Background: an optimization exercise with open tools, aiming at small area and a short achievable clock period. Do not read the settings as production practice.
RTL that was checked went through simulation tests only; none was proved equivalent to the original.
Some runs may be left out. An edit can pass the tests and still lose a function that they never use.
For runs 2 to 6, only the layout was checked, not whether the RTL still works.
Power and IR drop assume default switching activity.

## flow/run.sh

```bash
#!/bin/bash
# synth_recipe.tcl (not shown) runs the flow's synth.tcl, then flattens the netlist and writes it again
# the make line also repeats each setting of config.mk as NAME=value (left out here)
make -C /OpenROAD-flow-scripts/flow DESIGN_CONFIG=/design/flow/config.mk WORK_HOME=/design/flow/orfs CLKGATE_MAP_FILE= SYNTH_SCRIPT=/design/flow/synth_recipe.tcl finish
```

## flow/config.mk

```make
export PLATFORM = sky130hd
export DESIGN_NAME = eight_pt_fft
export DESIGN_NICKNAME = eight_pt_fft
export VERILOG_FILES = /design/flow/design.v
export SDC_FILE = /design/flow/constraint.sdc
export NUM_CORES = 4
export LEC_CHECK = 0
export CAP_MARGIN = 20
export CORE_MARGIN = 2
export CORE_UTILIZATION = 40
export SLEW_MARGIN = 20
```

## flow/constraint.sdc

```tcl
create_clock -name core_clock -period 4.0 [get_ports {clk}]
set_input_delay 0.8000 -clock core_clock [delete_from_list [all_inputs] [get_ports {clk}]]
set_output_delay 0.8000 -clock core_clock [all_outputs]
set_load 0.01 [all_outputs]
```

## flow/design.v

```verilog
module D_ff (d,rst,clk,q);
    input d,rst,clk;
    output reg q;
always @(posedge clk) begin
    if (rst) begin
        q <=1'b0;
    end
    else begin
        q <=d;
    end
end
endmodule
module reg_n(d,clk,rst,q);
    parameter N = 4;
    input [(2**N)-1:0] d;
    input clk,rst;
    output [(2**N)-1:0] q;
    D_ff dff0(d[0],rst,clk,q[0]);
    D_ff dff1(d[1],rst,clk,q[1]);
    D_ff dff2(d[2],rst,clk,q[2]);
    D_ff dff3(d[3],rst,clk,q[3]);
    D_ff dff4(d[4],rst,clk,q[4]);
    D_ff dff5(d[5],rst,clk,q[5]);
    D_ff dff6(d[6],rst,clk,q[6]);
    D_ff dff7(d[7],rst,clk,q[7]);
    D_ff dff8(d[8],rst,clk,q[8]);
    D_ff dff9(d[9],rst,clk,q[9]);
    D_ff dff10(d[10],rst,clk,q[10]);
    D_ff dff11(d[11],rst,clk,q[11]);
    D_ff dff12(d[12],rst,clk,q[12]);
    D_ff dff13(d[13],rst,clk,q[13]);
    D_ff dff14(d[14],rst,clk,q[14]);
    D_ff dff15(d[15],rst,clk,q[15]);
endmodule  
module delay(a,clk,rst,b);
	parameter N = 4;
	input [(2**N)-1:0] a;
	output [(2**N)-1:0] b;
	input clk,rst;
	wire [(2**N)-1:0] a1,a2,a3,a4;
	 reg_n f1(a,clk,rst,a1);
	 reg_n f2(a1,clk,rst,a2);
	 reg_n f3(a2,clk,rst,a3);
	 reg_n f4(a3,clk,rst,b);
endmodule
module add_sub(add,a,b,result);
    input [15:0] a,b;
    input add;
    output[15:0] result;
	 assign result = (add)?(a-b) :(a+b);
endmodule
module rsh_1(a,b);
    input [15:0] a;
    output [15:0] b;
assign {b[15],b[14:0]}= {a[15],a[15:1]};
endmodule
module rsh_3(a,b);
    input [15:0] a;
    output [15:0] b;
assign {b[15:12],b[11:0]}= {a[15],a[15],a[15],a[15:3]};
endmodule
module rsh_4(a,b);
    input [15:0] a;
    output [15:0] b;
assign {b[15:11],b[10:0]}= {a[15],a[15],a[15],a[15],a[15:4]};
endmodule
module rsh_6(a,b);
    input [15:0] a;
    output [15:0] b;
assign {b[15:9],b[8:0]}= {a[15],a[15],a[15],a[15],a[15],a[15],a[15:6]};
endmodule
module rsh_8(a,b);
    input [15:0] a;
    output [15:0] b;
assign {b[15:7],b[6:0]}= {a[15],a[15],a[15],a[15],a[15],a[15],a[15],a[15],a[15:8]};
endmodule
module c_multiplier(a,clk,rst,result);
    parameter N = 4;
    input  [(2**N)-1:0] a;
    input clk,rst;
    output [(2**N)-1:0] result;
    wire [(2**N)-1:0] r1,r3,r4,r6,r8,s1,s2,s3,s4,s5,s6,s7,s8;
    rsh_1 rsh1(a,r1);
    rsh_3 rsh3(a,r3);
    rsh_4 rsh4(a,r4);
    rsh_6 rsh6(a,r6);
    rsh_8 rsh8(a,r8);
    add_sub add1(1'b0, r1,r3, s1);  
    add_sub add2(1'b0, r4,r6, s2);  
    reg_n rr1(s1,clk,rst,s3);  
    reg_n rr2(s2,clk,rst,s4);  
    reg_n rr3(r8,clk,rst,s5);  
    add_sub add3(1'b0, s3,s4,s6);  
    reg_n rr4(s6,clk,rst,s7);  
    reg_n rr5(s5,clk,rst,s8);  
    add_sub add4(1'b0, s7,s8,result);  
endmodule
module complex_mul(ra,rb,clk,rst,real_op,image_op);
    parameter N = 4;
    input [(2**N)-1:0] ra,rb;
    input clk,rst;
    output [(2**N)-1:0] real_op, image_op;
    wire [(2**N)-1:0] s1,s2,s3,s4,s5,s6;
    add_sub a1(1'b0,ra,rb,s1);
    add_sub a2(1'b1,ra,rb,s2);
    reg_n rr1 (s1,clk,rst,s3); 
    reg_n rr2 (s2,clk,rst,s4); 
    c_multiplier cm1(s3,clk,rst,s5);  
    c_multiplier cm2(s4,clk,rst,s6);  
    reg_n rr3(s5,clk,rst,real_op);
    reg_n rr4(s6,clk,rst,image_op);
endmodule
module complex_mul_2(ra,rb,clk,rst,real_op,image_op);
    parameter N = 4;
    input [(2**N)-1:0] ra,rb;
    input clk,rst;
    output [(2**N)-1:0] real_op, image_op;
    wire [(2**N)-1:0] s1,s2,s3,s4,s5,s6;
    add_sub a1(1'b1,ra,rb,s1); 
    add_sub a2(1'b0,ra,rb,s2); 
    reg_n rr1 (s1,clk,rst,s3); 
    reg_n rr2 (s2,clk,rst,s4); 
    c_multiplier cm1(s3,clk,rst,s5);  
    c_multiplier cm2(s4,clk,rst,s6);  
    reg_n rr3(s5,clk,rst,real_op);
    reg_n rr4(s6,clk,rst,image_op);
endmodule
module butterfly_1(a,b,clk,rst,y1,y2);
    parameter N = 4;
    input  [(2**N)-1:0] a,b;
    input clk,rst;
    output [(2**N)-1:0] y1,y2;
    wire [(2**N)-1:0] s1,s2;
    add_sub add1(1'b0,a,b,s1);  
    add_sub sub1(1'b1,a,b,s2); 
    reg_n rr1 (s1,clk,rst,y1);
    reg_n rr2 (s2,clk,rst,y2);
endmodule
module butterfly_2(a,b,clk,rst,yr1,yr2,yi1,yi2);
    parameter N = 4;
    input  [(2**N)-1:0] a,b;
    input clk,rst;
    output [(2**N)-1:0] yr1,yr2,yi1,yi2;  
    wire [(2**N)-1:0] t;
    parameter zero_real = 16'b0000000000000000;
    reg_n rr1 (a,clk,rst,yr1);
    add_sub sub1(1'b1,zero_real,b,t);  
    reg_n rr2 (t,clk,rst,yi1);
	 reg_n rr3 (b,clk,rst,yi2);
    assign yr2 = yr1;
endmodule
module fft_stage1(a0,a1,a2,a3,a4,a5,a6,a7,clk,rst,s0,s1,s2,s3,s4,s5,s6,s7);
    parameter N = 4;
    input [(2**N)-1:0]a0,a1,a2,a3,a4,a5,a6,a7;
    input clk,rst;
    output [(2**N)-1:0] s0,s1,s2,s3,s4,s5,s6,s7;
    butterfly_1 bf1(a0,a4,clk,rst,s0,s1);
    butterfly_1 bf2(a2,a6,clk,rst,s2,s3);
    butterfly_1 bf3(a1,a5,clk,rst,s4,s5);
    butterfly_1 bf4(a3,a7,clk,rst,s6,s7);
endmodule
module fft_stage2(s0,s1,s2,s3,s4,s5,s6,s7,clk,rst,t0,tr1,ti1,t2,tr3,ti3,t4,tr5,ti5,t6,tr7,ti7);
    parameter N = 4;
    input [(2**N)-1:0]s0,s1,s2,s3,s4,s5,s6,s7;
    input clk,rst;
    output [(2**N)-1:0] t0,tr1,ti1,t2,tr3,ti3,t4,tr5,ti5,t6,tr7,ti7;   
    wire [(2**N)-1:0] y0,y1,y2,y3,y4,yr5,yi5,y6,yr7,yi7;
    butterfly_1 bf1_1(s0,s1,clk,rst,y0,y2);
    butterfly_2 bf2_1(y1,y3,clk,rst,tr1,tr3,ti1,ti3);
    butterfly_1 bf1_2(s4,s5,clk,rst,y4,y6);
    butterfly_2 bf2_2(s6,s7,clk,rst,yr5,yr7,yi5,yi7);
    delay d1(y0,clk,rst,t0);
    delay d2(y2,clk,rst,t2);
    delay d3(s2,clk,rst,y1);
    delay d4(s3,clk,rst,y3);
    delay d5(y4,clk,rst,t4);
    delay d6(y6,clk,rst,t6);
    complex_mul cm1(yr5,yi5,clk,rst,tr5,ti5);
    complex_mul_2 cm2(yr7,yi7,clk,rst,tr7,ti7);
endmodule
module fft_stage3(a0,a1,ar2,ai2,ar3,ai3,a4,a5,ar6,ai6,ar7,ai7,clk,rst,
                y0,yr1,yi1,yr2,yi2,yr3,yi3,y4,yr5,yi5,yr6,yi6,yr7,yi7);
    parameter N = 4;
    input [(2**N)-1:0]a0,a1,ar2,ai2,ar3,ai3,a4,a5,ar6,ai6,ar7,ai7; 
    input clk,rst;
    output [(2**N)-1:0]y0,yr1,yi1,yr2,yi2,yr3,yi3,y4,yr5,yi5,yr6,yi6,yr7,yi7;  
    butterfly_1 bf1_1(a0,a1,clk,rst,y0,y4);
    butterfly_1 bf1_real(ar2,ar3,clk,rst,yr5,yr1); 
    butterfly_1 bf1_imag(ai2,ai3,clk,rst,yi5,yi1); 
    butterfly_2 bf2_1(a4,a5,clk,rst,yr2,yr6,yi2,yi6);
    butterfly_1 bf2_real(ar6,ar7,clk,rst,yr7,yr3); 
    butterfly_1 bf2_imag(ai6,ai7,clk,rst,yi7,yi3); 
endmodule
module eight_pt_fft(a0,a1,a2,a3,a4,a5,a6,a7,clk,rst,
                    y0,yr1,yi1,yr2,yi2,yr3,yi3,y4,yr5,yi5,yr6,yi6,yr7,yi7);
    parameter N = 4;
    input [(2**N)-1:0]a0,a1,a2,a3,a4,a5,a6,a7;
    input clk,rst;
    output [(2**N)-1:0]y0,yr1,yi1,yr2,yi2,yr3,yi3,y4,yr5,yi5,yr6,yi6,yr7,yi7;     
    wire [(2**N)-1:0]s0,s1,s2,s3,s4,s5,s6,s7;  
    wire [(2**N)-1:0]t0,t4, tr1,ti1,tr5,ti5,t2,t6,tr3,ti3,tr7,ti7;
    fft_stage1 fs1 (a0,a1,a2,a3,a4,a5,a6,a7,clk,rst,s0,s1,s2,s3,s4,s5,s6,s7);
    fft_stage2 fs2 (s0,s2,s1,s3,s4,s6,s5,s7,clk,rst,t0,tr1,ti1,t2,tr3,ti3,t4,tr5,ti5,t6,tr7,ti7); 
    fft_stage3 fs3 (t0,t4,tr1,ti1,tr5,ti5,t2,t6,tr3,ti3,tr7,ti7,clk,rst, y0,yr1,yi1,yr2,yi2,yr3,yi3,y4,yr5,yi5,yr6,yi6,yr7,yi7);
endmodule
```

==> summary.md, run 1 <==
| Metric | Value |
|---|---|
| Max-capacitance violation count | `0` |
| Most instantiated flip-flop cell in the synthesis netlist | `sky130_fd_sc_hd__dfxtp_1` |
| Worst-path cell chain | `ha_1 > fa_1 > a21oi_1 > o22ai_1 > o41ai_2 > o21ai_1 > a311oi_1 > mux2_1` |
| Worst path buffer plus inverter count | `0` |
| Synthesized area divided by synthesized cell count | `9.03 sq um` |
| RSZ-0062 raised after global routing | `false` |
| CP peak stage delay | `0.49 ns` |
| Gr ovfl total | `0` |
| Post-route worst setup slack | `0.972 ns` |
| Detail Route Antenna Nets | `0` |
| Crit start category | `flip-flop` |
| Clock network latency to the later pin of the worst-skew pair | `0.76 ns` |
| Clock root buffer master | `sky130_fd_sc_hd__clkbuf_16` |
| Count of input and output buffers | `353` |
| Adder and majority gate portion of the synthesized area | `13.1%` |
| Setup bufs post-CTS | `0` |
| Slew margin rel. | `37.1%` |
| Ratio of cells with drive above 1 in the final layout | `4.39%` |
| Starting density of the core | `40.3%` |
| XOR/XNOR share of the synthesized area | `6.65%` |
| Kind of critical path | `flip-flop to flip-flop` |
| Largest family of logic cells by synthesized area | `simple AND/OR/NAND/NOR gates` |
| Clock Path Buffers | `3` |
| Number of resized instances in the post-cts repair step | `0` |
| First-pass GRT wire length | `233 mm` |
| Count of fill cells added during filler insertion | `14521` |
| Post-route cell area | `68300 sq um` |
| Setup slack on the worst flop-to-flop path | `0.97 ns` |
| Basic-gate share of the synthesized area counting and, or, nand and nor cells | `18.9%` |
| Die Outline Area | `154000 sq um` |
| Distinct cell type count of the synthesized netlist | `92` |
| DRC viols | `0` |
| Boundary Pins | `354` |
| Cell types with the largest area share after synthesis | `sky130_fd_sc_hd__dfxtp_1 (40%), sky130_fd_sc_hd__ha_1 (12%), sky130_fd_sc_hd__nor2b_1 (7.1%)` |
| Portion of netlist area occupied by mux cells | `0.764%` |
| Yosys warnings | `1` |
| HPWL reported at the end of detailed placement | `118 mm` |
| Post-synthesis to final-layout area growth | `13.5%` |
| Sum of internal, switching and leakage power | `37.5 mW` |
| Share of synthesized area occupied by flip-flops and latches | `40.5%` |
| Yosys top cell area share | `40.5%` |
| Post-synthesis cell type with the largest combined area | `sky130_fd_sc_hd__dfxtp_1` |
| Cell area after synthesis | `60200 sq um` |
| Worst Path Required | `4.58 ns` |
| Most common cell after layout, fill and taps aside | `sky130_fd_sc_hd__dfxtp_1` |
| Slowest stage cell on the critical path | `sky130_fd_sc_hd__fa_1` |
| Share of the cycle needed by the critical path after routing | `75.7%` |
| Arrival time of the worst setup path | `3.61 ns` |
| Worst path top cell family by delay | `compound AO/OA/AOI/OAI gates` |
| Synth async-reset ratio | `0%` |
| Setup tns final | `0 ns` |
| Core region area | `150000 sq um` |
| Compound-cell area share of the yosys netlist | `13.1%` |
| Clock-pin transition on the worst setup and hold timing paths | `0.06 ns` |
| Cell Area, Placed | `64000 sq um` |
| Clock skew | `0.0571 ns` |
| Number of endpoints with negative hold slack in the final report | `0` |
| Post-route worst hold slack | `0.406 ns` |
| Final Max Tran Viols | `0` |
| Storage cell area | `24400 sq um` |
| Reported leakage power | `29.6 nW` |
| Initial detailed-routing violation count | `2660` |
| TritonCTS clock tree | `done` |
| Final nets | `7424` |
| Footprint of the multi-input gates | `31600 sq um` |
| Total nets after synthesis | `7404` |
| Most frequent cells in the layout | `sky130_fd_sc_hd__dfxtp_1 (1218), sky130_fd_sc_hd__nor2_1 (804), sky130_fd_sc_hd__nor2b_1 (680), sky130_fd_sc_hd__ha_1 (565), sky130_fd_sc_hd__inv_1 (392)` |
| Slew of the pin with the lowest slew margin | `0.931 ns` |
| Power density over cell area | `549 nW/um^2` |
| Setup Slack @ Placement | `0.362 ns` |
| Final count of negative-setup-slack endpoints | `0` |
| Final critical path time including I/O delays and setup | `3.03 ns` |
| Outcome | `no timing/DRC/antenna violations` |
| Max VDD drop | `0.405 mV` |
| Vias in the first global route | `41533` |
| Router iterations before antenna repair | `6` |
| Max H-tree Level | `3` |
| Mapped Cells | `6669` |
| Number of enable-type register cells in the synthesized netlist | `0` |
| Number of hold buffers added after CTS | `0` |
| TritonCTS buffer count | `121` |
| Via density | `4.89` |
| Worst Hold Class | `flip-flop to flip-flop` |
| Clk sinks | `1218` |
| Number of synthesized register bits | `1218` |
| Pin count of the biggest net entering global routing | `154` |
| RD Place Congestion | `0.900` |
| Antenna violations before repair | `21` |
| Highest clock frequency the design can meet | `330 MHz` |
| Capturing element type of the critical path | `flip-flop` |
| Largest fanout on the critical path | `3` |
-- run 1: kinds of logic (layout without fill, tap and decap cells) --
group,count (synthesis),in the layout
simple gates,2242,2242
buf+inv,898,1021
flops,1218,1218
other cells,0,2
fa+ha+maj,605,605
xor+xnor,457,457
mux,43,43
compound gates,1206,1206
-- run 1: metrics by stage --
stage,std cells,util (%)
2_1_floorplan,6669,-
3_3_place_gp,8582,42.8
3_5_place_dp,8582,42.8
4_1_cts,8808,45.7
5_1_grt,8808,45.7
6_report,8810,45.7
-- run 1: area by class of cell --
| type | instances | area share (%) |
|---|---|---|
| Timing Repair Buffer | 394 | 5.79 |
| Clock buffer | 169 | 5.16 |
| Inverter | 401 | 2.20 |
| Clock inverter | 57 | 1.20 |
| Sequential cell | 1218 | 35.7 |
| Antenna cell | 2 | 0.00732 |
| Tap cell | 2016 | 3.69 |
| Multi-Input combinational cell | 4553 | 46.3 |
-- run 1: synth_stat cells, types with 11 or more instances --
library cell / n
sky130_fd_sc_hd__or3_1: 46
sky130_fd_sc_hd__nor4_1: 41
sky130_fd_sc_hd__inv_1: 393
sky130_fd_sc_hd__a41oi_1: 11
sky130_fd_sc_hd__and3_1: 42
sky130_fd_sc_hd__mux2i_1: 19
sky130_fd_sc_hd__o211ai_1: 31
sky130_fd_sc_hd__a21oi_1: 354
sky130_fd_sc_hd__ha_1: 565
sky130_fd_sc_hd__xor2_1: 175
sky130_fd_sc_hd__o31a_1: 17
sky130_fd_sc_hd__a31oi_1: 51
sky130_fd_sc_hd__fa_1: 40
sky130_fd_sc_hd__nand3_1: 71
sky130_fd_sc_hd__o21ai_1: 85
sky130_fd_sc_hd__or2_2: 19
sky130_fd_sc_hd__buf_4: 224
sky130_fd_sc_hd__or4_1: 13
sky130_fd_sc_hd__nand4_1: 25
sky130_fd_sc_hd__a311oi_1: 12
sky130_fd_sc_hd__nor3b_1: 15
sky130_fd_sc_hd__a21o_1: 136
sky130_fd_sc_hd__clkbuf_1: 255
sky130_fd_sc_hd__mux2_1: 24
sky130_fd_sc_hd__nand2b_1: 67
sky130_fd_sc_hd__xnor2_1: 282
sky130_fd_sc_hd__o21ai_0: 115
sky130_fd_sc_hd__o21a_1: 72
sky130_fd_sc_hd__nor2b_1: 680
sky130_fd_sc_hd__o31ai_1: 40
sky130_fd_sc_hd__o22ai_1: 16
sky130_fd_sc_hd__a221oi_1: 21
sky130_fd_sc_hd__and2_1: 26
sky130_fd_sc_hd__a2111oi_0: 12
sky130_fd_sc_hd__o21bai_1: 68
sky130_fd_sc_hd__o41ai_1: 11
sky130_fd_sc_hd__dfxtp_1: 1218
sky130_fd_sc_hd__nor2_1: 804
sky130_fd_sc_hd__nand2_1: 189
sky130_fd_sc_hd__a211oi_1: 50
sky130_fd_sc_hd__nor3_1: 165
-- run 1: path summary, 6_finish.rpt --
| kind | start | cells past startpoint | end |
|---|---|---|---|
| min reg2reg | fs2.d6.f1.dff9.q$_SDFF_PP0_ | 1 | fs2.d6.f2.dff9.q$_SDFF_PP0_ |
| max reg2reg | fs2.bf2_1.rr1.dff0.q$_SDFF_PP0_ | 8 | fs3.bf1_real.rr1.dff14.q$_SDFF_PP0_ |
| max | fs2.bf2_1.rr1.dff0.q$_SDFF_PP0_ | 8 | fs3.bf1_real.rr1.dff14.q$_SDFF_PP0_ |
| min | fs2.d6.f1.dff9.q$_SDFF_PP0_ | 1 | fs2.d6.f2.dff9.q$_SDFF_PP0_ |
-- run 1: report_power, final --
group          internal [mW]  switching (mW)  total, mW  leakage (nW)
Sequential              13.9           0.893       14.8          9.99
Combinational           4.73            5.99       10.7          17.6
Clock                   6.99            5.00       12.0          2.09
-- run 1: routing by layer --
layer | vias to the layer above | global-route usage, % | share of wire, %
li1 | 22118 | - | -
met1 | 19911 | 27.6 | 50
met2 | 924 | 29.1 | 43
met3 | 157 | 2.91 | 4.8
met4 | 14 | 5.15 | 2.1
met5 | - | 0 | 0.056
Figure 1. Close-up of the layout (run 1).
Bar = 10 um. Window x 181 to 211, y 103 to 133 um. Cells in gray, sequential cells in the stronger gray; small squares are vias.
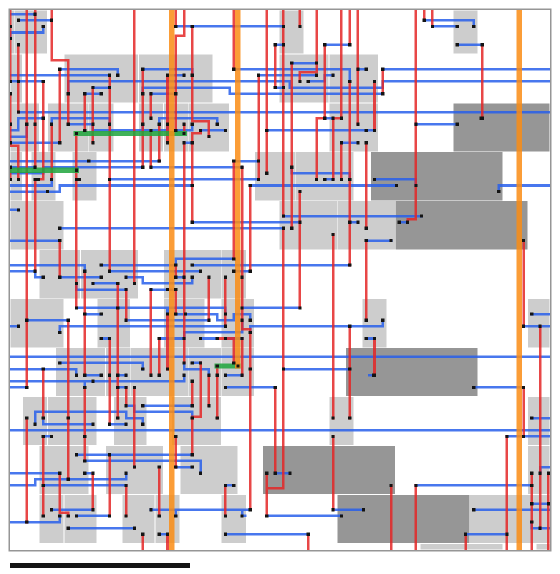
| layer | color |
|---|---|
| met2 | red |
| met3 | green |
| met1 | blue |
| met4 | orange |
sequential cells in the window: 6
cells with their middle in the window: 55
most frequent: nor2_1 (14), dfxtp_1 (6), a21oi_1 (5)

Figure 2. Final layout (run 1).
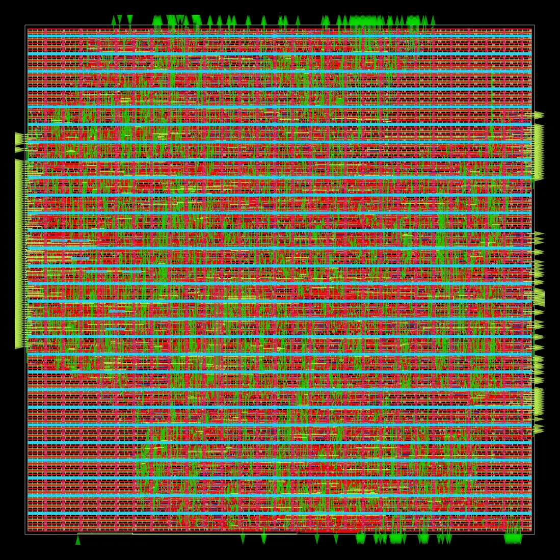
number of cell rows: 142
Die Wd: 392 um

Figure 3. Congestion heat map (run 1).
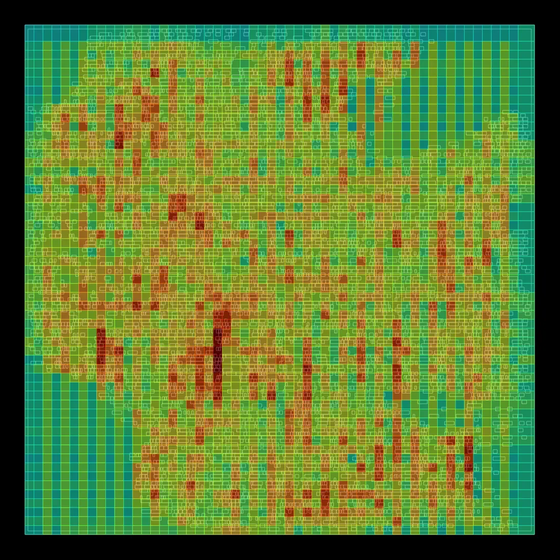
share of the core filled with cells in the final layout: 45.7%
routed wirelength normalized by instance count: 16.9 um
global-route usage over all layers: 19.0%

Figure 4. Signal wires by layer (run 1).
Bar = 100 um. Only two layers are drawn.
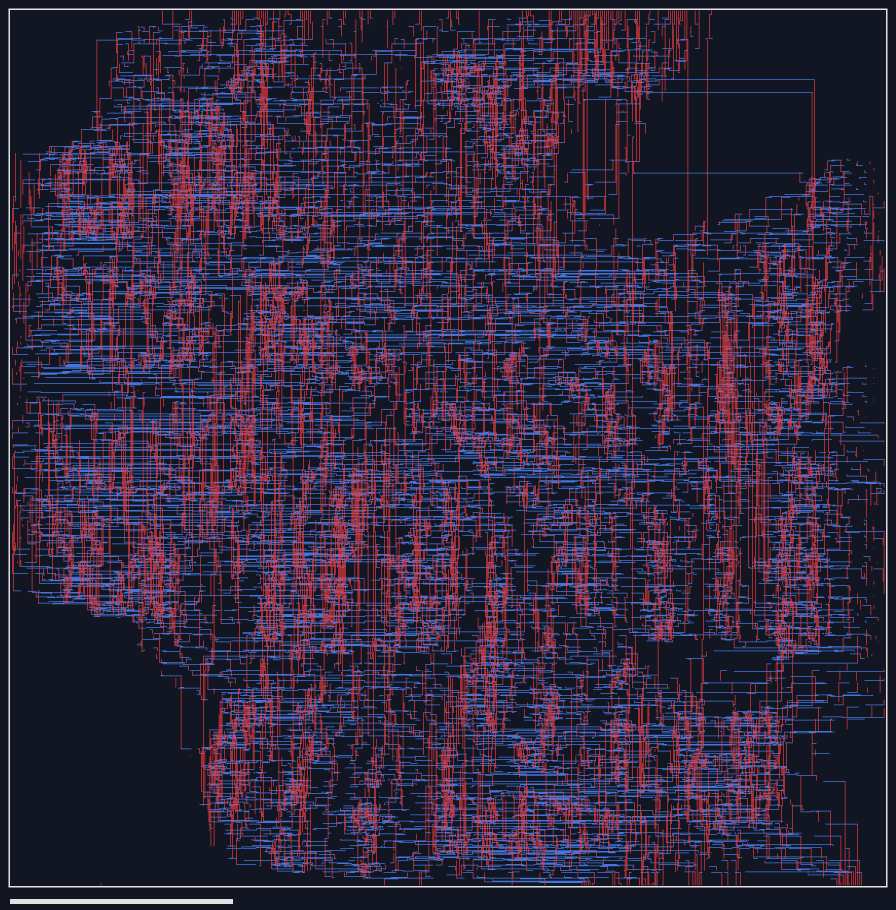
| layer | color | wire length |
|---|---|---|
| met2 | red | 63.6 mm |
| met1 | blue | 75.2 mm |
routed vias: 43124
sum of routed wire length over all layers: 149 mm

Figure 5. Gate families picked out (run 1).
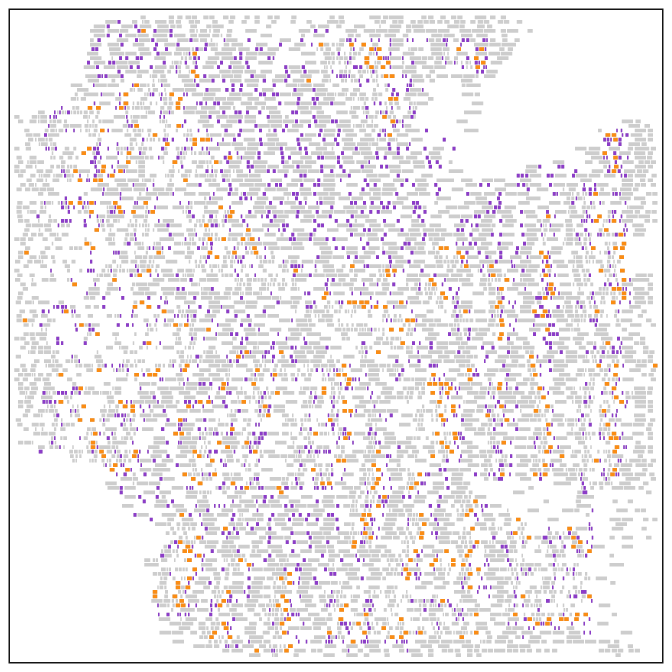

==> run 2, diff against run 1 <==
==> flow/design.v (replaced) <==
module eight_pt_fft(a0,a1,a2,a3,a4,a5,a6,a7,clk,rst,
                    y0,yr1,yi1,yr2,yi2,yr3,yi3,y4,yr5,yi5,yr6,yi6,yr7,yi7);
    input  [15:0] a0,a1,a2,a3,a4,a5,a6,a7;
    input  clk,rst;
    output [15:0] y0,yr1,yi1,yr2,yi2,yr3,yi3,y4,yr5,yi5,yr6,yi6,yr7,yi7;
    reg [15:0] s0,s1,s2,s3,s4,s5,s6,s7;
    always @(posedge clk) begin
        s0 <= a0 + a4;  s1 <= a0 - a4;
        s2 <= a2 + a6;  s3 <= a2 - a6;
        s4 <= a1 + a5;  s5 <= a1 - a5;
        s6 <= a3 + a7;  s7 <= a3 - a7;
    end
    reg [15:0] t0,t2,t4,t6,b1,b3,u,v;
    always @(posedge clk) begin
        t0 <= s0 + s2;  t2 <= s0 - s2;
        t4 <= s4 + s6;  t6 <= s4 - s6;
        u  <= s5 - s7;  v  <= s5 + s7;
        b1 <= s1;       b3 <= s3;
    end
    wire [15:0] su = u, sv = v;
    reg [15:0] pa,pb,qa,qb,c0,c2,c4,c6,c1,c3;
    always @(posedge clk) begin
        pa <= ($signed(su) >>> 1) + ($signed(su) >>> 3);
        pb <= ($signed(su) >>> 4) + ($signed(su) >>> 6) + ($signed(su) >>> 8);
        qa <= ($signed(sv) >>> 1) + ($signed(sv) >>> 3);
        qb <= ($signed(sv) >>> 4) + ($signed(sv) >>> 6) + ($signed(sv) >>> 8);
        c0 <= t0; c2 <= t2; c4 <= t4; c6 <= t6; c1 <= b1; c3 <= b3;
    end
    reg [15:0] d0,d2,d4,d6,d1,d3,p,q;
    always @(posedge clk) begin
        p <= pa + pb;  q <= qa + qb;
        d0 <= c0; d2 <= c2; d4 <= c4; d6 <= c6; d1 <= c1; d3 <= c3;
    end
    reg [15:0] e0,e2,e4,e6,e1,e3,ep,eq;
    reg [15:0] f0,f2,f4,f6,f1,f3,fp,fq;
    always @(posedge clk) begin
        e0 <= d0; e2 <= d2; e4 <= d4; e6 <= d6; e1 <= d1; e3 <= d3; ep <= p; eq <= q;
        f0 <= e0; f2 <= e2; f4 <= e4; f6 <= e6; f1 <= e1; f3 <= e3; fp <= ep; fq <= eq;
    end
    reg [2:0] cnt;
    always @(posedge clk)
        if (rst) cnt <= 3'd0;
        else if (cnt != 3'd6) cnt <= cnt + 3'd1;
    wire ok = (cnt == 3'd6) & ~rst;
    reg [15:0] o0,o4,or1,or5,or2,oi2,oi6,oi1,oi3,oi5,oi7;
    always @(posedge clk) begin
        if (!ok) begin
            o0 <= 16'd0; o4 <= 16'd0; or1 <= 16'd0; or5 <= 16'd0; or2 <= 16'd0;
            oi2 <= 16'd0; oi6 <= 16'd0; oi1 <= 16'd0; oi3 <= 16'd0; oi5 <= 16'd0; oi7 <= 16'd0;
        end else begin
            o0  <= f0 + f4;   o4  <= f0 - f4;
            or1 <= f1 - fp;   or5 <= f1 + fp;
            or2 <= f2;        oi2 <= -f6;       oi6 <= f6;
            oi3 <= f3 - fq;   oi5 <= fq - f3;
            oi7 <= f3 + fq;   oi1 <= -f3 - fq;
        end
    end
    assign y0 = o0;   assign y4 = o4;
    assign yr1 = or1; assign yr3 = or1;
    assign yr5 = or5; assign yr7 = or5;
    assign yr2 = or2; assign yr6 = or2;
    assign yi2 = oi2; assign yi6 = oi6;
    assign yi1 = oi1; assign yi3 = oi3;
    assign yi5 = oi5; assign yi7 = oi7;
endmodule
Figure 6. Gate families picked out (run 2).
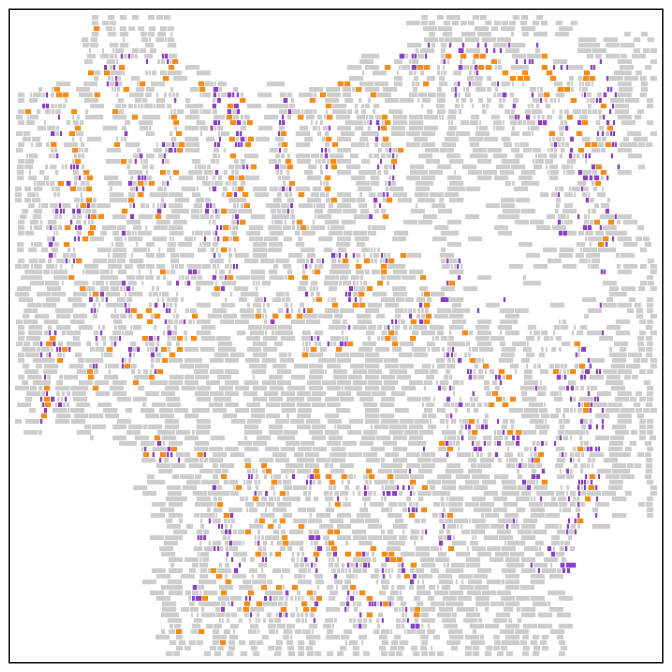
| family | color | cells | where |
|---|---|---|---|
| XOR/XNOR gates | orange | 335 | widely spread |
| NOR gates | purple | 553 | widely spread |
fin cells: 5626
fraction of area in multi-input gates: 39.5%

Figure 7. Signal wires by layer (run 2).
Bar = 100 um. Only two layers are drawn.
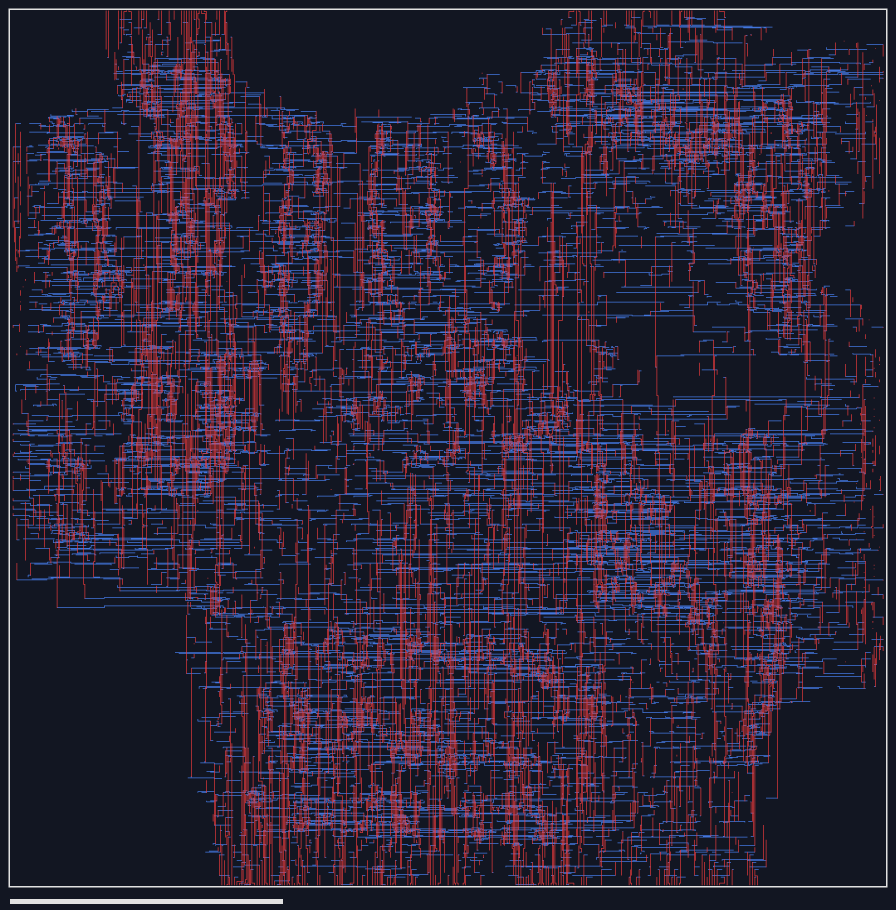
| layer | color | wire length |
|---|---|---|
| met2 | red | 42.7 mm |
| met1 | blue | 42.1 mm |
global-route usage over all layers: 17.6%
routed vias: 27022
routed wirelength normalized by instance count: 16.3 um

==> summary.md, run 2 <==
| Metric | Value |
|---|---|
| Outcome | `no timing/DRC/antenna violations (unchanged)` |
| Via density | `4.80 (was 4.89)` |
| Arrival time of the worst setup path | `3.89 ns (was 3.61 ns)` |
| Source of the worst register-to-register timing path | `f3[2]$_DFF_P_ (was fs2.bf2_1.rr1.dff0.q$_SDFF_PP0_)` |
| Clock-pin transition on the worst setup and hold timing paths | `0.06 ns (about the same)` |
| Min-Delay Startpoint | `b1[0]$_DFF_P_ (was fs2.d6.f1.dff9.q$_SDFF_PP0_)` |
| Number of cell rows | `116 (was 142)` |
| Clock network latency to the later pin of the worst-skew pair | `0.68 ns (was 0.76 ns)` |
| Setup slack on the worst flop-to-flop path | `0.64 ns (was 0.97 ns)` |
| Cell area after synthesis | `40100 sq um (was 60200 sq um)` |
| Highest clock frequency the design can meet | `298 MHz (was 330 MHz)` |
| Die Wd | `321 um (was 392 um)` |
| Max VDD drop | `0.536 mV (was 0.405 mV)` |
| Core region area | `99700 sq um (was 150000 sq um)` |
| Most instantiated flip-flop cell in the synthesis netlist | `sky130_fd_sc_hd__dfxtp_1 (unchanged)` |
| Number of enable-type register cells in the synthesized netlist | `0 (unchanged)` |
| Share of synthesized area occupied by flip-flops and latches | `47.6% (was 40.5%)` |
| Sum of routed wire length over all layers | `91.5 mm (was 149 mm)` |
| Pin count of the biggest net entering global routing | `63 (was 154)` |
| Slew margin rel. | `34.3% (was 37.1%)` |
| Post-synthesis cell type with the largest combined area | `sky130_fd_sc_hd__dfxtp_1 (unchanged)` |
| Number of hold buffers added after CTS | `0 (unchanged)` |
| TritonCTS clock tree | `done (unchanged)` |
| Path depth of the worst reg2reg path | `10 (was 8)` |
| Die Outline Area | `103000 sq um (was 154000 sq um)` |
| Distinct cell type count of the synthesized netlist | `89 (was 92)` |
| Post-synthesis to final-layout area growth | `19.2% (was 13.5%)` |
| Crit start category | `flip-flop (unchanged)` |
| Largest fanout on the critical path | `12 (was 3)` |
| Internal power consumption | `26.4 mW (was 25.7 mW)` |
| DRC viols | `0 (unchanged)` |
| Most common cell after layout, fill and taps aside | `sky130_fd_sc_hd__dfxtp_1 (unchanged)` |
| HPWL reported at the end of detailed placement | `72.5 mm (was 118 mm)` |
| Ratio of cells with drive above 1 in the final layout | `4.90% (was 4.39%)` |
| Boundary Pins | `354 (unchanged)` |
| Capture point of the worst reg-to-reg path | `oi1[15]$_SDFF_PN0_ (was fs3.bf1_real.rr1.dff14.q$_SDFF_PP0_)` |
| Switching power | `15.7 mW (was 11.9 mW)` |
| Detail Route Antenna Nets | `0 (unchanged)` |
| TritonCTS buffer count | `95 (was 121)` |
| Initial detailed-routing violation count | `1333 (was 2660)` |
| Total nets after synthesis | `4550 (was 7404)` |
| Clock skew | `0.0295 ns (was 0.0571 ns)` |
| Final Max Tran Viols | `0 (unchanged)` |
| Capturing element type of the critical path | `flip-flop (unchanged)` |
| RSZ-0062 raised after global routing | `false (unchanged)` |
| Router iterations before antenna repair | `5 (was 6)` |
| Final antenna diode count | `0 (was 2)` |
| Worst Hold Class | `flip-flop to flip-flop (unchanged)` |
| Gr ovfl total | `0 (unchanged)` |
| Sequential Power Share | `34.9% (was 39.5%)` |
| Most frequent cell after synthesis | `sky130_fd_sc_hd__dfxtp_1 (unchanged)` |
| Yosys warnings | `1 (unchanged)` |
| Most used standard cells in the synthesized netlist | `sky130_fd_sc_hd__dfxtp_1 (953), sky130_fd_sc_hd__ha_1 (422), sky130_fd_sc_hd__nor2_1 (353), sky130_fd_sc_hd__inv_1 (346), sky130_fd_sc_hd__xnor2_1 (239) (was sky130_fd_sc_hd__dfxtp_1 (1218), sky130_fd_sc_hd__nor2_1 (804), sky130_fd_sc_hd__nor2b_1 (680), sky130_fd_sc_hd__ha_1 (565), sky130_fd_sc_hd__inv_1 (393))` |
| Slew of the pin with the lowest slew margin | `0.973 ns (was 0.931 ns)` |
| Final nets | `4848 (was 7424)` |
| Cell types with the largest area share after synthesis | `sky130_fd_sc_hd__dfxtp_1 (48%), sky130_fd_sc_hd__ha_1 (13%), sky130_fd_sc_hd__xnor2_1 (5.2%) (was sky130_fd_sc_hd__dfxtp_1 (40%), sky130_fd_sc_hd__ha_1 (12%), sky130_fd_sc_hd__nor2b_1 (7.1%))` |
| Max-capacitance violation count | `0 (unchanged)` |
| Clk sinks | `953 (was 1218)` |
| Most frequent cells in the layout | `sky130_fd_sc_hd__dfxtp_1 (953), sky130_fd_sc_hd__ha_1 (422), sky130_fd_sc_hd__clkdlybuf4s50_1 (353), sky130_fd_sc_hd__nor2_1 (352), sky130_fd_sc_hd__inv_1 (346) (was sky130_fd_sc_hd__dfxtp_1 (1218), sky130_fd_sc_hd__nor2_1 (804), sky130_fd_sc_hd__nor2b_1 (680), sky130_fd_sc_hd__ha_1 (565), sky130_fd_sc_hd__inv_1 (392))` |
| Synth async-reset ratio | `0% (unchanged)` |
| Mapped Cells | `3951 (was 6669)` |
| Kind of critical path | `flip-flop to flip-flop (unchanged)` |
| First-pass GRT wire length | `143 mm (was 233 mm)` |
| Worst Path Required | `4.53 ns (was 4.58 ns)` |
| Yosys top cell area share | `47.6% (was 40.5%)` |
| Clock root buffer master | `sky130_fd_sc_hd__clkbuf_16 (unchanged)` |
| Post-route worst setup slack | `0.640 ns (was 0.972 ns)` |
| Synthesized area divided by synthesized cell count | `10.1 sq um (was 9.03 sq um)` |
| Sum of internal, switching and leakage power | `42.2 mW (was 37.5 mW)` |
| Clock Path Buffers | `3 (unchanged)` |
| Number of endpoints with negative hold slack in the final report | `0 (unchanged)` |
| Final critical path time including I/O delays and setup | `3.36 ns (was 3.03 ns)` |
| Setup bufs post-CTS | `0 (unchanged)` |
| Number of resized instances in the post-cts repair step | `0 (unchanged)` |
## run 2: cell count changes in the layout (fill, tap and decap cells not counted), moves of 46 or more
cell,previous run,this run
sky130_fd_sc_hd__nor2b_1,680,74
sky130_fd_sc_hd__nor2_1,804,352
sky130_fd_sc_hd__dfxtp_1,1218,953
sky130_fd_sc_hd__ha_1,565,422
sky130_fd_sc_hd__a21oi_1,354,237
sky130_fd_sc_hd__a21o_1,136,43
sky130_fd_sc_hd__nand2_1,189,109
sky130_fd_sc_hd__o21ai_1,85,5
sky130_fd_sc_hd__xor2_1,175,96
sky130_fd_sc_hd__nor3_1,165,93
sky130_fd_sc_hd__inv_1,392,346
## run 2: worst min path at each step
stage	to	slack (ns)	cells past startpoint
global placement	eq[13]$_DFF_P_	0.31	0
floorplan	b1[10]$_DFF_P_	0.31	0
finish	c1[0]$_DFF_P_	0.30	0
global route	e0[2]$_DFF_P_	0.30	0
CTS	c1[0]$_DFF_P_	0.30	0
detailed placement	c6[2]$_DFF_P_	0.31	0
## run 2: power groups by stage
| stage | sequential, mW | clock, mW | combinational (mW) |
|---|---|---|---|
| after floorplan | 14.1 | 0 | 14.1 |
| after global placement | 14.9 | 0 | 18.0 |
| after detailed placement | 15.0 | 0 | 18.1 |
| after CTS | 14.8 | 9.55 | 18.2 |
| after global routing | 15.1 | 9.95 | 20.4 |
| final | 14.7 | 9.28 | 18.2 |
## run 2: layout make-up
cell class	count	area (sq um)
fillers	9164	51900
flip-flops and latches	953	19100
multi-input cells	2490	18900
repair buffers	360	3600
clock buffers	123	2630
well taps	1298	1620
inverters	349	1310
clock inverters	53	694
## run 2: critical path, stage by stage, from the launching register on
cell and delay, ns:
sky130_fd_sc_hd__dfxtp_1 0.41, sky130_fd_sc_hd__inv_1 0.09, sky130_fd_sc_hd__ha_1 0.54, sky130_fd_sc_hd__fa_1 0.34
sky130_fd_sc_hd__a211o_1 0.17, sky130_fd_sc_hd__a211oi_1 0.10, sky130_fd_sc_hd__o41ai_1 0.86, sky130_fd_sc_hd__o21ai_0 0.29
sky130_fd_sc_hd__a21oi_1 0.23, sky130_fd_sc_hd__xnor2_1 0.14, sky130_fd_sc_hd__nor2_1 0.05
## run 2: through the flow
stage	hold WS [ns]	util, %	std cells	instance area [sq um]
3_3_place_gp	0.310	44.6	5450	44500
5_1_grt	0.302	47.9	5626	47800
2_1_floorplan	0.310	-	3951	40100
6_report	0.298	47.9	5626	47800
4_1_cts	0.296	47.9	5626	47800
3_5_place_dp	0.312	44.6	5450	44500
## run 2: kinds of logic after synthesis
group	synth area share, %
AOI/OAI and AO/OA	13.1
xor gates and xnor gates	7.32
adders and majority gates	15.5
buffers and inverters	5.39
DFF	47.6
muxes	0.275
and+or+nand+nor	10.8
## run 2: routing by layer
metal  track usage (%)  vias up  wire length (um)
met5                 0        -                13
met1              22.5    12497             42100
li1                  -    13839                 -
met4              5.51        2              2510
met2              29.9      549             42700
met3              3.28      135              4240
Figure 8. Close-up of the layout (run 2).
Bar = 10 um. Window x 145 to 175, y 81 to 111 um. Cells in gray, sequential cells in the stronger gray; small squares are vias.
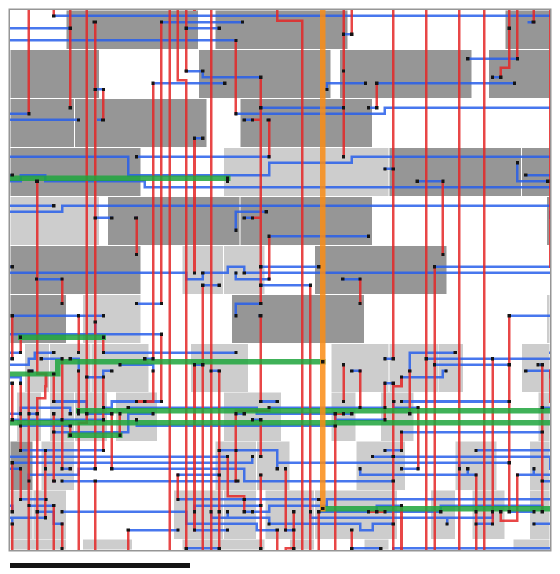

==> run 3, diff against run 2 <==
--- a/flow/config.mk
+++ b/flow/config.mk
@@ -8,4 +8,5 @@
 export CAP_MARGIN = 20
 export CORE_MARGIN = 2
 export CORE_UTILIZATION = 40
+export SETUP_SLACK_MARGIN = 2.0
 export SLEW_MARGIN = 20
Figure 9. Close-up of the layout (run 3).
Bar = 10 um. Window x 145 to 175, y 81 to 111 um. Cells in gray, sequential cells in the stronger gray; small squares are vias.
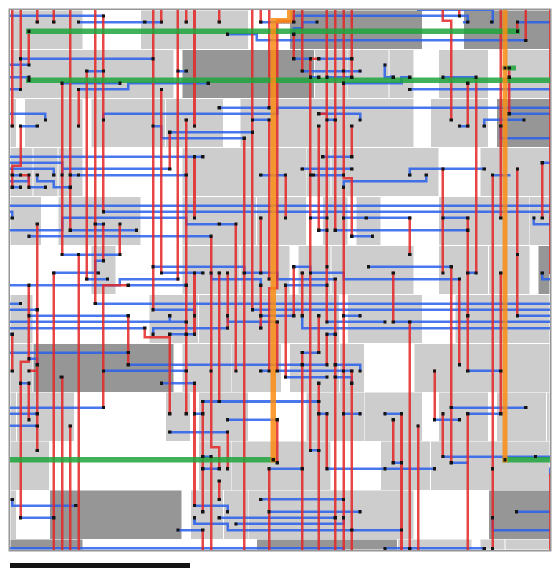
| layer | color |
|---|---|
| met3 | green |
| met4 | orange |
| met2 | red |
| met1 | blue |
cells with their middle in the window: 63
most frequent: buf_4 (10), nor2_1 (7), dfxtp_1 (4)
sequential cells in the window: 5

Figure 10. Congestion heat map (run 3).
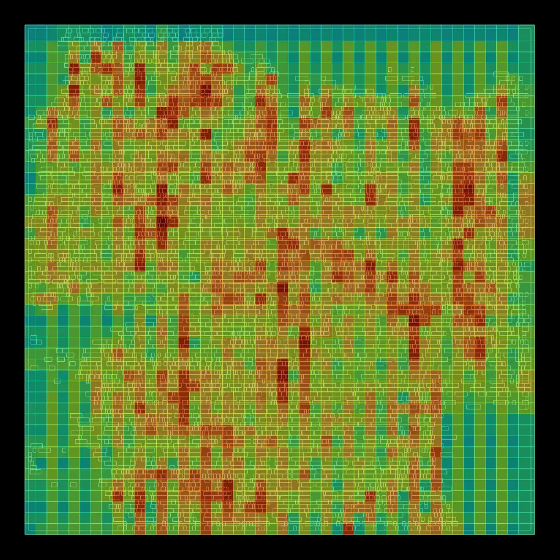
share of the core filled with cells in the final layout: 55.5%
routed wirelength normalized by instance count: 17.4 um
M2 GR Usage: 32.7%

==> summary.md, run 3 <==
| Metric | Value |
|---|---|
| TritonCTS buffer count | `98 (was 95)` |
| Number of hold buffers added after CTS | `0 (unchanged)` |
| Antenna violations before repair | `9 (was 6)` |
| Detail Route Antenna Nets | `0 (unchanged)` |
| Total nets after synthesis | `4550 (unchanged)` |
| Power density over cell area | `928 nW/um^2 (was 882 nW/um^2)` |
| Max-capacitance violation count | `0 (unchanged)` |
| Count of input and output buffers | `353 (unchanged)` |
| Post-synthesis to final-layout area growth | `38.0% (was 19.2%)` |
| Clk network pwr share | `17.9% (was 22.0%)` |
| Share of the cycle needed by the critical path after routing | `64.3% (was 84.0%)` |
| Cell area after synthesis | `40100 sq um (unchanged)` |
| Outcome | `no timing/DRC/antenna violations (unchanged)` |
| Die Wd | `321 um (unchanged)` |
| Slew of the pin with the lowest slew margin | `0.609 ns (was 0.973 ns)` |
| HPWL reported at the end of detailed placement | `74.4 mm (was 72.5 mm)` |
| Final critical path time including I/O delays and setup | `2.57 ns (was 3.36 ns)` |
| Yosys warnings | `1 (unchanged)` |
| Cell types with the largest area share after synthesis | `sky130_fd_sc_hd__dfxtp_1 (48%), sky130_fd_sc_hd__ha_1 (13%), sky130_fd_sc_hd__xnor2_1 (5.2%) (unchanged)` |
| Router iterations before antenna repair | `6 (was 5)` |
| Largest fanout on the critical path | `2 (was 12)` |
| Setup slack on the worst flop-to-flop path | `1.43 ns (was 0.64 ns)` |
| Final Max Tran Viols | `0 (unchanged)` |
| Clock Path Buffers | `3 (unchanged)` |
| Final nets | `5192 (was 4848)` |
| Post-route worst setup slack | `1.43 ns (was 0.640 ns)` |
| Distinct cell type count of the synthesized netlist | `89 (unchanged)` |
| Worst Hold Class | `flip-flop to flip-flop (unchanged)` |
| Via density | `4.88 (was 4.80)` |
| Kind of critical path | `flip-flop to flip-flop (unchanged)` |
| Max VDD drop | `0.638 mV (was 0.536 mV)` |
| Global-route usage over all layers | `19.5% (was 17.6%)` |
| Clock skew | `0.0317 ns (was 0.0295 ns)` |
| Crit start category | `flip-flop (unchanged)` |
| Clock-pin transition on the worst setup and hold timing paths | `0.06 ns (about the same)` |
| Highest clock frequency the design can meet | `389 MHz (was 298 MHz)` |
| Setup tns final | `0 ns (unchanged)` |
| Worst Path Required | `4.53 ns (about the same)` |
| Sum of internal, switching and leakage power | `51.3 mW (was 42.2 mW)` |
| Starting density of the core | `40.2% (unchanged)` |
| Internal power consumption | `31.8 mW (was 26.4 mW)` |
| Clock network latency to the later pin of the worst-skew pair | `0.68 ns (about the same)` |
| Capturing element type of the critical path | `flip-flop (unchanged)` |
| Number of cell rows | `116 (unchanged)` |
| Switching share of total power | `38.2% (was 37.3%)` |
| First-pass GRT wire length | `159 mm (was 143 mm)` |
| Routed vias | `29163 (was 27022)` |
| Ratio of cells with drive above 1 in the final layout | `36.8% (was 4.90%)` |
| Number of enable-type register cells in the synthesized netlist | `0 (unchanged)` |
| Yosys top cell area share | `47.6% (unchanged)` |
| Most common cell after layout, fill and taps aside | `sky130_fd_sc_hd__dfxtp_1 (unchanged)` |
| Most frequent cells in the layout | `sky130_fd_sc_hd__dfxtp_1 (805), sky130_fd_sc_hd__nor2_1 (327), sky130_fd_sc_hd__buf_4 (293), sky130_fd_sc_hd__inv_1 (261), sky130_fd_sc_hd__ha_1 (240) (was sky130_fd_sc_hd__dfxtp_1 (953), sky130_fd_sc_hd__ha_1 (422), sky130_fd_sc_hd__clkdlybuf4s50_1 (353), sky130_fd_sc_hd__nor2_1 (352), sky130_fd_sc_hd__inv_1 (346))` |
| Die Outline Area | `103000 sq um (unchanged)` |
| Share of power burned in combinational logic | `52.9% (was 43.1%)` |
| Setup Slack @ Placement | `0.390 ns (was 0.472 ns)` |
| Final count of negative-setup-slack endpoints | `0 (unchanged)` |
| Gr ovfl total | `0 (unchanged)` |
| Switching power | `19.6 mW (was 15.7 mW)` |
| Sequential Power Share | `29.3% (was 34.9%)` |
| Sum of routed wire length over all layers | `104 mm (was 91.5 mm)` |
-- run 3: cell types whose count changed in the layout (fill, tap and decap cells not counted), moves of 92 or more --
cell / before / now
sky130_fd_sc_hd__clkdlybuf4s50_1: 353 / 40
sky130_fd_sc_hd__buf_4: 6 / 293
sky130_fd_sc_hd__buf_2: 0 / 199
sky130_fd_sc_hd__ha_1: 422 / 240
sky130_fd_sc_hd__ha_4: 0 / 151
sky130_fd_sc_hd__dfxtp_1: 953 / 805
sky130_fd_sc_hd__dfxtp_2: 0 / 106
sky130_fd_sc_hd__a21oi_1: 237 / 145
-- run 3: path summary, 6_finish.rpt --
kind | from | to | cells after the start
setup / recovery | f6[0]$_DFF_P_ | o4[14]$_SDFF_PN0_ | 9
hold reg to reg | b3[13]$_DFF_P_ | c3[13]$_DFF_P_ | 0
hold / removal | b3[13]$_DFF_P_ | c3[13]$_DFF_P_ | 0
setup reg to reg | f6[0]$_DFF_P_ | o4[14]$_SDFF_PN0_ | 9
-- run 3: critical path, stage by stage (launching register included) --
cell and delay (ns):
sky130_fd_sc_hd__dfxtp_4 0.39, sky130_fd_sc_hd__ha_4 0.18, sky130_fd_sc_hd__fa_2 0.38, sky130_fd_sc_hd__nor2b_4 0.15
sky130_fd_sc_hd__o21ai_2 0.08, sky130_fd_sc_hd__a21boi_2 0.22, sky130_fd_sc_hd__o31a_1 0.26, sky130_fd_sc_hd__a221oi_2 0.09
sky130_fd_sc_hd__o21bai_1 0.26, sky130_fd_sc_hd__mux2i_2 0.44
-- run 3: power by group through the flow --
stage                     combinational (mW)  clock [mW]  sequential [mW]
final                                   27.1        9.17             15.0
after global routing                    29.5        9.81             15.4
after CTS                               24.2        9.38             15.1
after detailed placement                19.3           0             15.1
after global placement                  19.2           0             15.1
after floorplan                         15.4           0             14.2
-- run 3: final cells by class --
cell class | instances | area, sq um
antenna | 4 | 10.0
clock buffer | 129 | 2780
clock inverter | 50 | 543
fill | 8527 | 44400
inverter | 349 | 1530
multi-input combinational | 2492 | 24100
sequential | 953 | 19400
tap | 1298 | 1620
timing repair buffer | 699 | 5360
-- run 3: through the flow --
| stage | cell area, sq um | hold slack [ns] | instances |
|---|---|---|---|
| finish | 55300 | 0.311 | 5974 |
| global route | 55300 | 0.308 | 5971 |
| CTS | 53100 | 0.309 | 5865 |
| detailed placement | 46200 | 0.312 | 5449 |
| global placement | 46200 | 0.310 | 5449 |
| floorplan | 42000 | 0.309 | 3951 |
-- run 3: timing repair --
| item | 4_1_cts | 5_1_grt |
|---|---|---|
| pin swaps | 355 | 299 |
| gates cloned | 2 | 0 |
| endpoints found under the setup margin | 560 | 245 |
| resized for setup | 1786 | 351 |
| hold endpoints to repair | 0 | 0 |
| setup buffers | 235 | 105 |
-- run 3: routing by layer --
metal  global-route usage, %  wire length [um]
met5                       0                 0
met4                    4.85              2220
met3                    3.10              4370
met2                    32.7             49300
met1                    26.0             48100
-- run 3: cell families (layout without fill, tap and decap cells) --
kind of cell    Yosys count  in the layout  share of synthesized area, %
flops                   953            953                          47.6
compound gates          779            779                          13.1
buf+inv                 508           1227                          5.39
mux                      11             11                         0.275
xor+xnor                335            335                          7.32
fa+ha+maj               469            469                          15.5
simple gates            896            898                          10.8
other cells               0              4                             0
Figure 11. Signal wires by layer (run 3).
Bar = 100 um. Only two layers are drawn.
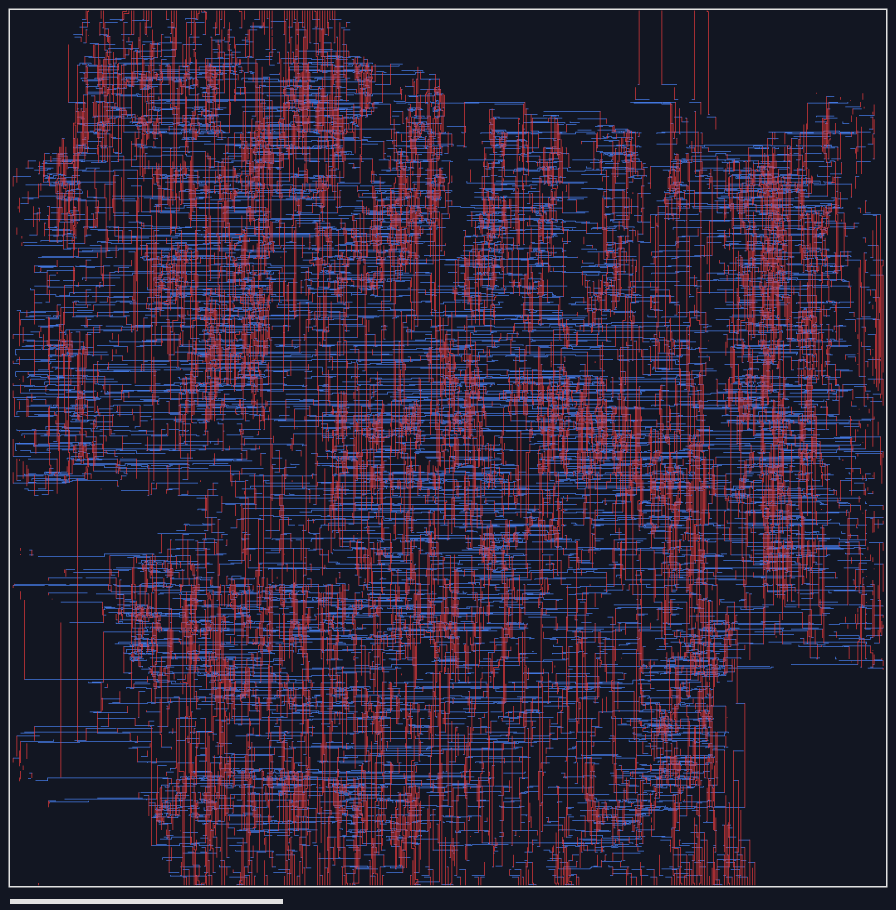

--- run 4 (changed files replaced; the others as in run 3) ---
removed: flow/run.sh
==> flow/design.v <==
module eight_pt_fft(a0,a1,a2,a3,a4,a5,a6,a7,clk,rst,
                    y0,yr1,yi1,yr2,yi2,yr3,yi3,y4,yr5,yi5,yr6,yi6,yr7,yi7);
    input  [15:0] a0,a1,a2,a3,a4,a5,a6,a7;
    input  clk,rst;
    output [15:0] y0,yr1,yi1,yr2,yi2,yr3,yi3,y4,yr5,yi5,yr6,yi6,yr7,yi7;
    reg [2:0] cnt;
    always @(posedge clk)
        if (rst) cnt <= 3'd0;
        else if (cnt != 3'd6) cnt <= cnt + 3'd1;
    wire ok = (cnt == 3'd6) & ~rst;
    wire [15:0] w_s0 = a0 + a4;
    wire [15:0] w_s1 = a0 - a4;
    reg [15:0] s0;
    reg [15:0] s1;
    always @(posedge clk) begin s0 <= w_s0; s1 <= w_s1; end
    wire [15:0] w_s2 = a2 + a6;
    wire [15:0] w_s3 = a2 - a6;
    reg [15:0] s2;
    reg [15:0] s3;
    always @(posedge clk) begin s2 <= w_s2; s3 <= w_s3; end
    wire [15:0] w_s4 = a1 + a5;
    wire [15:0] w_s5 = a1 - a5;
    reg [15:0] s4;
    reg [15:0] s5;
    always @(posedge clk) begin s4 <= w_s4; s5 <= w_s5; end
    wire [15:0] w_s6 = a3 + a7;
    wire [15:0] w_s7 = a3 - a7;
    reg [15:0] s6;
    reg [15:0] s7;
    always @(posedge clk) begin s6 <= w_s6; s7 <= w_s7; end
    wire [15:0] w_t0 = s0 + s2;
    reg [15:0] t0;
    always @(posedge clk) t0 <= w_t0;
    wire [15:0] w_t2 = s0 - s2;
    reg [15:0] t2;
    always @(posedge clk) t2 <= w_t2;
    wire [15:0] w_t4 = s4 + s6;
    reg [15:0] t4;
    always @(posedge clk) t4 <= w_t4;
    wire [15:0] w_t6 = s4 - s6;
    reg [15:0] t6;
    always @(posedge clk) t6 <= w_t6;
    wire [15:0] w_u = s5 - s7;
    reg [15:0] u;
    always @(posedge clk) u <= w_u;
    wire [15:0] w_v = s5 + s7;
    reg [15:0] v;
    always @(posedge clk) v <= w_v;
    reg [15:0] b1;
    always @(posedge clk) b1 <= s1;
    reg [15:0] b3;
    always @(posedge clk) b3 <= s3;
    wire cp_hs1 = u[1] ^ u[3];
    wire cp_hc2 = u[1] & u[3];
    wire cp_fs3 = u[2] ^ u[4] ^ u[5];
    wire cp_fc4 = (u[2] & u[4]) | (u[2] & u[5]) | (u[4] & u[5]);
    wire cp_fs5 = u[3] ^ u[5] ^ u[6];
    wire cp_fc6 = (u[3] & u[5]) | (u[3] & u[6]) | (u[5] & u[6]);
    wire cp_fs7 = u[4] ^ u[6] ^ u[7];
    wire cp_fc8 = (u[4] & u[6]) | (u[4] & u[7]) | (u[6] & u[7]);
    wire cp_fs9 = u[5] ^ u[7] ^ u[8];
    wire cp_fc10 = (u[5] & u[7]) | (u[5] & u[8]) | (u[7] & u[8]);
    wire cp_fs11 = u[6] ^ u[8] ^ u[9];
    wire cp_fc12 = (u[6] & u[8]) | (u[6] & u[9]) | (u[8] & u[9]);
    wire cp_fs13 = u[7] ^ u[9] ^ u[10];
    wire cp_fc14 = (u[7] & u[9]) | (u[7] & u[10]) | (u[9] & u[10]);
    wire cp_fs15 = u[8] ^ u[10] ^ u[11];
    wire cp_fc16 = (u[8] & u[10]) | (u[8] & u[11]) | (u[10] & u[11]);
    wire cp_fs17 = u[9] ^ u[11] ^ u[12];
    wire cp_fc18 = (u[9] & u[11]) | (u[9] & u[12]) | (u[11] & u[12]);
    wire cp_hs19 = cp_hs1 ^ u[4];
    wire cp_hc20 = cp_hs1 & u[4];
    wire cp_fs21 = cp_hc2 ^ cp_fs3 ^ u[7];
    wire cp_fc22 = (cp_hc2 & cp_fs3) | (cp_hc2 & u[7]) | (cp_fs3 & u[7]);
    wire cp_fs23 = cp_fc4 ^ cp_fs5 ^ u[8];
    wire cp_fc24 = (cp_fc4 & cp_fs5) | (cp_fc4 & u[8]) | (cp_fs5 & u[8]);
    wire cp_fs25 = cp_fc6 ^ cp_fs7 ^ u[9];
    wire cp_fc26 = (cp_fc6 & cp_fs7) | (cp_fc6 & u[9]) | (cp_fs7 & u[9]);
    wire cp_fs27 = cp_fc8 ^ cp_fs9 ^ u[10];
    wire cp_fc28 = (cp_fc8 & cp_fs9) | (cp_fc8 & u[10]) | (cp_fs9 & u[10]);
    wire cp_fs29 = cp_fc10 ^ cp_fs11 ^ u[11];
    wire cp_fc30 = (cp_fc10 & cp_fs11) | (cp_fc10 & u[11]) | (cp_fs11 & u[11]);
    wire cp_fs31 = cp_fc12 ^ cp_fs13 ^ u[12];
    wire cp_fc32 = (cp_fc12 & cp_fs13) | (cp_fc12 & u[12]) | (cp_fs13 & u[12]);
    wire cp_fs33 = cp_fc14 ^ cp_fs15 ^ u[13];
    wire cp_fc34 = (cp_fc14 & cp_fs15) | (cp_fc14 & u[13]) | (cp_fs15 & u[13]);
    wire cp_fs35 = cp_fc16 ^ cp_fs17 ^ u[14];
    wire cp_fc36 = (cp_fc16 & cp_fs17) | (cp_fc16 & u[14]) | (cp_fs17 & u[14]);
    wire cp_fs37 = cp_fc18 ^ u[10] ^ u[12];
    wire cp_fc38 = (cp_fc18 & u[10]) | (cp_fc18 & u[12]) | (u[10] & u[12]);
    wire cp_fs39 = u[11] ^ u[13] ^ u[14];
    wire cp_fc40 = (u[11] & u[13]) | (u[11] & u[14]) | (u[13] & u[14]);
    wire cp_hs41 = cp_hs19 ^ u[6];
    wire cp_hc42 = cp_hs19 & u[6];
    wire cp_fs43 = cp_hc20 ^ cp_fs21 ^ u[9];
    wire cp_fc44 = (cp_hc20 & cp_fs21) | (cp_hc20 & u[9]) | (cp_fs21 & u[9]);
    wire cp_fs45 = cp_fc22 ^ cp_fs23 ^ u[10];
    wire cp_fc46 = (cp_fc22 & cp_fs23) | (cp_fc22 & u[10]) | (cp_fs23 & u[10]);
    wire cp_fs47 = cp_fc24 ^ cp_fs25 ^ u[11];
    wire cp_fc48 = (cp_fc24 & cp_fs25) | (cp_fc24 & u[11]) | (cp_fs25 & u[11]);
    wire cp_fs49 = cp_fc26 ^ cp_fs27 ^ u[12];
    wire cp_fc50 = (cp_fc26 & cp_fs27) | (cp_fc26 & u[12]) | (cp_fs27 & u[12]);
    wire cp_fs51 = cp_fc28 ^ cp_fs29 ^ u[13];
    wire cp_fc52 = (cp_fc28 & cp_fs29) | (cp_fc28 & u[13]) | (cp_fs29 & u[13]);
    wire cp_fs53 = cp_fc30 ^ cp_fs31 ^ u[14];
    wire cp_fc54 = (cp_fc30 & cp_fs31) | (cp_fc30 & u[14]) | (cp_fs31 & u[14]);
    wire cp_fs55 = cp_fc32 ^ cp_fs33 ^ u[15];
    wire cp_fc56 = (cp_fc32 & cp_fs33) | (cp_fc32 & u[15]) | (cp_fs33 & u[15]);
    wire cp_fs57 = cp_fc34 ^ cp_fs35 ^ u[15];
    wire cp_fc58 = (cp_fc34 & cp_fs35) | (cp_fc34 & u[15]) | (cp_fs35 & u[15]);
    wire cp_fs59 = cp_fc36 ^ cp_fs37 ^ u[13];
    wire cp_fc60 = (cp_fc36 & cp_fs37) | (cp_fc36 & u[13]) | (cp_fs37 & u[13]);
    wire cp_fs61 = cp_fc38 ^ cp_fs39 ^ u[15];
    wire cp_fc62 = (cp_fc38 & cp_fs39) | (cp_fc38 & u[15]) | (cp_fs39 & u[15]);
    wire cp_fs63 = cp_fc40 ^ u[12] ^ u[14];
    wire cp_fc64 = (cp_fc40 & u[12]) | (cp_fc40 & u[14]) | (u[12] & u[14]);
    wire [15:0] cp_s = {u[15], 1'b0, u[14], cp_fc64, cp_fc62, cp_fc60, cp_fc58, cp_fc56, cp_fc54, cp_fc52, cp_fc50, cp_fc48, cp_fc46, cp_fc44, cp_hc42, cp_hs41};
    wire [15:0] cp_c = {1'b0, 1'b0, u[15], u[13], cp_fs63, cp_fs61, cp_fs59, cp_fs57, cp_fs55, cp_fs53, cp_fs51, cp_fs49, cp_fs47, cp_fs45, cp_fs43, u[8]};
    wire cq_hs65 = v[1] ^ v[3];
    wire cq_hc66 = v[1] & v[3];
    wire cq_fs67 = v[2] ^ v[4] ^ v[5];
    wire cq_fc68 = (v[2] & v[4]) | (v[2] & v[5]) | (v[4] & v[5]);
    wire cq_fs69 = v[3] ^ v[5] ^ v[6];
    wire cq_fc70 = (v[3] & v[5]) | (v[3] & v[6]) | (v[5] & v[6]);
    wire cq_fs71 = v[4] ^ v[6] ^ v[7];
    wire cq_fc72 = (v[4] & v[6]) | (v[4] & v[7]) | (v[6] & v[7]);
    wire cq_fs73 = v[5] ^ v[7] ^ v[8];
    wire cq_fc74 = (v[5] & v[7]) | (v[5] & v[8]) | (v[7] & v[8]);
    wire cq_fs75 = v[6] ^ v[8] ^ v[9];
    wire cq_fc76 = (v[6] & v[8]) | (v[6] & v[9]) | (v[8] & v[9]);
    wire cq_fs77 = v[7] ^ v[9] ^ v[10];
    wire cq_fc78 = (v[7] & v[9]) | (v[7] & v[10]) | (v[9] & v[10]);
    wire cq_fs79 = v[8] ^ v[10] ^ v[11];
    wire cq_fc80 = (v[8] & v[10]) | (v[8] & v[11]) | (v[10] & v[11]);
    wire cq_fs81 = v[9] ^ v[11] ^ v[12];
    wire cq_fc82 = (v[9] & v[11]) | (v[9] & v[12]) | (v[11] & v[12]);
    wire cq_hs83 = cq_hs65 ^ v[4];
    wire cq_hc84 = cq_hs65 & v[4];
    wire cq_fs85 = cq_hc66 ^ cq_fs67 ^ v[7];
    wire cq_fc86 = (cq_hc66 & cq_fs67) | (cq_hc66 & v[7]) | (cq_fs67 & v[7]);
    wire cq_fs87 = cq_fc68 ^ cq_fs69 ^ v[8];
    wire cq_fc88 = (cq_fc68 & cq_fs69) | (cq_fc68 & v[8]) | (cq_fs69 & v[8]);
    wire cq_fs89 = cq_fc70 ^ cq_fs71 ^ v[9];
    wire cq_fc90 = (cq_fc70 & cq_fs71) | (cq_fc70 & v[9]) | (cq_fs71 & v[9]);
    wire cq_fs91 = cq_fc72 ^ cq_fs73 ^ v[10];
    wire cq_fc92 = (cq_fc72 & cq_fs73) | (cq_fc72 & v[10]) | (cq_fs73 & v[10]);
    wire cq_fs93 = cq_fc74 ^ cq_fs75 ^ v[11];
    wire cq_fc94 = (cq_fc74 & cq_fs75) | (cq_fc74 & v[11]) | (cq_fs75 & v[11]);
    wire cq_fs95 = cq_fc76 ^ cq_fs77 ^ v[12];
    wire cq_fc96 = (cq_fc76 & cq_fs77) | (cq_fc76 & v[12]) | (cq_fs77 & v[12]);
    wire cq_fs97 = cq_fc78 ^ cq_fs79 ^ v[13];
    wire cq_fc98 = (cq_fc78 & cq_fs79) | (cq_fc78 & v[13]) | (cq_fs79 & v[13]);
    wire cq_fs99 = cq_fc80 ^ cq_fs81 ^ v[14];
    wire cq_fc100 = (cq_fc80 & cq_fs81) | (cq_fc80 & v[14]) | (cq_fs81 & v[14]);
    wire cq_fs101 = cq_fc82 ^ v[10] ^ v[12];
    wire cq_fc102 = (cq_fc82 & v[10]) | (cq_fc82 & v[12]) | (v[10] & v[12]);
    wire cq_fs103 = v[11] ^ v[13] ^ v[14];
    wire cq_fc104 = (v[11] & v[13]) | (v[11] & v[14]) | (v[13] & v[14]);
    wire cq_hs105 = cq_hs83 ^ v[6];
    wire cq_hc106 = cq_hs83 & v[6];
    wire cq_fs107 = cq_hc84 ^ cq_fs85 ^ v[9];
    wire cq_fc108 = (cq_hc84 & cq_fs85) | (cq_hc84 & v[9]) | (cq_fs85 & v[9]);
    wire cq_fs109 = cq_fc86 ^ cq_fs87 ^ v[10];
    wire cq_fc110 = (cq_fc86 & cq_fs87) | (cq_fc86 & v[10]) | (cq_fs87 & v[10]);
    wire cq_fs111 = cq_fc88 ^ cq_fs89 ^ v[11];
    wire cq_fc112 = (cq_fc88 & cq_fs89) | (cq_fc88 & v[11]) | (cq_fs89 & v[11]);
    wire cq_fs113 = cq_fc90 ^ cq_fs91 ^ v[12];
    wire cq_fc114 = (cq_fc90 & cq_fs91) | (cq_fc90 & v[12]) | (cq_fs91 & v[12]);
    wire cq_fs115 = cq_fc92 ^ cq_fs93 ^ v[13];
    wire cq_fc116 = (cq_fc92 & cq_fs93) | (cq_fc92 & v[13]) | (cq_fs93 & v[13]);
    wire cq_fs117 = cq_fc94 ^ cq_fs95 ^ v[14];
    wire cq_fc118 = (cq_fc94 & cq_fs95) | (cq_fc94 & v[14]) | (cq_fs95 & v[14]);
    wire cq_fs119 = cq_fc96 ^ cq_fs97 ^ v[15];
    wire cq_fc120 = (cq_fc96 & cq_fs97) | (cq_fc96 & v[15]) | (cq_fs97 & v[15]);
    wire cq_fs121 = cq_fc98 ^ cq_fs99 ^ v[15];
    wire cq_fc122 = (cq_fc98 & cq_fs99) | (cq_fc98 & v[15]) | (cq_fs99 & v[15]);
    wire cq_fs123 = cq_fc100 ^ cq_fs101 ^ v[13];
    wire cq_fc124 = (cq_fc100 & cq_fs101) | (cq_fc100 & v[13]) | (cq_fs101 & v[13]);
    wire cq_fs125 = cq_fc102 ^ cq_fs103 ^ v[15];
    wire cq_fc126 = (cq_fc102 & cq_fs103) | (cq_fc102 & v[15]) | (cq_fs103 & v[15]);
    wire cq_fs127 = cq_fc104 ^ v[12] ^ v[14];
    wire cq_fc128 = (cq_fc104 & v[12]) | (cq_fc104 & v[14]) | (v[12] & v[14]);
    wire [15:0] cq_s = {v[15], 1'b0, v[14], cq_fc128, cq_fc126, cq_fc124, cq_fc122, cq_fc120, cq_fc118, cq_fc116, cq_fc114, cq_fc112, cq_fc110, cq_fc108, cq_hc106, cq_hs105};
    wire [15:0] cq_c = {1'b0, 1'b0, v[15], v[13], cq_fs127, cq_fs125, cq_fs123, cq_fs121, cq_fs119, cq_fs117, cq_fs115, cq_fs113, cq_fs111, cq_fs109, cq_fs107, v[8]};
    reg [15:0] ps;
    reg [15:0] pc;
    reg [15:0] qs;
    reg [15:0] qc;
    reg [15:0] c0;
    reg [15:0] c2;
    reg [15:0] c4;
    reg [15:0] c6;
    reg [15:0] c1;
    reg [15:0] c3;
    always @(posedge clk) begin ps <= cp_s; pc <= cp_c; qs <= cq_s; qc <= cq_c; c0 <= t0; c2 <= t2; c4 <= t4; c6 <= t6; c1 <= b1; c3 <= b3; end
    wire [15:0] w_p = ps + pc;
    wire [15:0] w_q = qs + qc;
    reg [15:0] p;
    reg [15:0] q;
    reg [15:0] d0;
    reg [15:0] d2;
    reg [15:0] d4;
    reg [15:0] d6;
    reg [15:0] d1;
    reg [15:0] d3;
    always @(posedge clk) begin p <= w_p; q <= w_q; d0 <= c0; d2 <= c2; d4 <= c4; d6 <= c6; d1 <= c1; d3 <= c3; end
    reg [15:0] ep;
    reg [15:0] eq;
    reg [15:0] e0;
    reg [15:0] e2;
    reg [15:0] e4;
    reg [15:0] e6;
    reg [15:0] e1;
    reg [15:0] e3;
    always @(posedge clk) begin ep <= p; eq <= q; e0 <= d0; e2 <= d2; e4 <= d4; e6 <= d6; e1 <= d1; e3 <= d3; end
    wire [15:0] w_f0 = e0 + e4;
    reg [15:0] f0;
    always @(posedge clk) f0 <= w_f0;
    wire [15:0] w_f4 = e0 - e4;
    reg [15:0] f4;
    always @(posedge clk) f4 <= w_f4;
    wire [15:0] w_fr1 = e1 - ep;
    reg [15:0] fr1;
    always @(posedge clk) fr1 <= w_fr1;
    wire [15:0] w_fr5 = e1 + ep;
    reg [15:0] fr5;
    always @(posedge clk) fr5 <= w_fr5;
    wire [15:0] w_fi3 = e3 - eq;
    reg [15:0] fi3;
    always @(posedge clk) fi3 <= w_fi3;
    wire [15:0] w_fi7 = e3 + eq;
    reg [15:0] fi7;
    always @(posedge clk) fi7 <= w_fi7;
    reg [15:0] f2;
    always @(posedge clk) f2 <= e2;
    reg [15:0] f6;
    always @(posedge clk) f6 <= e6;
    wire w_ni2_o129 = f6[0];
    wire w_ni2_o130 = w_ni2_o129 | f6[1];
    wire w_ni2_o131 = w_ni2_o130 | f6[2];
    wire w_ni2_o132 = w_ni2_o131 | f6[3];
    wire w_ni2_o133 = w_ni2_o132 | f6[4];
    wire w_ni2_o134 = w_ni2_o133 | f6[5];
    wire w_ni2_o135 = w_ni2_o134 | f6[6];
    wire w_ni2_o136 = w_ni2_o135 | f6[7];
    wire w_ni2_o137 = w_ni2_o136 | f6[8];
    wire w_ni2_o138 = w_ni2_o137 | f6[9];
    wire w_ni2_o139 = w_ni2_o138 | f6[10];
    wire w_ni2_o140 = w_ni2_o139 | f6[11];
    wire w_ni2_o141 = w_ni2_o140 | f6[12];
    wire w_ni2_o142 = w_ni2_o141 | f6[13];
    wire w_ni2_o143 = w_ni2_o142 | f6[14];
    wire [15:0] w_ni2 = {f6[15] ^ w_ni2_o143, f6[14] ^ w_ni2_o142, f6[13] ^ w_ni2_o141, f6[12] ^ w_ni2_o140, f6[11] ^ w_ni2_o139, f6[10] ^ w_ni2_o138, f6[9] ^ w_ni2_o137, f6[8] ^ w_ni2_o136, f6[7] ^ w_ni2_o135, f6[6] ^ w_ni2_o134, f6[5] ^ w_ni2_o133, f6[4] ^ w_ni2_o132, f6[3] ^ w_ni2_o131, f6[2] ^ w_ni2_o130, f6[1] ^ w_ni2_o129, f6[0]};
    wire w_ni5_o144 = fi3[0];
    wire w_ni5_o145 = w_ni5_o144 | fi3[1];
    wire w_ni5_o146 = w_ni5_o145 | fi3[2];
    wire w_ni5_o147 = w_ni5_o146 | fi3[3];
    wire w_ni5_o148 = w_ni5_o147 | fi3[4];
    wire w_ni5_o149 = w_ni5_o148 | fi3[5];
    wire w_ni5_o150 = w_ni5_o149 | fi3[6];
    wire w_ni5_o151 = w_ni5_o150 | fi3[7];
    wire w_ni5_o152 = w_ni5_o151 | fi3[8];
    wire w_ni5_o153 = w_ni5_o152 | fi3[9];
    wire w_ni5_o154 = w_ni5_o153 | fi3[10];
    wire w_ni5_o155 = w_ni5_o154 | fi3[11];
    wire w_ni5_o156 = w_ni5_o155 | fi3[12];
    wire w_ni5_o157 = w_ni5_o156 | fi3[13];
    wire w_ni5_o158 = w_ni5_o157 | fi3[14];
    wire [15:0] w_ni5 = {fi3[15] ^ w_ni5_o158, fi3[14] ^ w_ni5_o157, fi3[13] ^ w_ni5_o156, fi3[12] ^ w_ni5_o155, fi3[11] ^ w_ni5_o154, fi3[10] ^ w_ni5_o153, fi3[9] ^ w_ni5_o152, fi3[8] ^ w_ni5_o151, fi3[7] ^ w_ni5_o150, fi3[6] ^ w_ni5_o149, fi3[5] ^ w_ni5_o148, fi3[4] ^ w_ni5_o147, fi3[3] ^ w_ni5_o146, fi3[2] ^ w_ni5_o145, fi3[1] ^ w_ni5_o144, fi3[0]};
    wire w_ni1_o159 = fi7[0];
    wire w_ni1_o160 = w_ni1_o159 | fi7[1];
    wire w_ni1_o161 = w_ni1_o160 | fi7[2];
    wire w_ni1_o162 = w_ni1_o161 | fi7[3];
    wire w_ni1_o163 = w_ni1_o162 | fi7[4];
    wire w_ni1_o164 = w_ni1_o163 | fi7[5];
    wire w_ni1_o165 = w_ni1_o164 | fi7[6];
    wire w_ni1_o166 = w_ni1_o165 | fi7[7];
    wire w_ni1_o167 = w_ni1_o166 | fi7[8];
    wire w_ni1_o168 = w_ni1_o167 | fi7[9];
    wire w_ni1_o169 = w_ni1_o168 | fi7[10];
    wire w_ni1_o170 = w_ni1_o169 | fi7[11];
    wire w_ni1_o171 = w_ni1_o170 | fi7[12];
    wire w_ni1_o172 = w_ni1_o171 | fi7[13];
    wire w_ni1_o173 = w_ni1_o172 | fi7[14];
    wire [15:0] w_ni1 = {fi7[15] ^ w_ni1_o173, fi7[14] ^ w_ni1_o172, fi7[13] ^ w_ni1_o171, fi7[12] ^ w_ni1_o170, fi7[11] ^ w_ni1_o169, fi7[10] ^ w_ni1_o168, fi7[9] ^ w_ni1_o167, fi7[8] ^ w_ni1_o166, fi7[7] ^ w_ni1_o165, fi7[6] ^ w_ni1_o164, fi7[5] ^ w_ni1_o163, fi7[4] ^ w_ni1_o162, fi7[3] ^ w_ni1_o161, fi7[2] ^ w_ni1_o160, fi7[1] ^ w_ni1_o159, fi7[0]};
    reg [15:0] o0;
    always @(posedge clk) o0 <= f0 & {16{ok}};
    reg [15:0] o4;
    always @(posedge clk) o4 <= f4 & {16{ok}};
    reg [15:0] or1;
    always @(posedge clk) or1 <= fr1 & {16{ok}};
    reg [15:0] or5;
    always @(posedge clk) or5 <= fr5 & {16{ok}};
    reg [15:0] or2;
    always @(posedge clk) or2 <= f2 & {16{ok}};
    reg [15:0] oi6;
    always @(posedge clk) oi6 <= f6 & {16{ok}};
    reg [15:0] oi2;
    always @(posedge clk) oi2 <= w_ni2 & {16{ok}};
    reg [15:0] oi3;
    always @(posedge clk) oi3 <= fi3 & {16{ok}};
    reg [15:0] oi5;
    always @(posedge clk) oi5 <= w_ni5 & {16{ok}};
    reg [15:0] oi7;
    always @(posedge clk) oi7 <= fi7 & {16{ok}};
    reg [15:0] oi1;
    always @(posedge clk) oi1 <= w_ni1 & {16{ok}};
    assign y0 = o0;   assign y4 = o4;
    assign yr1 = or1; assign yr3 = or1;
    assign yr5 = or5; assign yr7 = or5;
    assign yr2 = or2; assign yr6 = or2;
    assign yi2 = oi2; assign yi6 = oi6;
    assign yi1 = oi1; assign yi3 = oi3;
    assign yi5 = oi5; assign yi7 = oi7;
endmodule
==> flow/flow/run.sh <==
#!/bin/bash
# Standard layout, except that synthesis maps adders to plain gates instead of
# the platform's full/half-adder cells (ADDER_MAP_FILE left empty). Registers,
# their names and cell types are the same as the standard synthesis.
set -euo pipefail
bash standard.sh ADDER_MAP_FILE= finish > run_make.log 2>&1
==> flow/standard.sh <==
#!/bin/bash
# synth_recipe.tcl (not shown) runs the flow's synth.tcl, then flattens the netlist and writes it again
# the make line also repeats each setting of config.mk as NAME=value (left out here)
make -C /OpenROAD-flow-scripts/flow DESIGN_CONFIG=/design/flow/config.mk WORK_HOME=/design/flow/orfs CLKGATE_MAP_FILE= SYNTH_SCRIPT=/design/flow/synth_recipe.tcl "${@:-finish}"
Figure 12. Signal wires by layer (run 4).
Bar = 100 um. Only two layers are drawn.
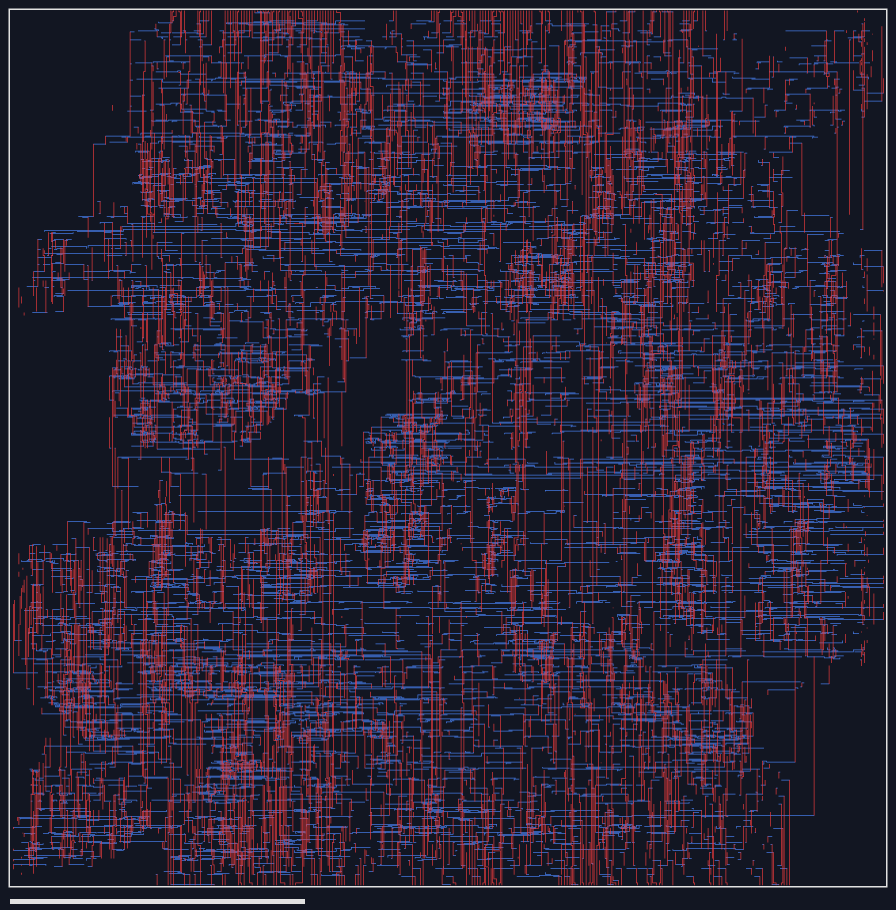
| layer | color | wire length |
|---|---|---|
| met1 | blue | 33.3 mm |
| met2 | red | 40.2 mm |
routed wirelength normalized by instance count: 15.1 um
routed vias: 23374
global-route usage over all layers: 17.0%

Figure 13. Cells by drive strength (run 4).
Bar = 100 um.
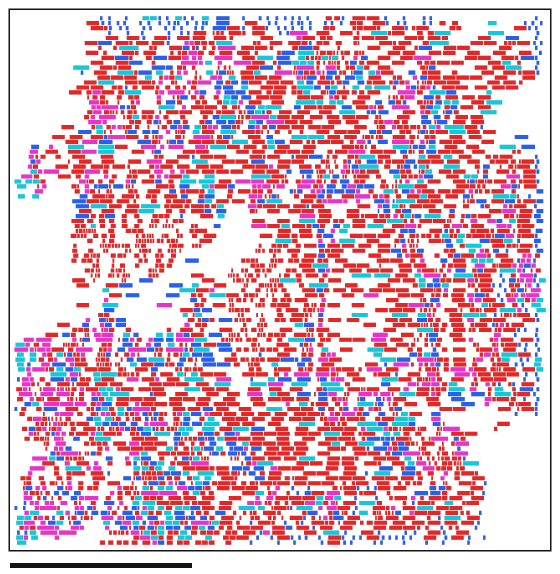
| size | color | cells | share |
|---|---|---|---|
| drive 3 to 4 | magenta | 439 | 11% |
| drive 1 or less | red | 2564 | 64% |
| drive 6 and up | cyan | 349 | 8.6% |
| drive 2 | blue | 683 | 17% |
post-route worst setup slack: 0.560 ns
post-synthesis to final-layout area growth: 40.2%
bufs w/o clock: 771

==> summary.md, run 4 <==
| Metric | Value |
|---|---|
| Worst path buffer plus inverter count | `0 (unchanged)` |
| Crit start category | `flip-flop (unchanged)` |
| Storage cell area | `19200 sq um (was 19400 sq um)` |
| Number of cell rows | `107 (was 116)` |
| Final nets | `4086 (was 5192)` |
| Capturing element type of the critical path | `flip-flop (unchanged)` |
| Number of synthesized register bits | `948 (was 953)` |
| Most used standard cells in the synthesized netlist | `sky130_fd_sc_hd__dfxtp_1 (948), sky130_fd_sc_hd__xnor2_1 (407), sky130_fd_sc_hd__nor2_1 (207), sky130_fd_sc_hd__xor2_1 (195), sky130_fd_sc_hd__maj3_1 (163) (was sky130_fd_sc_hd__dfxtp_1 (953), sky130_fd_sc_hd__ha_1 (422), sky130_fd_sc_hd__nor2_1 (353), sky130_fd_sc_hd__inv_1 (346), sky130_fd_sc_hd__xnor2_1 (239))` |
| Arrival time of the worst setup path | `3.95 ns (was 3.10 ns)` |
| Outcome | `no timing/DRC/antenna violations (unchanged)` |
| Power density over cell area | `861 nW/um^2 (was 928 nW/um^2)` |
| Boundary Pins | `354 (unchanged)` |
| Number of endpoints with negative hold slack in the final report | `0 (unchanged)` |
| Clock network latency to the later pin of the worst-skew pair | `0.64 ns (was 0.68 ns)` |
| Router iterations before antenna repair | `4 (was 6)` |
| Cell Area, Placed | `40400 sq um (was 46200 sq um)` |
| Worst path top cell family by delay | `adder cells (was compound AO/OA/AOI/OAI gates)` |
| Detail Route Antenna Nets | `0 (unchanged)` |
| Clock-pin transition on the worst setup and hold timing paths | `0.06 ns (about the same)` |
| Most instantiated flip-flop cell in the synthesis netlist | `sky130_fd_sc_hd__dfxtp_1 (unchanged)` |
| Footprint of the multi-input gates | `17200 sq um (was 24100 sq um)` |
| Max VDD drop | `0.424 mV (was 0.638 mV)` |
| Number of hold buffers added after CTS | `0 (unchanged)` |
| Pin count of the biggest net entering global routing | `77 (was 31)` |
| RD Place Congestion | `0.846 (was 0.895)` |
| Final count of negative-setup-slack endpoints | `0 (unchanged)` |
| Largest fanout on the critical path | `3 (was 2)` |
| Count of fill cells added during filler insertion | `7225 (was 8527)` |
| WP depth | `11 (was 9)` |
| Total nets after synthesis | `3349 (was 4550)` |
| Gr ovfl total | `0 (unchanged)` |
| Starting density of the core | `40.3% (was 40.2%)` |
| TritonCTS buffer count | `96 (was 98)` |
| Core region area | `85100 sq um (was 99700 sq um)` |
| Reported leakage power | `20.3 nW (was 23.9 nW)` |
| Cell area after synthesis | `34300 sq um (was 40100 sq um)` |
| Antenna violations before repair | `6 (was 9)` |
| Distinct cell type count of the synthesized netlist | `76 (was 89)` |
| Final Max Tran Viols | `0 (unchanged)` |
| Slowest stage cell on the critical path | `sky130_fd_sc_hd__dfxtp_4 (was sky130_fd_sc_hd__mux2i_2)` |
| Launching instance or port of the critical path | `s6[1]$_DFF_P_ (was f6[0]$_DFF_P_)` |
| Largest family of logic cells by synthesized area | `XOR/XNOR gates (was adder cells)` |
| Synth async-reset ratio | `0% (unchanged)` |
| Vias in the first global route | `22971 (was 28601)` |
| CP peak stage delay | `0.36 ns (was 0.44 ns)` |
| TritonCTS clock tree | `done (unchanged)` |
| Clock root buffer master | `sky130_fd_sc_hd__clkbuf_16 (unchanged)` |
| Sum of routed wire length over all layers | `78.0 mm (was 104 mm)` |
| Yosys top cell area share | `55.3% (was 47.6%)` |
| Yosys warnings | `1 (unchanged)` |
## run 4: changes by cell type after synthesis, sizes merged, moves of 47 or more
cell and change:
a21oi -140, and2 +93, fa -47, ha -422
inv -221, maj3 +202, nor2 -146, nor3 -64
o21bai -52, xnor2 +168, xor2 +99
## run 4: report_power, final
group	switching [mW]	total, mW	internal, mW	leakage, nW
clock	3.74	9.63	5.89	1.72
combinational	7.16	16.0	8.83	10.6
sequential	2.67	15.8	13.1	7.96
total	13.6	41.4	27.9	20.3
## run 4: cells by family (layout without fill, tap and decap cells)
| kind of cell | count (synthesis) | after routing |
|---|---|---|
| and+or+nand+nor | 769 | 769 |
| DFF | 948 | 948 |
| muxes | 1 | 1 |
| AOI/OAI and AO/OA | 439 | 439 |
| other | 0 | 2 |
| buffers and inverters | 258 | 1074 |
| xor gates and xnor gates | 602 | 602 |
| adders and majority gates | 202 | 202 |
## run 4: final cells by class
type	instances	share of cell area, %
sequential	948	39.8
clock buffer	124	5.74
timing repair buffer	771	13.1
tap	1144	2.97
clock inverter	53	1.55
antenna	2	0.0104
inverter	126	0.985
multi-input combinational	2013	35.8
## run 4: through the flow
step / instances / hold WS [ns] / util, % / power (mW) / setup slack (ns)
floorplan: 3219 / 0.309 / - / 25.1 / 0.401
global placement: 4670 / 0.310 / 47.5 / 28.0 / -0.225
detailed placement: 4670 / 0.312 / 47.5 / 28.2 / -0.255
CTS: 5052 / 0.309 / 53.9 / 40.1 / 0.545
global route: 5181 / 0.319 / 56.5 / 44.1 / 0.462
finish: 5181 / 0.310 / 56.5 / 41.4 / 0.560
## run 4: worst register-to-register path, delay by kind of cell (launching register included)
family / cells / cell delay (ns)
flip-flops: 1 / 0.36
AO/OA/AOI/OAI: 3 / 0.55
XOR/XNOR: 1 / 0.15
adder cells (fa/ha/maj): 7 / 2.26
## run 4: worst max-delay path by stage
stage,endpoint
3_3_place_gp,s2[15]$_DFF_P_
4_1_cts,t4[15]$_DFF_P_
5_1_grt,p[14]$_DFF_P_
6_report,t4[15]$_DFF_P_
3_5_place_dp,s2[15]$_DFF_P_
2_1_floorplan,s0[11]$_DFF_P_
## run 4: routing by layer
layer,routed length [um],GRT usage (%),up-vias
met5,7,0,-
met4,1990,5.74,2
met3,2550,2.76,114
met2,40200,31.0,351
met1,33300,20.0,10829
li1,-,-,12078
## run 4: repair_timing
action                      CTS  global route
gates resized for setup    1414           273
setup endpoints to repair   451           253
setup buffers               205           127
pin swaps                   248           226
Figure 14. Final layout (run 4).
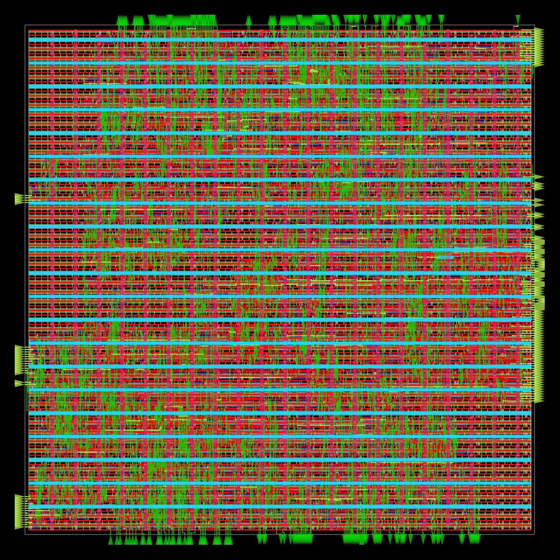

==> run 5, diff against run 4 <==
--- a/flow/design.v
+++ b/flow/design.v
@@ -235,54 +235,105 @@
     always @(posedge clk) f2 <= e2;
     reg [15:0] f6;
     always @(posedge clk) f6 <= e6;
-    wire w_ni2_o129 = f6[0];
-    wire w_ni2_o130 = w_ni2_o129 | f6[1];
-    wire w_ni2_o131 = w_ni2_o130 | f6[2];
-    wire w_ni2_o132 = w_ni2_o131 | f6[3];
-    wire w_ni2_o133 = w_ni2_o132 | f6[4];
-    wire w_ni2_o134 = w_ni2_o133 | f6[5];
-    wire w_ni2_o135 = w_ni2_o134 | f6[6];
-    wire w_ni2_o136 = w_ni2_o135 | f6[7];
-    wire w_ni2_o137 = w_ni2_o136 | f6[8];
-    wire w_ni2_o138 = w_ni2_o137 | f6[9];
-    wire w_ni2_o139 = w_ni2_o138 | f6[10];
-    wire w_ni2_o140 = w_ni2_o139 | f6[11];
-    wire w_ni2_o141 = w_ni2_o140 | f6[12];
-    wire w_ni2_o142 = w_ni2_o141 | f6[13];
-    wire w_ni2_o143 = w_ni2_o142 | f6[14];
-    wire [15:0] w_ni2 = {f6[15] ^ w_ni2_o143, f6[14] ^ w_ni2_o142, f6[13] ^ w_ni2_o141, f6[12] ^ w_ni2_o140, f6[11] ^ w_ni2_o139, f6[10] ^ w_ni2_o138, f6[9] ^ w_ni2_o137, f6[8] ^ w_ni2_o136, f6[7] ^ w_ni2_o135, f6[6] ^ w_ni2_o134, f6[5] ^ w_ni2_o133, f6[4] ^ w_ni2_o132, f6[3] ^ w_ni2_o131, f6[2] ^ w_ni2_o130, f6[1] ^ w_ni2_o129, f6[0]};
-    wire w_ni5_o144 = fi3[0];
-    wire w_ni5_o145 = w_ni5_o144 | fi3[1];
-    wire w_ni5_o146 = w_ni5_o145 | fi3[2];
-    wire w_ni5_o147 = w_ni5_o146 | fi3[3];
-    wire w_ni5_o148 = w_ni5_o147 | fi3[4];
-    wire w_ni5_o149 = w_ni5_o148 | fi3[5];
-    wire w_ni5_o150 = w_ni5_o149 | fi3[6];
-    wire w_ni5_o151 = w_ni5_o150 | fi3[7];
-    wire w_ni5_o152 = w_ni5_o151 | fi3[8];
-    wire w_ni5_o153 = w_ni5_o152 | fi3[9];
-    wire w_ni5_o154 = w_ni5_o153 | fi3[10];
-    wire w_ni5_o155 = w_ni5_o154 | fi3[11];
-    wire w_ni5_o156 = w_ni5_o155 | fi3[12];
-    wire w_ni5_o157 = w_ni5_o156 | fi3[13];
-    wire w_ni5_o158 = w_ni5_o157 | fi3[14];
-    wire [15:0] w_ni5 = {fi3[15] ^ w_ni5_o158, fi3[14] ^ w_ni5_o157, fi3[13] ^ w_ni5_o156, fi3[12] ^ w_ni5_o155, fi3[11] ^ w_ni5_o154, fi3[10] ^ w_ni5_o153, fi3[9] ^ w_ni5_o152, fi3[8] ^ w_ni5_o151, fi3[7] ^ w_ni5_o150, fi3[6] ^ w_ni5_o149, fi3[5] ^ w_ni5_o148, fi3[4] ^ w_ni5_o147, fi3[3] ^ w_ni5_o146, fi3[2] ^ w_ni5_o145, fi3[1] ^ w_ni5_o144, fi3[0]};
-    wire w_ni1_o159 = fi7[0];
-    wire w_ni1_o160 = w_ni1_o159 | fi7[1];
-    wire w_ni1_o161 = w_ni1_o160 | fi7[2];
-    wire w_ni1_o162 = w_ni1_o161 | fi7[3];
-    wire w_ni1_o163 = w_ni1_o162 | fi7[4];
-    wire w_ni1_o164 = w_ni1_o163 | fi7[5];
-    wire w_ni1_o165 = w_ni1_o164 | fi7[6];
-    wire w_ni1_o166 = w_ni1_o165 | fi7[7];
-    wire w_ni1_o167 = w_ni1_o166 | fi7[8];
-    wire w_ni1_o168 = w_ni1_o167 | fi7[9];
-    wire w_ni1_o169 = w_ni1_o168 | fi7[10];
-    wire w_ni1_o170 = w_ni1_o169 | fi7[11];
-    wire w_ni1_o171 = w_ni1_o170 | fi7[12];
-    wire w_ni1_o172 = w_ni1_o171 | fi7[13];
-    wire w_ni1_o173 = w_ni1_o172 | fi7[14];
-    wire [15:0] w_ni1 = {fi7[15] ^ w_ni1_o173, fi7[14] ^ w_ni1_o172, fi7[13] ^ w_ni1_o171, fi7[12] ^ w_ni1_o170, fi7[11] ^ w_ni1_o169, fi7[10] ^ w_ni1_o168, fi7[9] ^ w_ni1_o167, fi7[8] ^ w_ni1_o166, fi7[7] ^ w_ni1_o165, fi7[6] ^ w_ni1_o164, fi7[5] ^ w_ni1_o163, fi7[4] ^ w_ni1_o162, fi7[3] ^ w_ni1_o161, fi7[2] ^ w_ni1_o160, fi7[1] ^ w_ni1_o159, fi7[0]};
+    wire w_ni2_o129 = f6[1] | f6[0];
+    wire w_ni2_o130 = f6[3] | f6[2];
+    wire w_ni2_o131 = f6[5] | f6[4];
+    wire w_ni2_o132 = f6[7] | f6[6];
+    wire w_ni2_o133 = f6[9] | f6[8];
+    wire w_ni2_o134 = f6[11] | f6[10];
+    wire w_ni2_o135 = f6[13] | f6[12];
+    wire w_ni2_o136 = f6[15] | f6[14];
+    wire w_ni2_o137 = f6[2] | w_ni2_o129;
+    wire w_ni2_o138 = w_ni2_o130 | w_ni2_o129;
+    wire w_ni2_o139 = f6[6] | w_ni2_o131;
+    wire w_ni2_o140 = w_ni2_o132 | w_ni2_o131;
+    wire w_ni2_o141 = f6[10] | w_ni2_o133;
+    wire w_ni2_o142 = w_ni2_o134 | w_ni2_o133;
+    wire w_ni2_o143 = f6[14] | w_ni2_o135;
+    wire w_ni2_o144 = w_ni2_o136 | w_ni2_o135;
+    wire w_ni2_o145 = f6[4] | w_ni2_o138;
+    wire w_ni2_o146 = w_ni2_o131 | w_ni2_o138;
+    wire w_ni2_o147 = w_ni2_o139 | w_ni2_o138;
+    wire w_ni2_o148 = w_ni2_o140 | w_ni2_o138;
+    wire w_ni2_o149 = f6[12] | w_ni2_o142;
+    wire w_ni2_o150 = w_ni2_o135 | w_ni2_o142;
+    wire w_ni2_o151 = w_ni2_o143 | w_ni2_o142;
+    wire w_ni2_o152 = w_ni2_o144 | w_ni2_o142;
+    wire w_ni2_o153 = f6[8] | w_ni2_o148;
+    wire w_ni2_o154 = w_ni2_o133 | w_ni2_o148;
+    wire w_ni2_o155 = w_ni2_o141 | w_ni2_o148;
+    wire w_ni2_o156 = w_ni2_o142 | w_ni2_o148;
+    wire w_ni2_o157 = w_ni2_o149 | w_ni2_o148;
+    wire w_ni2_o158 = w_ni2_o150 | w_ni2_o148;
+    wire w_ni2_o159 = w_ni2_o151 | w_ni2_o148;
+    wire w_ni2_o160 = w_ni2_o152 | w_ni2_o148;
+    wire [15:0] w_ni2 = {f6[15] ^ w_ni2_o159, f6[14] ^ w_ni2_o158, f6[13] ^ w_ni2_o157, f6[12] ^ w_ni2_o156, f6[11] ^ w_ni2_o155, f6[10] ^ w_ni2_o154, f6[9] ^ w_ni2_o153, f6[8] ^ w_ni2_o148, f6[7] ^ w_ni2_o147, f6[6] ^ w_ni2_o146, f6[5] ^ w_ni2_o145, f6[4] ^ w_ni2_o138, f6[3] ^ w_ni2_o137, f6[2] ^ w_ni2_o129, f6[1] ^ f6[0], f6[0]};
+    wire w_ni5_o161 = fi3[1] | fi3[0];
+    wire w_ni5_o162 = fi3[3] | fi3[2];
+    wire w_ni5_o163 = fi3[5] | fi3[4];
+    wire w_ni5_o164 = fi3[7] | fi3[6];
+    wire w_ni5_o165 = fi3[9] | fi3[8];
+    wire w_ni5_o166 = fi3[11] | fi3[10];
+    wire w_ni5_o167 = fi3[13] | fi3[12];
+    wire w_ni5_o168 = fi3[15] | fi3[14];
+    wire w_ni5_o169 = fi3[2] | w_ni5_o161;
+    wire w_ni5_o170 = w_ni5_o162 | w_ni5_o161;
+    wire w_ni5_o171 = fi3[6] | w_ni5_o163;
+    wire w_ni5_o172 = w_ni5_o164 | w_ni5_o163;
+    wire w_ni5_o173 = fi3[10] | w_ni5_o165;
+    wire w_ni5_o174 = w_ni5_o166 | w_ni5_o165;
+    wire w_ni5_o175 = fi3[14] | w_ni5_o167;
+    wire w_ni5_o176 = w_ni5_o168 | w_ni5_o167;
+    wire w_ni5_o177 = fi3[4] | w_ni5_o170;
+    wire w_ni5_o178 = w_ni5_o163 | w_ni5_o170;
+    wire w_ni5_o179 = w_ni5_o171 | w_ni5_o170;
+    wire w_ni5_o180 = w_ni5_o172 | w_ni5_o170;
+    wire w_ni5_o181 = fi3[12] | w_ni5_o174;
+    wire w_ni5_o182 = w_ni5_o167 | w_ni5_o174;
+    wire w_ni5_o183 = w_ni5_o175 | w_ni5_o174;
+    wire w_ni5_o184 = w_ni5_o176 | w_ni5_o174;
+    wire w_ni5_o185 = fi3[8] | w_ni5_o180;
+    wire w_ni5_o186 = w_ni5_o165 | w_ni5_o180;
+    wire w_ni5_o187 = w_ni5_o173 | w_ni5_o180;
+    wire w_ni5_o188 = w_ni5_o174 | w_ni5_o180;
+    wire w_ni5_o189 = w_ni5_o181 | w_ni5_o180;
+    wire w_ni5_o190 = w_ni5_o182 | w_ni5_o180;
+    wire w_ni5_o191 = w_ni5_o183 | w_ni5_o180;
+    wire w_ni5_o192 = w_ni5_o184 | w_ni5_o180;
+    wire [15:0] w_ni5 = {fi3[15] ^ w_ni5_o191, fi3[14] ^ w_ni5_o190, fi3[13] ^ w_ni5_o189, fi3[12] ^ w_ni5_o188, fi3[11] ^ w_ni5_o187, fi3[10] ^ w_ni5_o186, fi3[9] ^ w_ni5_o185, fi3[8] ^ w_ni5_o180, fi3[7] ^ w_ni5_o179, fi3[6] ^ w_ni5_o178, fi3[5] ^ w_ni5_o177, fi3[4] ^ w_ni5_o170, fi3[3] ^ w_ni5_o169, fi3[2] ^ w_ni5_o161, fi3[1] ^ fi3[0], fi3[0]};
+    wire w_ni1_o193 = fi7[1] | fi7[0];
+    wire w_ni1_o194 = fi7[3] | fi7[2];
+    wire w_ni1_o195 = fi7[5] | fi7[4];
+    wire w_ni1_o196 = fi7[7] | fi7[6];
+    wire w_ni1_o197 = fi7[9] | fi7[8];
+    wire w_ni1_o198 = fi7[11] | fi7[10];
+    wire w_ni1_o199 = fi7[13] | fi7[12];
+    wire w_ni1_o200 = fi7[15] | fi7[14];
+    wire w_ni1_o201 = fi7[2] | w_ni1_o193;
+    wire w_ni1_o202 = w_ni1_o194 | w_ni1_o193;
+    wire w_ni1_o203 = fi7[6] | w_ni1_o195;
+    wire w_ni1_o204 = w_ni1_o196 | w_ni1_o195;
+    wire w_ni1_o205 = fi7[10] | w_ni1_o197;
+    wire w_ni1_o206 = w_ni1_o198 | w_ni1_o197;
+    wire w_ni1_o207 = fi7[14] | w_ni1_o199;
+    wire w_ni1_o208 = w_ni1_o200 | w_ni1_o199;
+    wire w_ni1_o209 = fi7[4] | w_ni1_o202;
+    wire w_ni1_o210 = w_ni1_o195 | w_ni1_o202;
+    wire w_ni1_o211 = w_ni1_o203 | w_ni1_o202;
+    wire w_ni1_o212 = w_ni1_o204 | w_ni1_o202;
+    wire w_ni1_o213 = fi7[12] | w_ni1_o206;
+    wire w_ni1_o214 = w_ni1_o199 | w_ni1_o206;
+    wire w_ni1_o215 = w_ni1_o207 | w_ni1_o206;
+    wire w_ni1_o216 = w_ni1_o208 | w_ni1_o206;
+    wire w_ni1_o217 = fi7[8] | w_ni1_o212;
+    wire w_ni1_o218 = w_ni1_o197 | w_ni1_o212;
+    wire w_ni1_o219 = w_ni1_o205 | w_ni1_o212;
+    wire w_ni1_o220 = w_ni1_o206 | w_ni1_o212;
+    wire w_ni1_o221 = w_ni1_o213 | w_ni1_o212;
+    wire w_ni1_o222 = w_ni1_o214 | w_ni1_o212;
+    wire w_ni1_o223 = w_ni1_o215 | w_ni1_o212;
+    wire w_ni1_o224 = w_ni1_o216 | w_ni1_o212;
+    wire [15:0] w_ni1 = {fi7[15] ^ w_ni1_o223, fi7[14] ^ w_ni1_o222, fi7[13] ^ w_ni1_o221, fi7[12] ^ w_ni1_o220, fi7[11] ^ w_ni1_o219, fi7[10] ^ w_ni1_o218, fi7[9] ^ w_ni1_o217, fi7[8] ^ w_ni1_o212, fi7[7] ^ w_ni1_o211, fi7[6] ^ w_ni1_o210, fi7[5] ^ w_ni1_o209, fi7[4] ^ w_ni1_o202, fi7[3] ^ w_ni1_o201, fi7[2] ^ w_ni1_o193, fi7[1] ^ fi7[0], fi7[0]};
     reg [15:0] o0;
     always @(posedge clk) o0 <= f0 & {16{ok}};
     reg [15:0] o4;
Figure 15. Final layout (run 5).
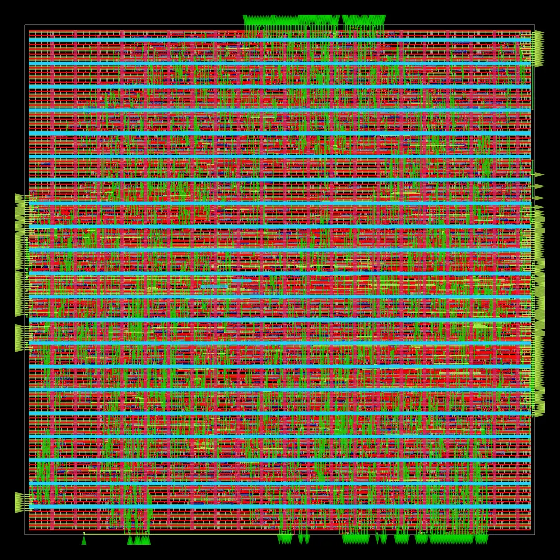
Die Height: 297 um
post-route cell area: 48900 sq um
Die Outline Area: 88200 sq um
share of the core filled with cells in the final layout: 57.5%
number of cell rows: 107

Figure 16. Signal wires by layer (run 5).
Bar = 100 um. Only two layers are drawn.
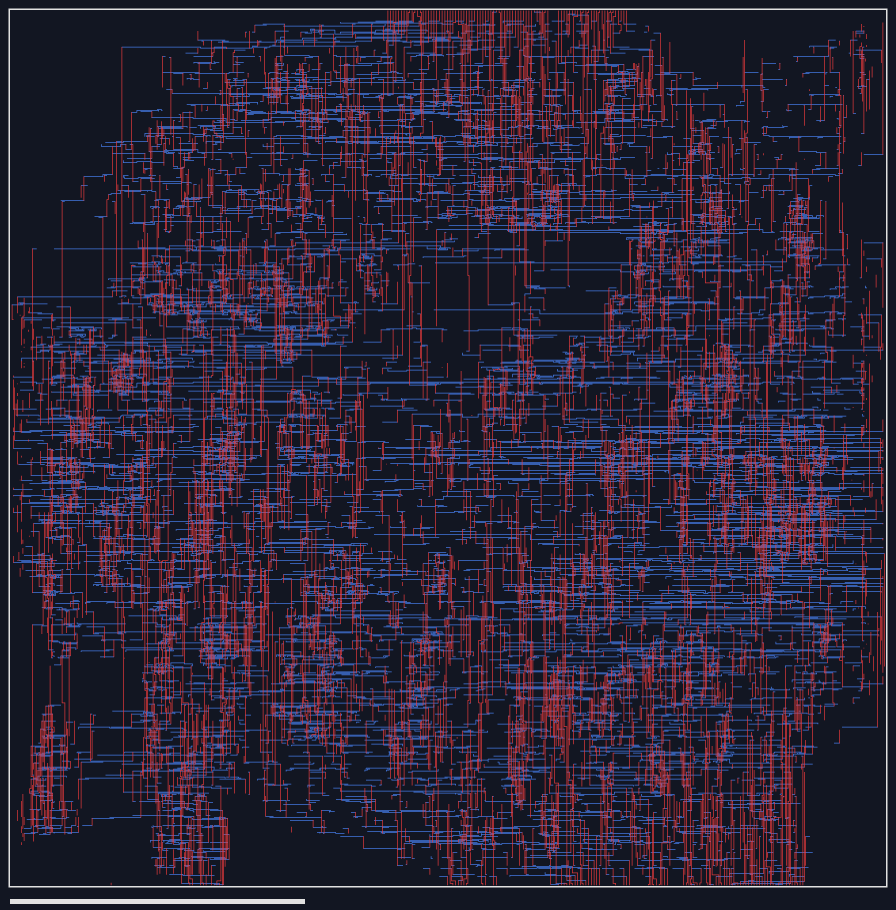
| layer | color | wire length |
|---|---|---|
| met2 | red | 38.3 mm |
| met1 | blue | 37.3 mm |
global-route usage over all layers: 17.5%
routed wirelength normalized by instance count: 15.5 um
routed vias: 24076
sum of routed wire length over all layers: 81.3 mm

==> summary.md, run 5 <==
| Metric | Value |
|---|---|
| Count of input and output buffers | `353 (unchanged)` |
| First-pass GRT wire length | `124 mm (was 121 mm)` |
| Most used standard cells in the synthesized netlist | `sky130_fd_sc_hd__dfxtp_1 (948), sky130_fd_sc_hd__xnor2_1 (417), sky130_fd_sc_hd__nor2_1 (205), sky130_fd_sc_hd__xor2_1 (180), sky130_fd_sc_hd__nand2_1 (164) (was sky130_fd_sc_hd__dfxtp_1 (948), sky130_fd_sc_hd__xnor2_1 (407), sky130_fd_sc_hd__nor2_1 (207), sky130_fd_sc_hd__xor2_1 (195), sky130_fd_sc_hd__maj3_1 (163))` |
| Setup Slack @ Placement | `-0.549 ns (was -0.255 ns)` |
| Number of hold buffers added after CTS | `0 (unchanged)` |
| Worst Hold Class | `flip-flop to flip-flop (unchanged)` |
| Core region area | `85100 sq um (unchanged)` |
| Cell area after synthesis | `34300 sq um (about the same)` |
| Vias in the first global route | `23270 (was 22971)` |
| RSZ-0062 raised after global routing | `true (unchanged)` |
| Slew of the pin with the lowest slew margin | `0.819 ns (was 0.919 ns)` |
| Post-synthesis cell type with the largest combined area | `sky130_fd_sc_hd__dfxtp_1 (unchanged)` |
| Ratio of cells with drive above 1 in the final layout | `36.7% (was 36.5%)` |
| Clock root buffer master | `sky130_fd_sc_hd__clkbuf_16 (unchanged)` |
| Cell types with the largest area share after synthesis | `sky130_fd_sc_hd__dfxtp_1 (55%), sky130_fd_sc_hd__xnor2_1 (11%), sky130_fd_sc_hd__xor2_1 (4.6%) (was sky130_fd_sc_hd__dfxtp_1 (55%), sky130_fd_sc_hd__xnor2_1 (10%), sky130_fd_sc_hd__xor2_1 (5.0%))` |
| TritonCTS buffer count | `95 (was 96)` |
| Most common cell after layout, fill and taps aside | `sky130_fd_sc_hd__dfxtp_1 (unchanged)` |
| Yosys warnings | `1 (unchanged)` |
| Power density over cell area | `858 nW/um^2 (was 861 nW/um^2)` |
| Starting density of the core | `40.3% (about the same)` |
| Clock Path Buffers | `3 (unchanged)` |
| Outcome | `no timing/DRC/antenna violations (unchanged)` |
| Clock network latency to the later pin of the worst-skew pair | `0.63 ns (was 0.64 ns)` |
| Synth async-reset ratio | `0% (unchanged)` |
| HPWL reported at the end of detailed placement | `57.0 mm (was 54.8 mm)` |
| Clock-pin transition on the worst setup and hold timing paths | `0.06 ns (about the same)` |
| XOR/XNOR share of the synthesized area | `15.2% (was 15.4%)` |
| Worst path buffer plus inverter count | `0 (unchanged)` |
| DRC viols | `0 (unchanged)` |
| Via density | `4.60 (was 4.51)` |
| Die Wd | `297 um (about the same)` |
| Share of the cycle needed by the critical path after routing | `85.1% (was 86.0%)` |
| Number of enable-type register cells in the synthesized netlist | `0 (unchanged)` |
| Basic-gate share of the synthesized area counting and, or, nand and nor cells | `12.0% (was 11.3%)` |
| Worst-path cell chain | `a31oi_4 > o31ai_4 > maj3_2 > maj3_2 > maj3_2 > maj3_2 > o2bb2ai_4 > maj3_2 > maj3_2 > maj3_2 > xnor2_1 (was o211ai_4 > a31oi_4 > maj3_2 > maj3_2 > maj3_2 > maj3_2 > maj3_2 > o21a_1 > maj3_2 > maj3_2 > xnor2_2)` |
| Clock skew | `0.0186 ns (was 0.0243 ns)` |
| Reported leakage power | `20.4 nW (was 20.3 nW)` |
| Yosys top cell area share | `55.3% (about the same)` |
| RD Place Congestion | `0.838 (was 0.846)` |
| Slowest stage cell on the critical path | `sky130_fd_sc_hd__maj3_2 (was sky130_fd_sc_hd__dfxtp_4)` |
| Clk sinks | `948 (unchanged)` |
| Final critical path time including I/O delays and setup | `3.40 ns (was 3.44 ns)` |
| Synthesized area divided by synthesized cell count | `10.6 sq um (was 10.7 sq um)` |
| Final Max Tran Viols | `0 (unchanged)` |
| Distinct cell type count of the synthesized netlist | `64 (was 76)` |
| Most used cell, CP | `sky130_fd_sc_hd__maj3_2 (unchanged)` |
| Highest clock frequency the design can meet | `294 MHz (was 291 MHz)` |
| Share of synthesized area occupied by flip-flops and latches | `55.3% (about the same)` |
| Max-capacitance violation count | `0 (unchanged)` |
| Number of synthesized register bits | `948 (unchanged)` |
| Antenna violations before repair | `7 (was 6)` |
| Final count of negative-setup-slack endpoints | `0 (unchanged)` |
| Slew margin rel. | `45.0% (was 38.1%)` |
| Final nets | `4143 (was 4086)` |
| CP peak stage delay | `0.38 ns (was 0.36 ns)` |
| Router iterations before antenna repair | `5 (was 4)` |
| Detail Route Antenna Nets | `0 (unchanged)` |
| Total nets after synthesis | `3385 (was 3349)` |
| Capturing element type of the critical path | `flip-flop (unchanged)` |
| Number of endpoints with negative hold slack in the final report | `0 (unchanged)` |
## run 5: final timing paths
| kind | from | endpoint | slack [ns] | cells past startpoint |
|---|---|---|---|---|
| setup / recovery | e0[1]$_DFF_P_ | f0[14]$_DFF_P_ | 0.60 | 11 |
| hold / removal | p[10]$_DFF_P_ | ep[10]$_DFF_P_ | 0.31 | 0 |
| setup reg to reg | e0[1]$_DFF_P_ | f0[14]$_DFF_P_ | 0.60 | 11 |
| hold reg to reg | p[10]$_DFF_P_ | ep[10]$_DFF_P_ | 0.31 | 0 |
## run 5: power by group
group,switching (mW),internal (mW)
clock,3.59,5.73
sequential,2.86,13.1
combinational,7.26,9.38
## run 5: routing by layer
| layer | up-vias | GRT usage (%) | part of all wire [%] |
|---|---|---|---|
| li1 | 12287 | - | - |
| met1 | 11241 | 23.2 | 46 |
| met2 | 432 | 28.9 | 47 |
| met3 | 112 | 3.18 | 4.6 |
| met4 | 4 | 5.65 | 2.4 |
| met5 | - | 0 | 0.028 |
## run 5: cell type report
class	count	area [sq um]	share of cell area (%)
clock inverters	35	536	1.09
diodes	4	10.0	0.0205
repair buffers	798	6790	13.9
multi-input cells	2051	17700	36.1
well taps	1144	1430	2.93
clock buffers	136	2840	5.81
inverters	119	450	0.921
flip-flops and latches	948	19200	39.2
## run 5: repair_timing
item	CTS	global route
pin swaps	281	249
gates resized for setup	1393	336
setup buffers	247	124
endpoints found under the hold margin	0	0
setup endpoints to repair	452	278
gates cloned	0	0
## run 5: cells by family after synthesis
kind of cell,after synthesis
fa+ha+maj,176
xor+xnor,597
mux,1
compound gates,460
simple gates,817
flops,948
buf+inv,256
## run 5: through the flow
stage / total power, mW / TNS (ns) / hold slack [ns] / area (sq um) / util [%]
detailed placement: 28.2 / -4.10 / 0.312 / 40400 / 47.5
CTS: 40.3 / 0 / 0.314 / 46700 / 54.8
global placement: 28.0 / -3.71 / 0.310 / 40400 / 47.5
floorplan: 25.3 / 0 / 0.309 / 35600 / -
finish: 42.0 / 0 / 0.314 / 48900 / 57.5
global route: 44.5 / 0 / 0.321 / 48900 / 57.4
Figure 17. Gate families picked out (run 5).
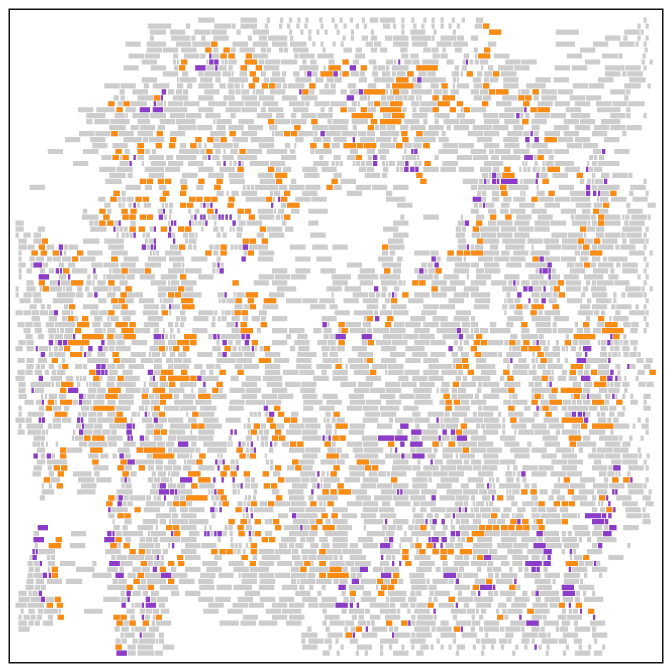

## Run 6: large edit since run 5, in outline
flow/design.v: 366 -> 2344 lines; modules unchanged: 0
  eight_pt_fft: edited, 366 -> 2344 lines
==> flow/run.sh (new file) <==
#!/bin/bash
# synth_recipe.tcl (not shown) runs the flow's synth.tcl, then flattens the netlist and writes it again
# the make line also repeats each setting of config.mk as NAME=value (left out here)
make -C /OpenROAD-flow-scripts/flow DESIGN_CONFIG=/design/flow/config.mk WORK_HOME=/design/flow/orfs CLKGATE_MAP_FILE= SYNTH_SCRIPT=/design/flow/synth_recipe.tcl finish
removed: flow/flow/run.sh
removed: flow/standard.sh
Figure 18. Gate families picked out (run 6).
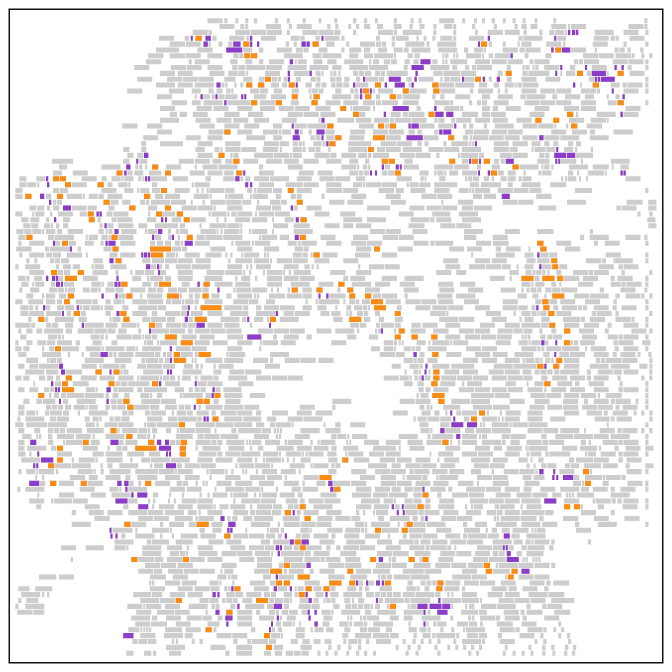
| family | color | cells | where |
|---|---|---|---|
| XOR/XNOR gates | orange | 235 | widely spread |
| NOR gates | purple | 295 | widely spread |
fraction of area in multi-input gates: 36.6%
fin cells: 4955

==> summary.md, run 6 <==
| Metric | Value |
|---|---|
| Max-capacitance violation count | `0 (unchanged)` |
| Final nets | `4309 (was 4143)` |
| Setup tns final | `0 ns (unchanged)` |
| Final Max Tran Viols | `0 (unchanged)` |
| Distinct cell type count of the synthesized netlist | `68 (was 64)` |
| Post-route cell area | `48100 sq um (was 48900 sq um)` |
| Yosys top cell area share | `53.1% (was 55.3%)` |
| Arrival time of the worst setup path | `3.09 ns (was 3.93 ns)` |
| Post-synthesis cell type with the largest combined area | `sky130_fd_sc_hd__dfxtp_1 (unchanged)` |
| Capturing element type of the critical path | `flip-flop (unchanged)` |
| XOR/XNOR share of the synthesized area | `5.76% (was 15.2%)` |
| TritonCTS buffer count | `98 (was 95)` |
| Basic-gate share of the synthesized area counting and, or, nand and nor cells | `7.93% (was 12.0%)` |
| Inst Count DP | `4532 (was 4689)` |
| Worst Hold Class | `flip-flop to flip-flop (unchanged)` |
| Setup slack on the worst flop-to-flop path | `1.42 ns (was 0.60 ns)` |
| Worst hold endpoint | `d2[0]$_DFF_P_ (was ep[10]$_DFF_P_)` |
| Share of the core filled with cells in the final layout | `54.5% (was 57.5%)` |
| Vias in the first global route | `21896 (was 23270)` |
| Portion of netlist area occupied by mux cells | `0% (was 0.0291%)` |
| Min-Delay Startpoint | `c2[0]$_DFF_P_ (was p[10]$_DFF_P_)` |
| Adder and majority gate portion of the synthesized area | `19.6% (was 5.23%)` |
| Reported leakage power | `22.1 nW (was 20.4 nW)` |
| Initial detailed-routing violation count | `673 (was 1050)` |
| Routed vias | `21616 (was 24076)` |
| Die Height | `303 um (was 297 um)` |
| Max VDD drop | `0.420 mV (was 0.448 mV)` |
| Starting density of the core | `40.4% (was 40.3%)` |
| Ratio of cells with drive above 1 in the final layout | `34.9% (was 36.7%)` |
| Yosys warnings | `1 (unchanged)` |
| Most instantiated flip-flop cell in the synthesis netlist | `sky130_fd_sc_hd__dfxtp_1 (unchanged)` |
| Count of input and output buffers | `353 (unchanged)` |
| Synth async-reset ratio | `0% (unchanged)` |
| Boundary Pins | `354 (unchanged)` |
| Compound-cell area share of the yosys netlist | `7.00% (was 8.89%)` |
| Capture point of the worst reg-to-reg path | `f4[15]$_DFF_P_ (was f0[14]$_DFF_P_)` |
| Final critical path time including I/O delays and setup | `2.58 ns (was 3.40 ns)` |
| Antenna violations before repair | `5 (was 7)` |
| Via density | `4.36 (was 4.60)` |
| Path depth of the worst reg2reg path | `9 (was 11)` |
| Clock network latency to the later pin of the worst-skew pair | `0.65 ns (was 0.63 ns)` |
| Largest fanout on the critical path | `4 (unchanged)` |
| Clock skew | `0.0321 ns (was 0.0186 ns)` |
| HPWL reported at the end of detailed placement | `55.9 mm (was 57.0 mm)` |
| Mapped Cells | `3125 (was 3255)` |
| Cell types with the largest area share after synthesis | `sky130_fd_sc_hd__dfxtp_1 (53%), sky130_fd_sc_hd__ha_1 (11%), sky130_fd_sc_hd__fa_1 (8.2%) (was sky130_fd_sc_hd__dfxtp_1 (55%), sky130_fd_sc_hd__xnor2_1 (11%), sky130_fd_sc_hd__xor2_1 (4.6%))` |
| Share of synthesized area occupied by flip-flops and latches | `53.1% (was 55.3%)` |
| Most frequent cell after synthesis | `sky130_fd_sc_hd__dfxtp_1 (unchanged)` |
| Worst Path Required | `4.51 ns (was 4.52 ns)` |
| Kind of critical path | `flip-flop to flip-flop (unchanged)` |
| Number of cell rows | `109 (was 107)` |
| Router iterations before antenna repair | `6 (was 5)` |
| Largest family of logic cells by synthesized area | `adder cells (was XOR/XNOR gates)` |
| Final count of negative-setup-slack endpoints | `0 (unchanged)` |
| Source of the worst register-to-register timing path | `e6[0]$_DFF_P_ (was e0[1]$_DFF_P_)` |
| Highest clock frequency the design can meet | `387 MHz (was 294 MHz)` |
| RD Place Congestion | `0.827 (was 0.838)` |
| Synthesized area divided by synthesized cell count | `11.4 sq um (was 10.6 sq um)` |
| Most common cell after layout, fill and taps aside | `sky130_fd_sc_hd__dfxtp_1 (unchanged)` |
| Gr ovfl total | `0 (unchanged)` |
| Cell Area, Placed | `41300 sq um (was 40400 sq um)` |
| Setup Slack @ Placement | `0.259 ns (was -0.549 ns)` |
| TritonCTS clock tree | `done (unchanged)` |
| Die Wd | `303 um (was 297 um)` |
| Crit start category | `flip-flop (unchanged)` |
| Count of fill cells added during filler insertion | `7580 (was 7136)` |
| Core region area | `88400 sq um (was 85100 sq um)` |
| Number of enable-type register cells in the synthesized netlist | `0 (unchanged)` |
| Slew margin rel. | `53.2% (was 45.0%)` |
| Clock Path Buffers | `3 (unchanged)` |
| Number of synthesized register bits | `948 (unchanged)` |
| Clk sinks | `948 (unchanged)` |
| Power density over cell area | `834 nW/um^2 (was 858 nW/um^2)` |
| Clock root buffer master | `sky130_fd_sc_hd__clkbuf_16 (unchanged)` |
| Number of endpoints with negative hold slack in the final report | `0 (unchanged)` |
| Sum of routed wire length over all layers | `77.2 mm (was 81.3 mm)` |
| Cells on Worst Hold Path | `0 (unchanged)` |
| Pin count of the biggest net entering global routing | `129 (unchanged)` |
| Post-route worst setup slack | `1.42 ns (was 0.595 ns)` |
| First-pass GRT wire length | `118 mm (was 124 mm)` |
| Clock-pin transition on the worst setup and hold timing paths | `0.06 ns (about the same)` |
| Share of the cycle needed by the critical path after routing | `64.6% (was 85.1%)` |
| Most frequent cells in the layout | `sky130_fd_sc_hd__dfxtp_1 (854), sky130_fd_sc_hd__inv_1 (376), sky130_fd_sc_hd__ha_1 (230), sky130_fd_sc_hd__buf_2 (227), sky130_fd_sc_hd__nor2_1 (187) (was sky130_fd_sc_hd__dfxtp_1 (839), sky130_fd_sc_hd__xnor2_1 (350), sky130_fd_sc_hd__buf_4 (228), sky130_fd_sc_hd__buf_6 (226), sky130_fd_sc_hd__buf_2 (198))` |
| Total nets after synthesis | `3726 (was 3385)` |
| Max H-tree Level | `3 (unchanged)` |
| Cell area after synthesis | `35700 sq um (was 34300 sq um)` |
| Detail Route Antenna Nets | `0 (unchanged)` |
| Outcome | `no timing/DRC/antenna violations (unchanged)` |
| Die Outline Area | `91700 sq um (was 88200 sq um)` |
| Slew of the pin with the lowest slew margin | `0.700 ns (was 0.819 ns)` |
| Most used standard cells in the synthesized netlist | `sky130_fd_sc_hd__dfxtp_1 (948), sky130_fd_sc_hd__inv_1 (450), sky130_fd_sc_hd__ha_1 (325), sky130_fd_sc_hd__nor2_1 (218), sky130_fd_sc_hd__fa_1 (146) (was sky130_fd_sc_hd__dfxtp_1 (948), sky130_fd_sc_hd__xnor2_1 (417), sky130_fd_sc_hd__nor2_1 (205), sky130_fd_sc_hd__xor2_1 (180), sky130_fd_sc_hd__nand2_1 (164))` |
| DRC viols | `0 (unchanged)` |
| Post-synthesis to final-layout area growth | `34.8% (was 42.4%)` |
| RSZ-0062 raised after global routing | `true (unchanged)` |
Figure 19. Congestion heat map (run 6).
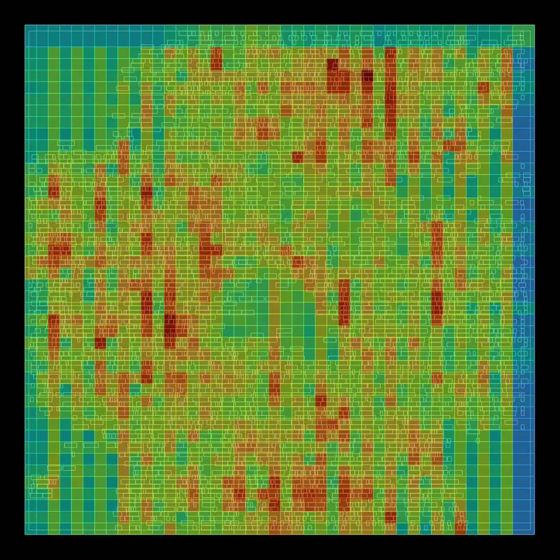
routed wirelength normalized by instance count: 15.6 um
M2 GR Usage: 29.1%
global-route usage over all layers: 16.5%
met3 Resource Use GR: 2.48%

-- run 6: cell types whose count changed in the layout (fill, tap and decap cells not counted), moves of 66 or more --
| cell | before | now |
|---|---|---|
| sky130_fd_sc_hd__maj3_2 | 126 | 0 |
| sky130_fd_sc_hd__inv_1 | 117 | 376 |
| sky130_fd_sc_hd__o21ai_0 | 76 | 10 |
| sky130_fd_sc_hd__nand2_1 | 146 | 21 |
| sky130_fd_sc_hd__fa_1 | 0 | 79 |
| sky130_fd_sc_hd__ha_1 | 0 | 230 |
| sky130_fd_sc_hd__xnor2_1 | 350 | 105 |
| sky130_fd_sc_hd__buf_6 | 226 | 88 |
| sky130_fd_sc_hd__fa_2 | 0 | 67 |
| sky130_fd_sc_hd__ha_4 | 0 | 82 |
-- run 6: layout make-up --
type	instances	area (sq um)	area share (%)
timing repair buffer	598	4520	9.40
sequential	948	19200	39.8
inverter	450	1810	3.76
clock inverter	46	728	1.51
multi-input combinational	1612	17600	36.6
clock buffer	133	2840	5.90
tap	1165	1460	3.03
antenna	3	7.51	0.0156
-- run 6: worst max-delay path by stage --
stage | from | endpoint | cells past startpoint
detailed placement | a1[0] | s4[8]$_DFF_P_ | 11
global placement | a3[0] | s6[15]$_DFF_P_ | 10
finish | e6[0]$_DFF_P_ | f4[15]$_DFF_P_ | 9
global route | e6[0]$_DFF_P_ | f0[15]$_DFF_P_ | 11
floorplan | a1[0] | s4[8]$_DFF_P_ | 10
CTS | e6[0]$_DFF_P_ | f4[15]$_DFF_P_ | 9
-- run 6: layer usage --
metal | vias up | wire length [um] | track usage (%)
met3 | 112 | 2970 | 2.48
met1 | 10185 | 33800 | 20.8
met4 | 0 | 1970 | 5.11
met5 | - | 0 | 0
met2 | 348 | 38500 | 29.1
li1 | 10971 | - | -
-- run 6: what timing repair did --
item | CTS | global route
cloned | 0 | 0
hold buffers | 0 | 0
endpoints found under the setup margin | 472 | 248
pin swaps | 204 | 169
buffers inserted | 158 | 83
resized for setup | 1462 | 271
-- run 6: metrics by stage --
stage,total power [mW],hold WS [ns]
2_1_floorplan,23.7,0.309
3_3_place_gp,27.0,0.310
3_5_place_dp,27.2,0.312
4_1_cts,39.3,0.303
5_1_grt,43.3,0.317
6_report,40.2,0.306
-- run 6: power by group --
group          total, mW  internal (mW)  switching [mW]
clock network       9.72           5.98            3.75
registers           14.9           13.2            1.74
logic               15.5           7.60            7.92
-- run 6: kinds of logic (layout without fill, tap and decap cells) --
| kind of cell | Yosys count | count (layout) |
|---|---|---|
| simple gates | 550 | 550 |
| fa+ha+maj | 471 | 471 |
| flops | 948 | 948 |
| other cells | 0 | 3 |
| compound gates | 356 | 356 |
| buf+inv | 565 | 1227 |
| xor+xnor | 235 | 235 |
-- run 6: worst max-delay path, stage by stage, from the launching register on --
cell	delay (ns)
sky130_fd_sc_hd__dfxtp_4	0.42
sky130_fd_sc_hd__ha_4	0.15
sky130_fd_sc_hd__inv_2	0.03
sky130_fd_sc_hd__fa_2	0.36
sky130_fd_sc_hd__a211oi_4	0.25
sky130_fd_sc_hd__o211ai_1	0.18
sky130_fd_sc_hd__a221o_1	0.40
sky130_fd_sc_hd__or3b_1	0.39
sky130_fd_sc_hd__a31oi_2	0.18
sky130_fd_sc_hd__xnor2_1	0.09

port drivers added, routing unchanged:
No port has a modelled driver above. Below, the same layouts with a new extraction and two added sets of constraints.
Step 1: set_driving_cell puts a clkbuf_16 on clk and a buf_2 on each other input, an assumption about the parent block.
Step 2 times the ports against the registers' clock, not the clock port: input delays grow and output delays shrink by t, the midpoint of the rising clock arrivals with the driver on.
Slacks: no drivers / after step 1 / after step 2; pairs: no drivers / after step 1.
run | t, ns | setup WS [ns] | slew at the worst register clock pin (ns) | cell pins on the clock port's net
run 1 | 0.805 | 0.972 / 0.972 / 0.323 | 0.07 / 0.07 | 1
run 2 | 0.730 | 0.640 / 0.640 / 0.370 | 0.07 / 0.07 | 1
run 3 | 0.730 | 1.428 / 1.428 / 0.991 | 0.07 / 0.07 | 1
run 4 | 0.698 | 0.560 / 0.560 / 0.086 | 0.07 / 0.07 | 1
run 5 | 0.686 | 0.595 / 0.551 / -0.136 | 0.06 / 0.06 | 1
run 6 | 0.696 | 1.417 / 1.417 / 0.978 | 0.06 / 0.06 | 1
Met with ideal ports but missed after step 2: setup timing in run 5. For run 5, which loses most, drivers alone change the setup slack by -0.044 ns; drivers and shift together by -0.731 ns.
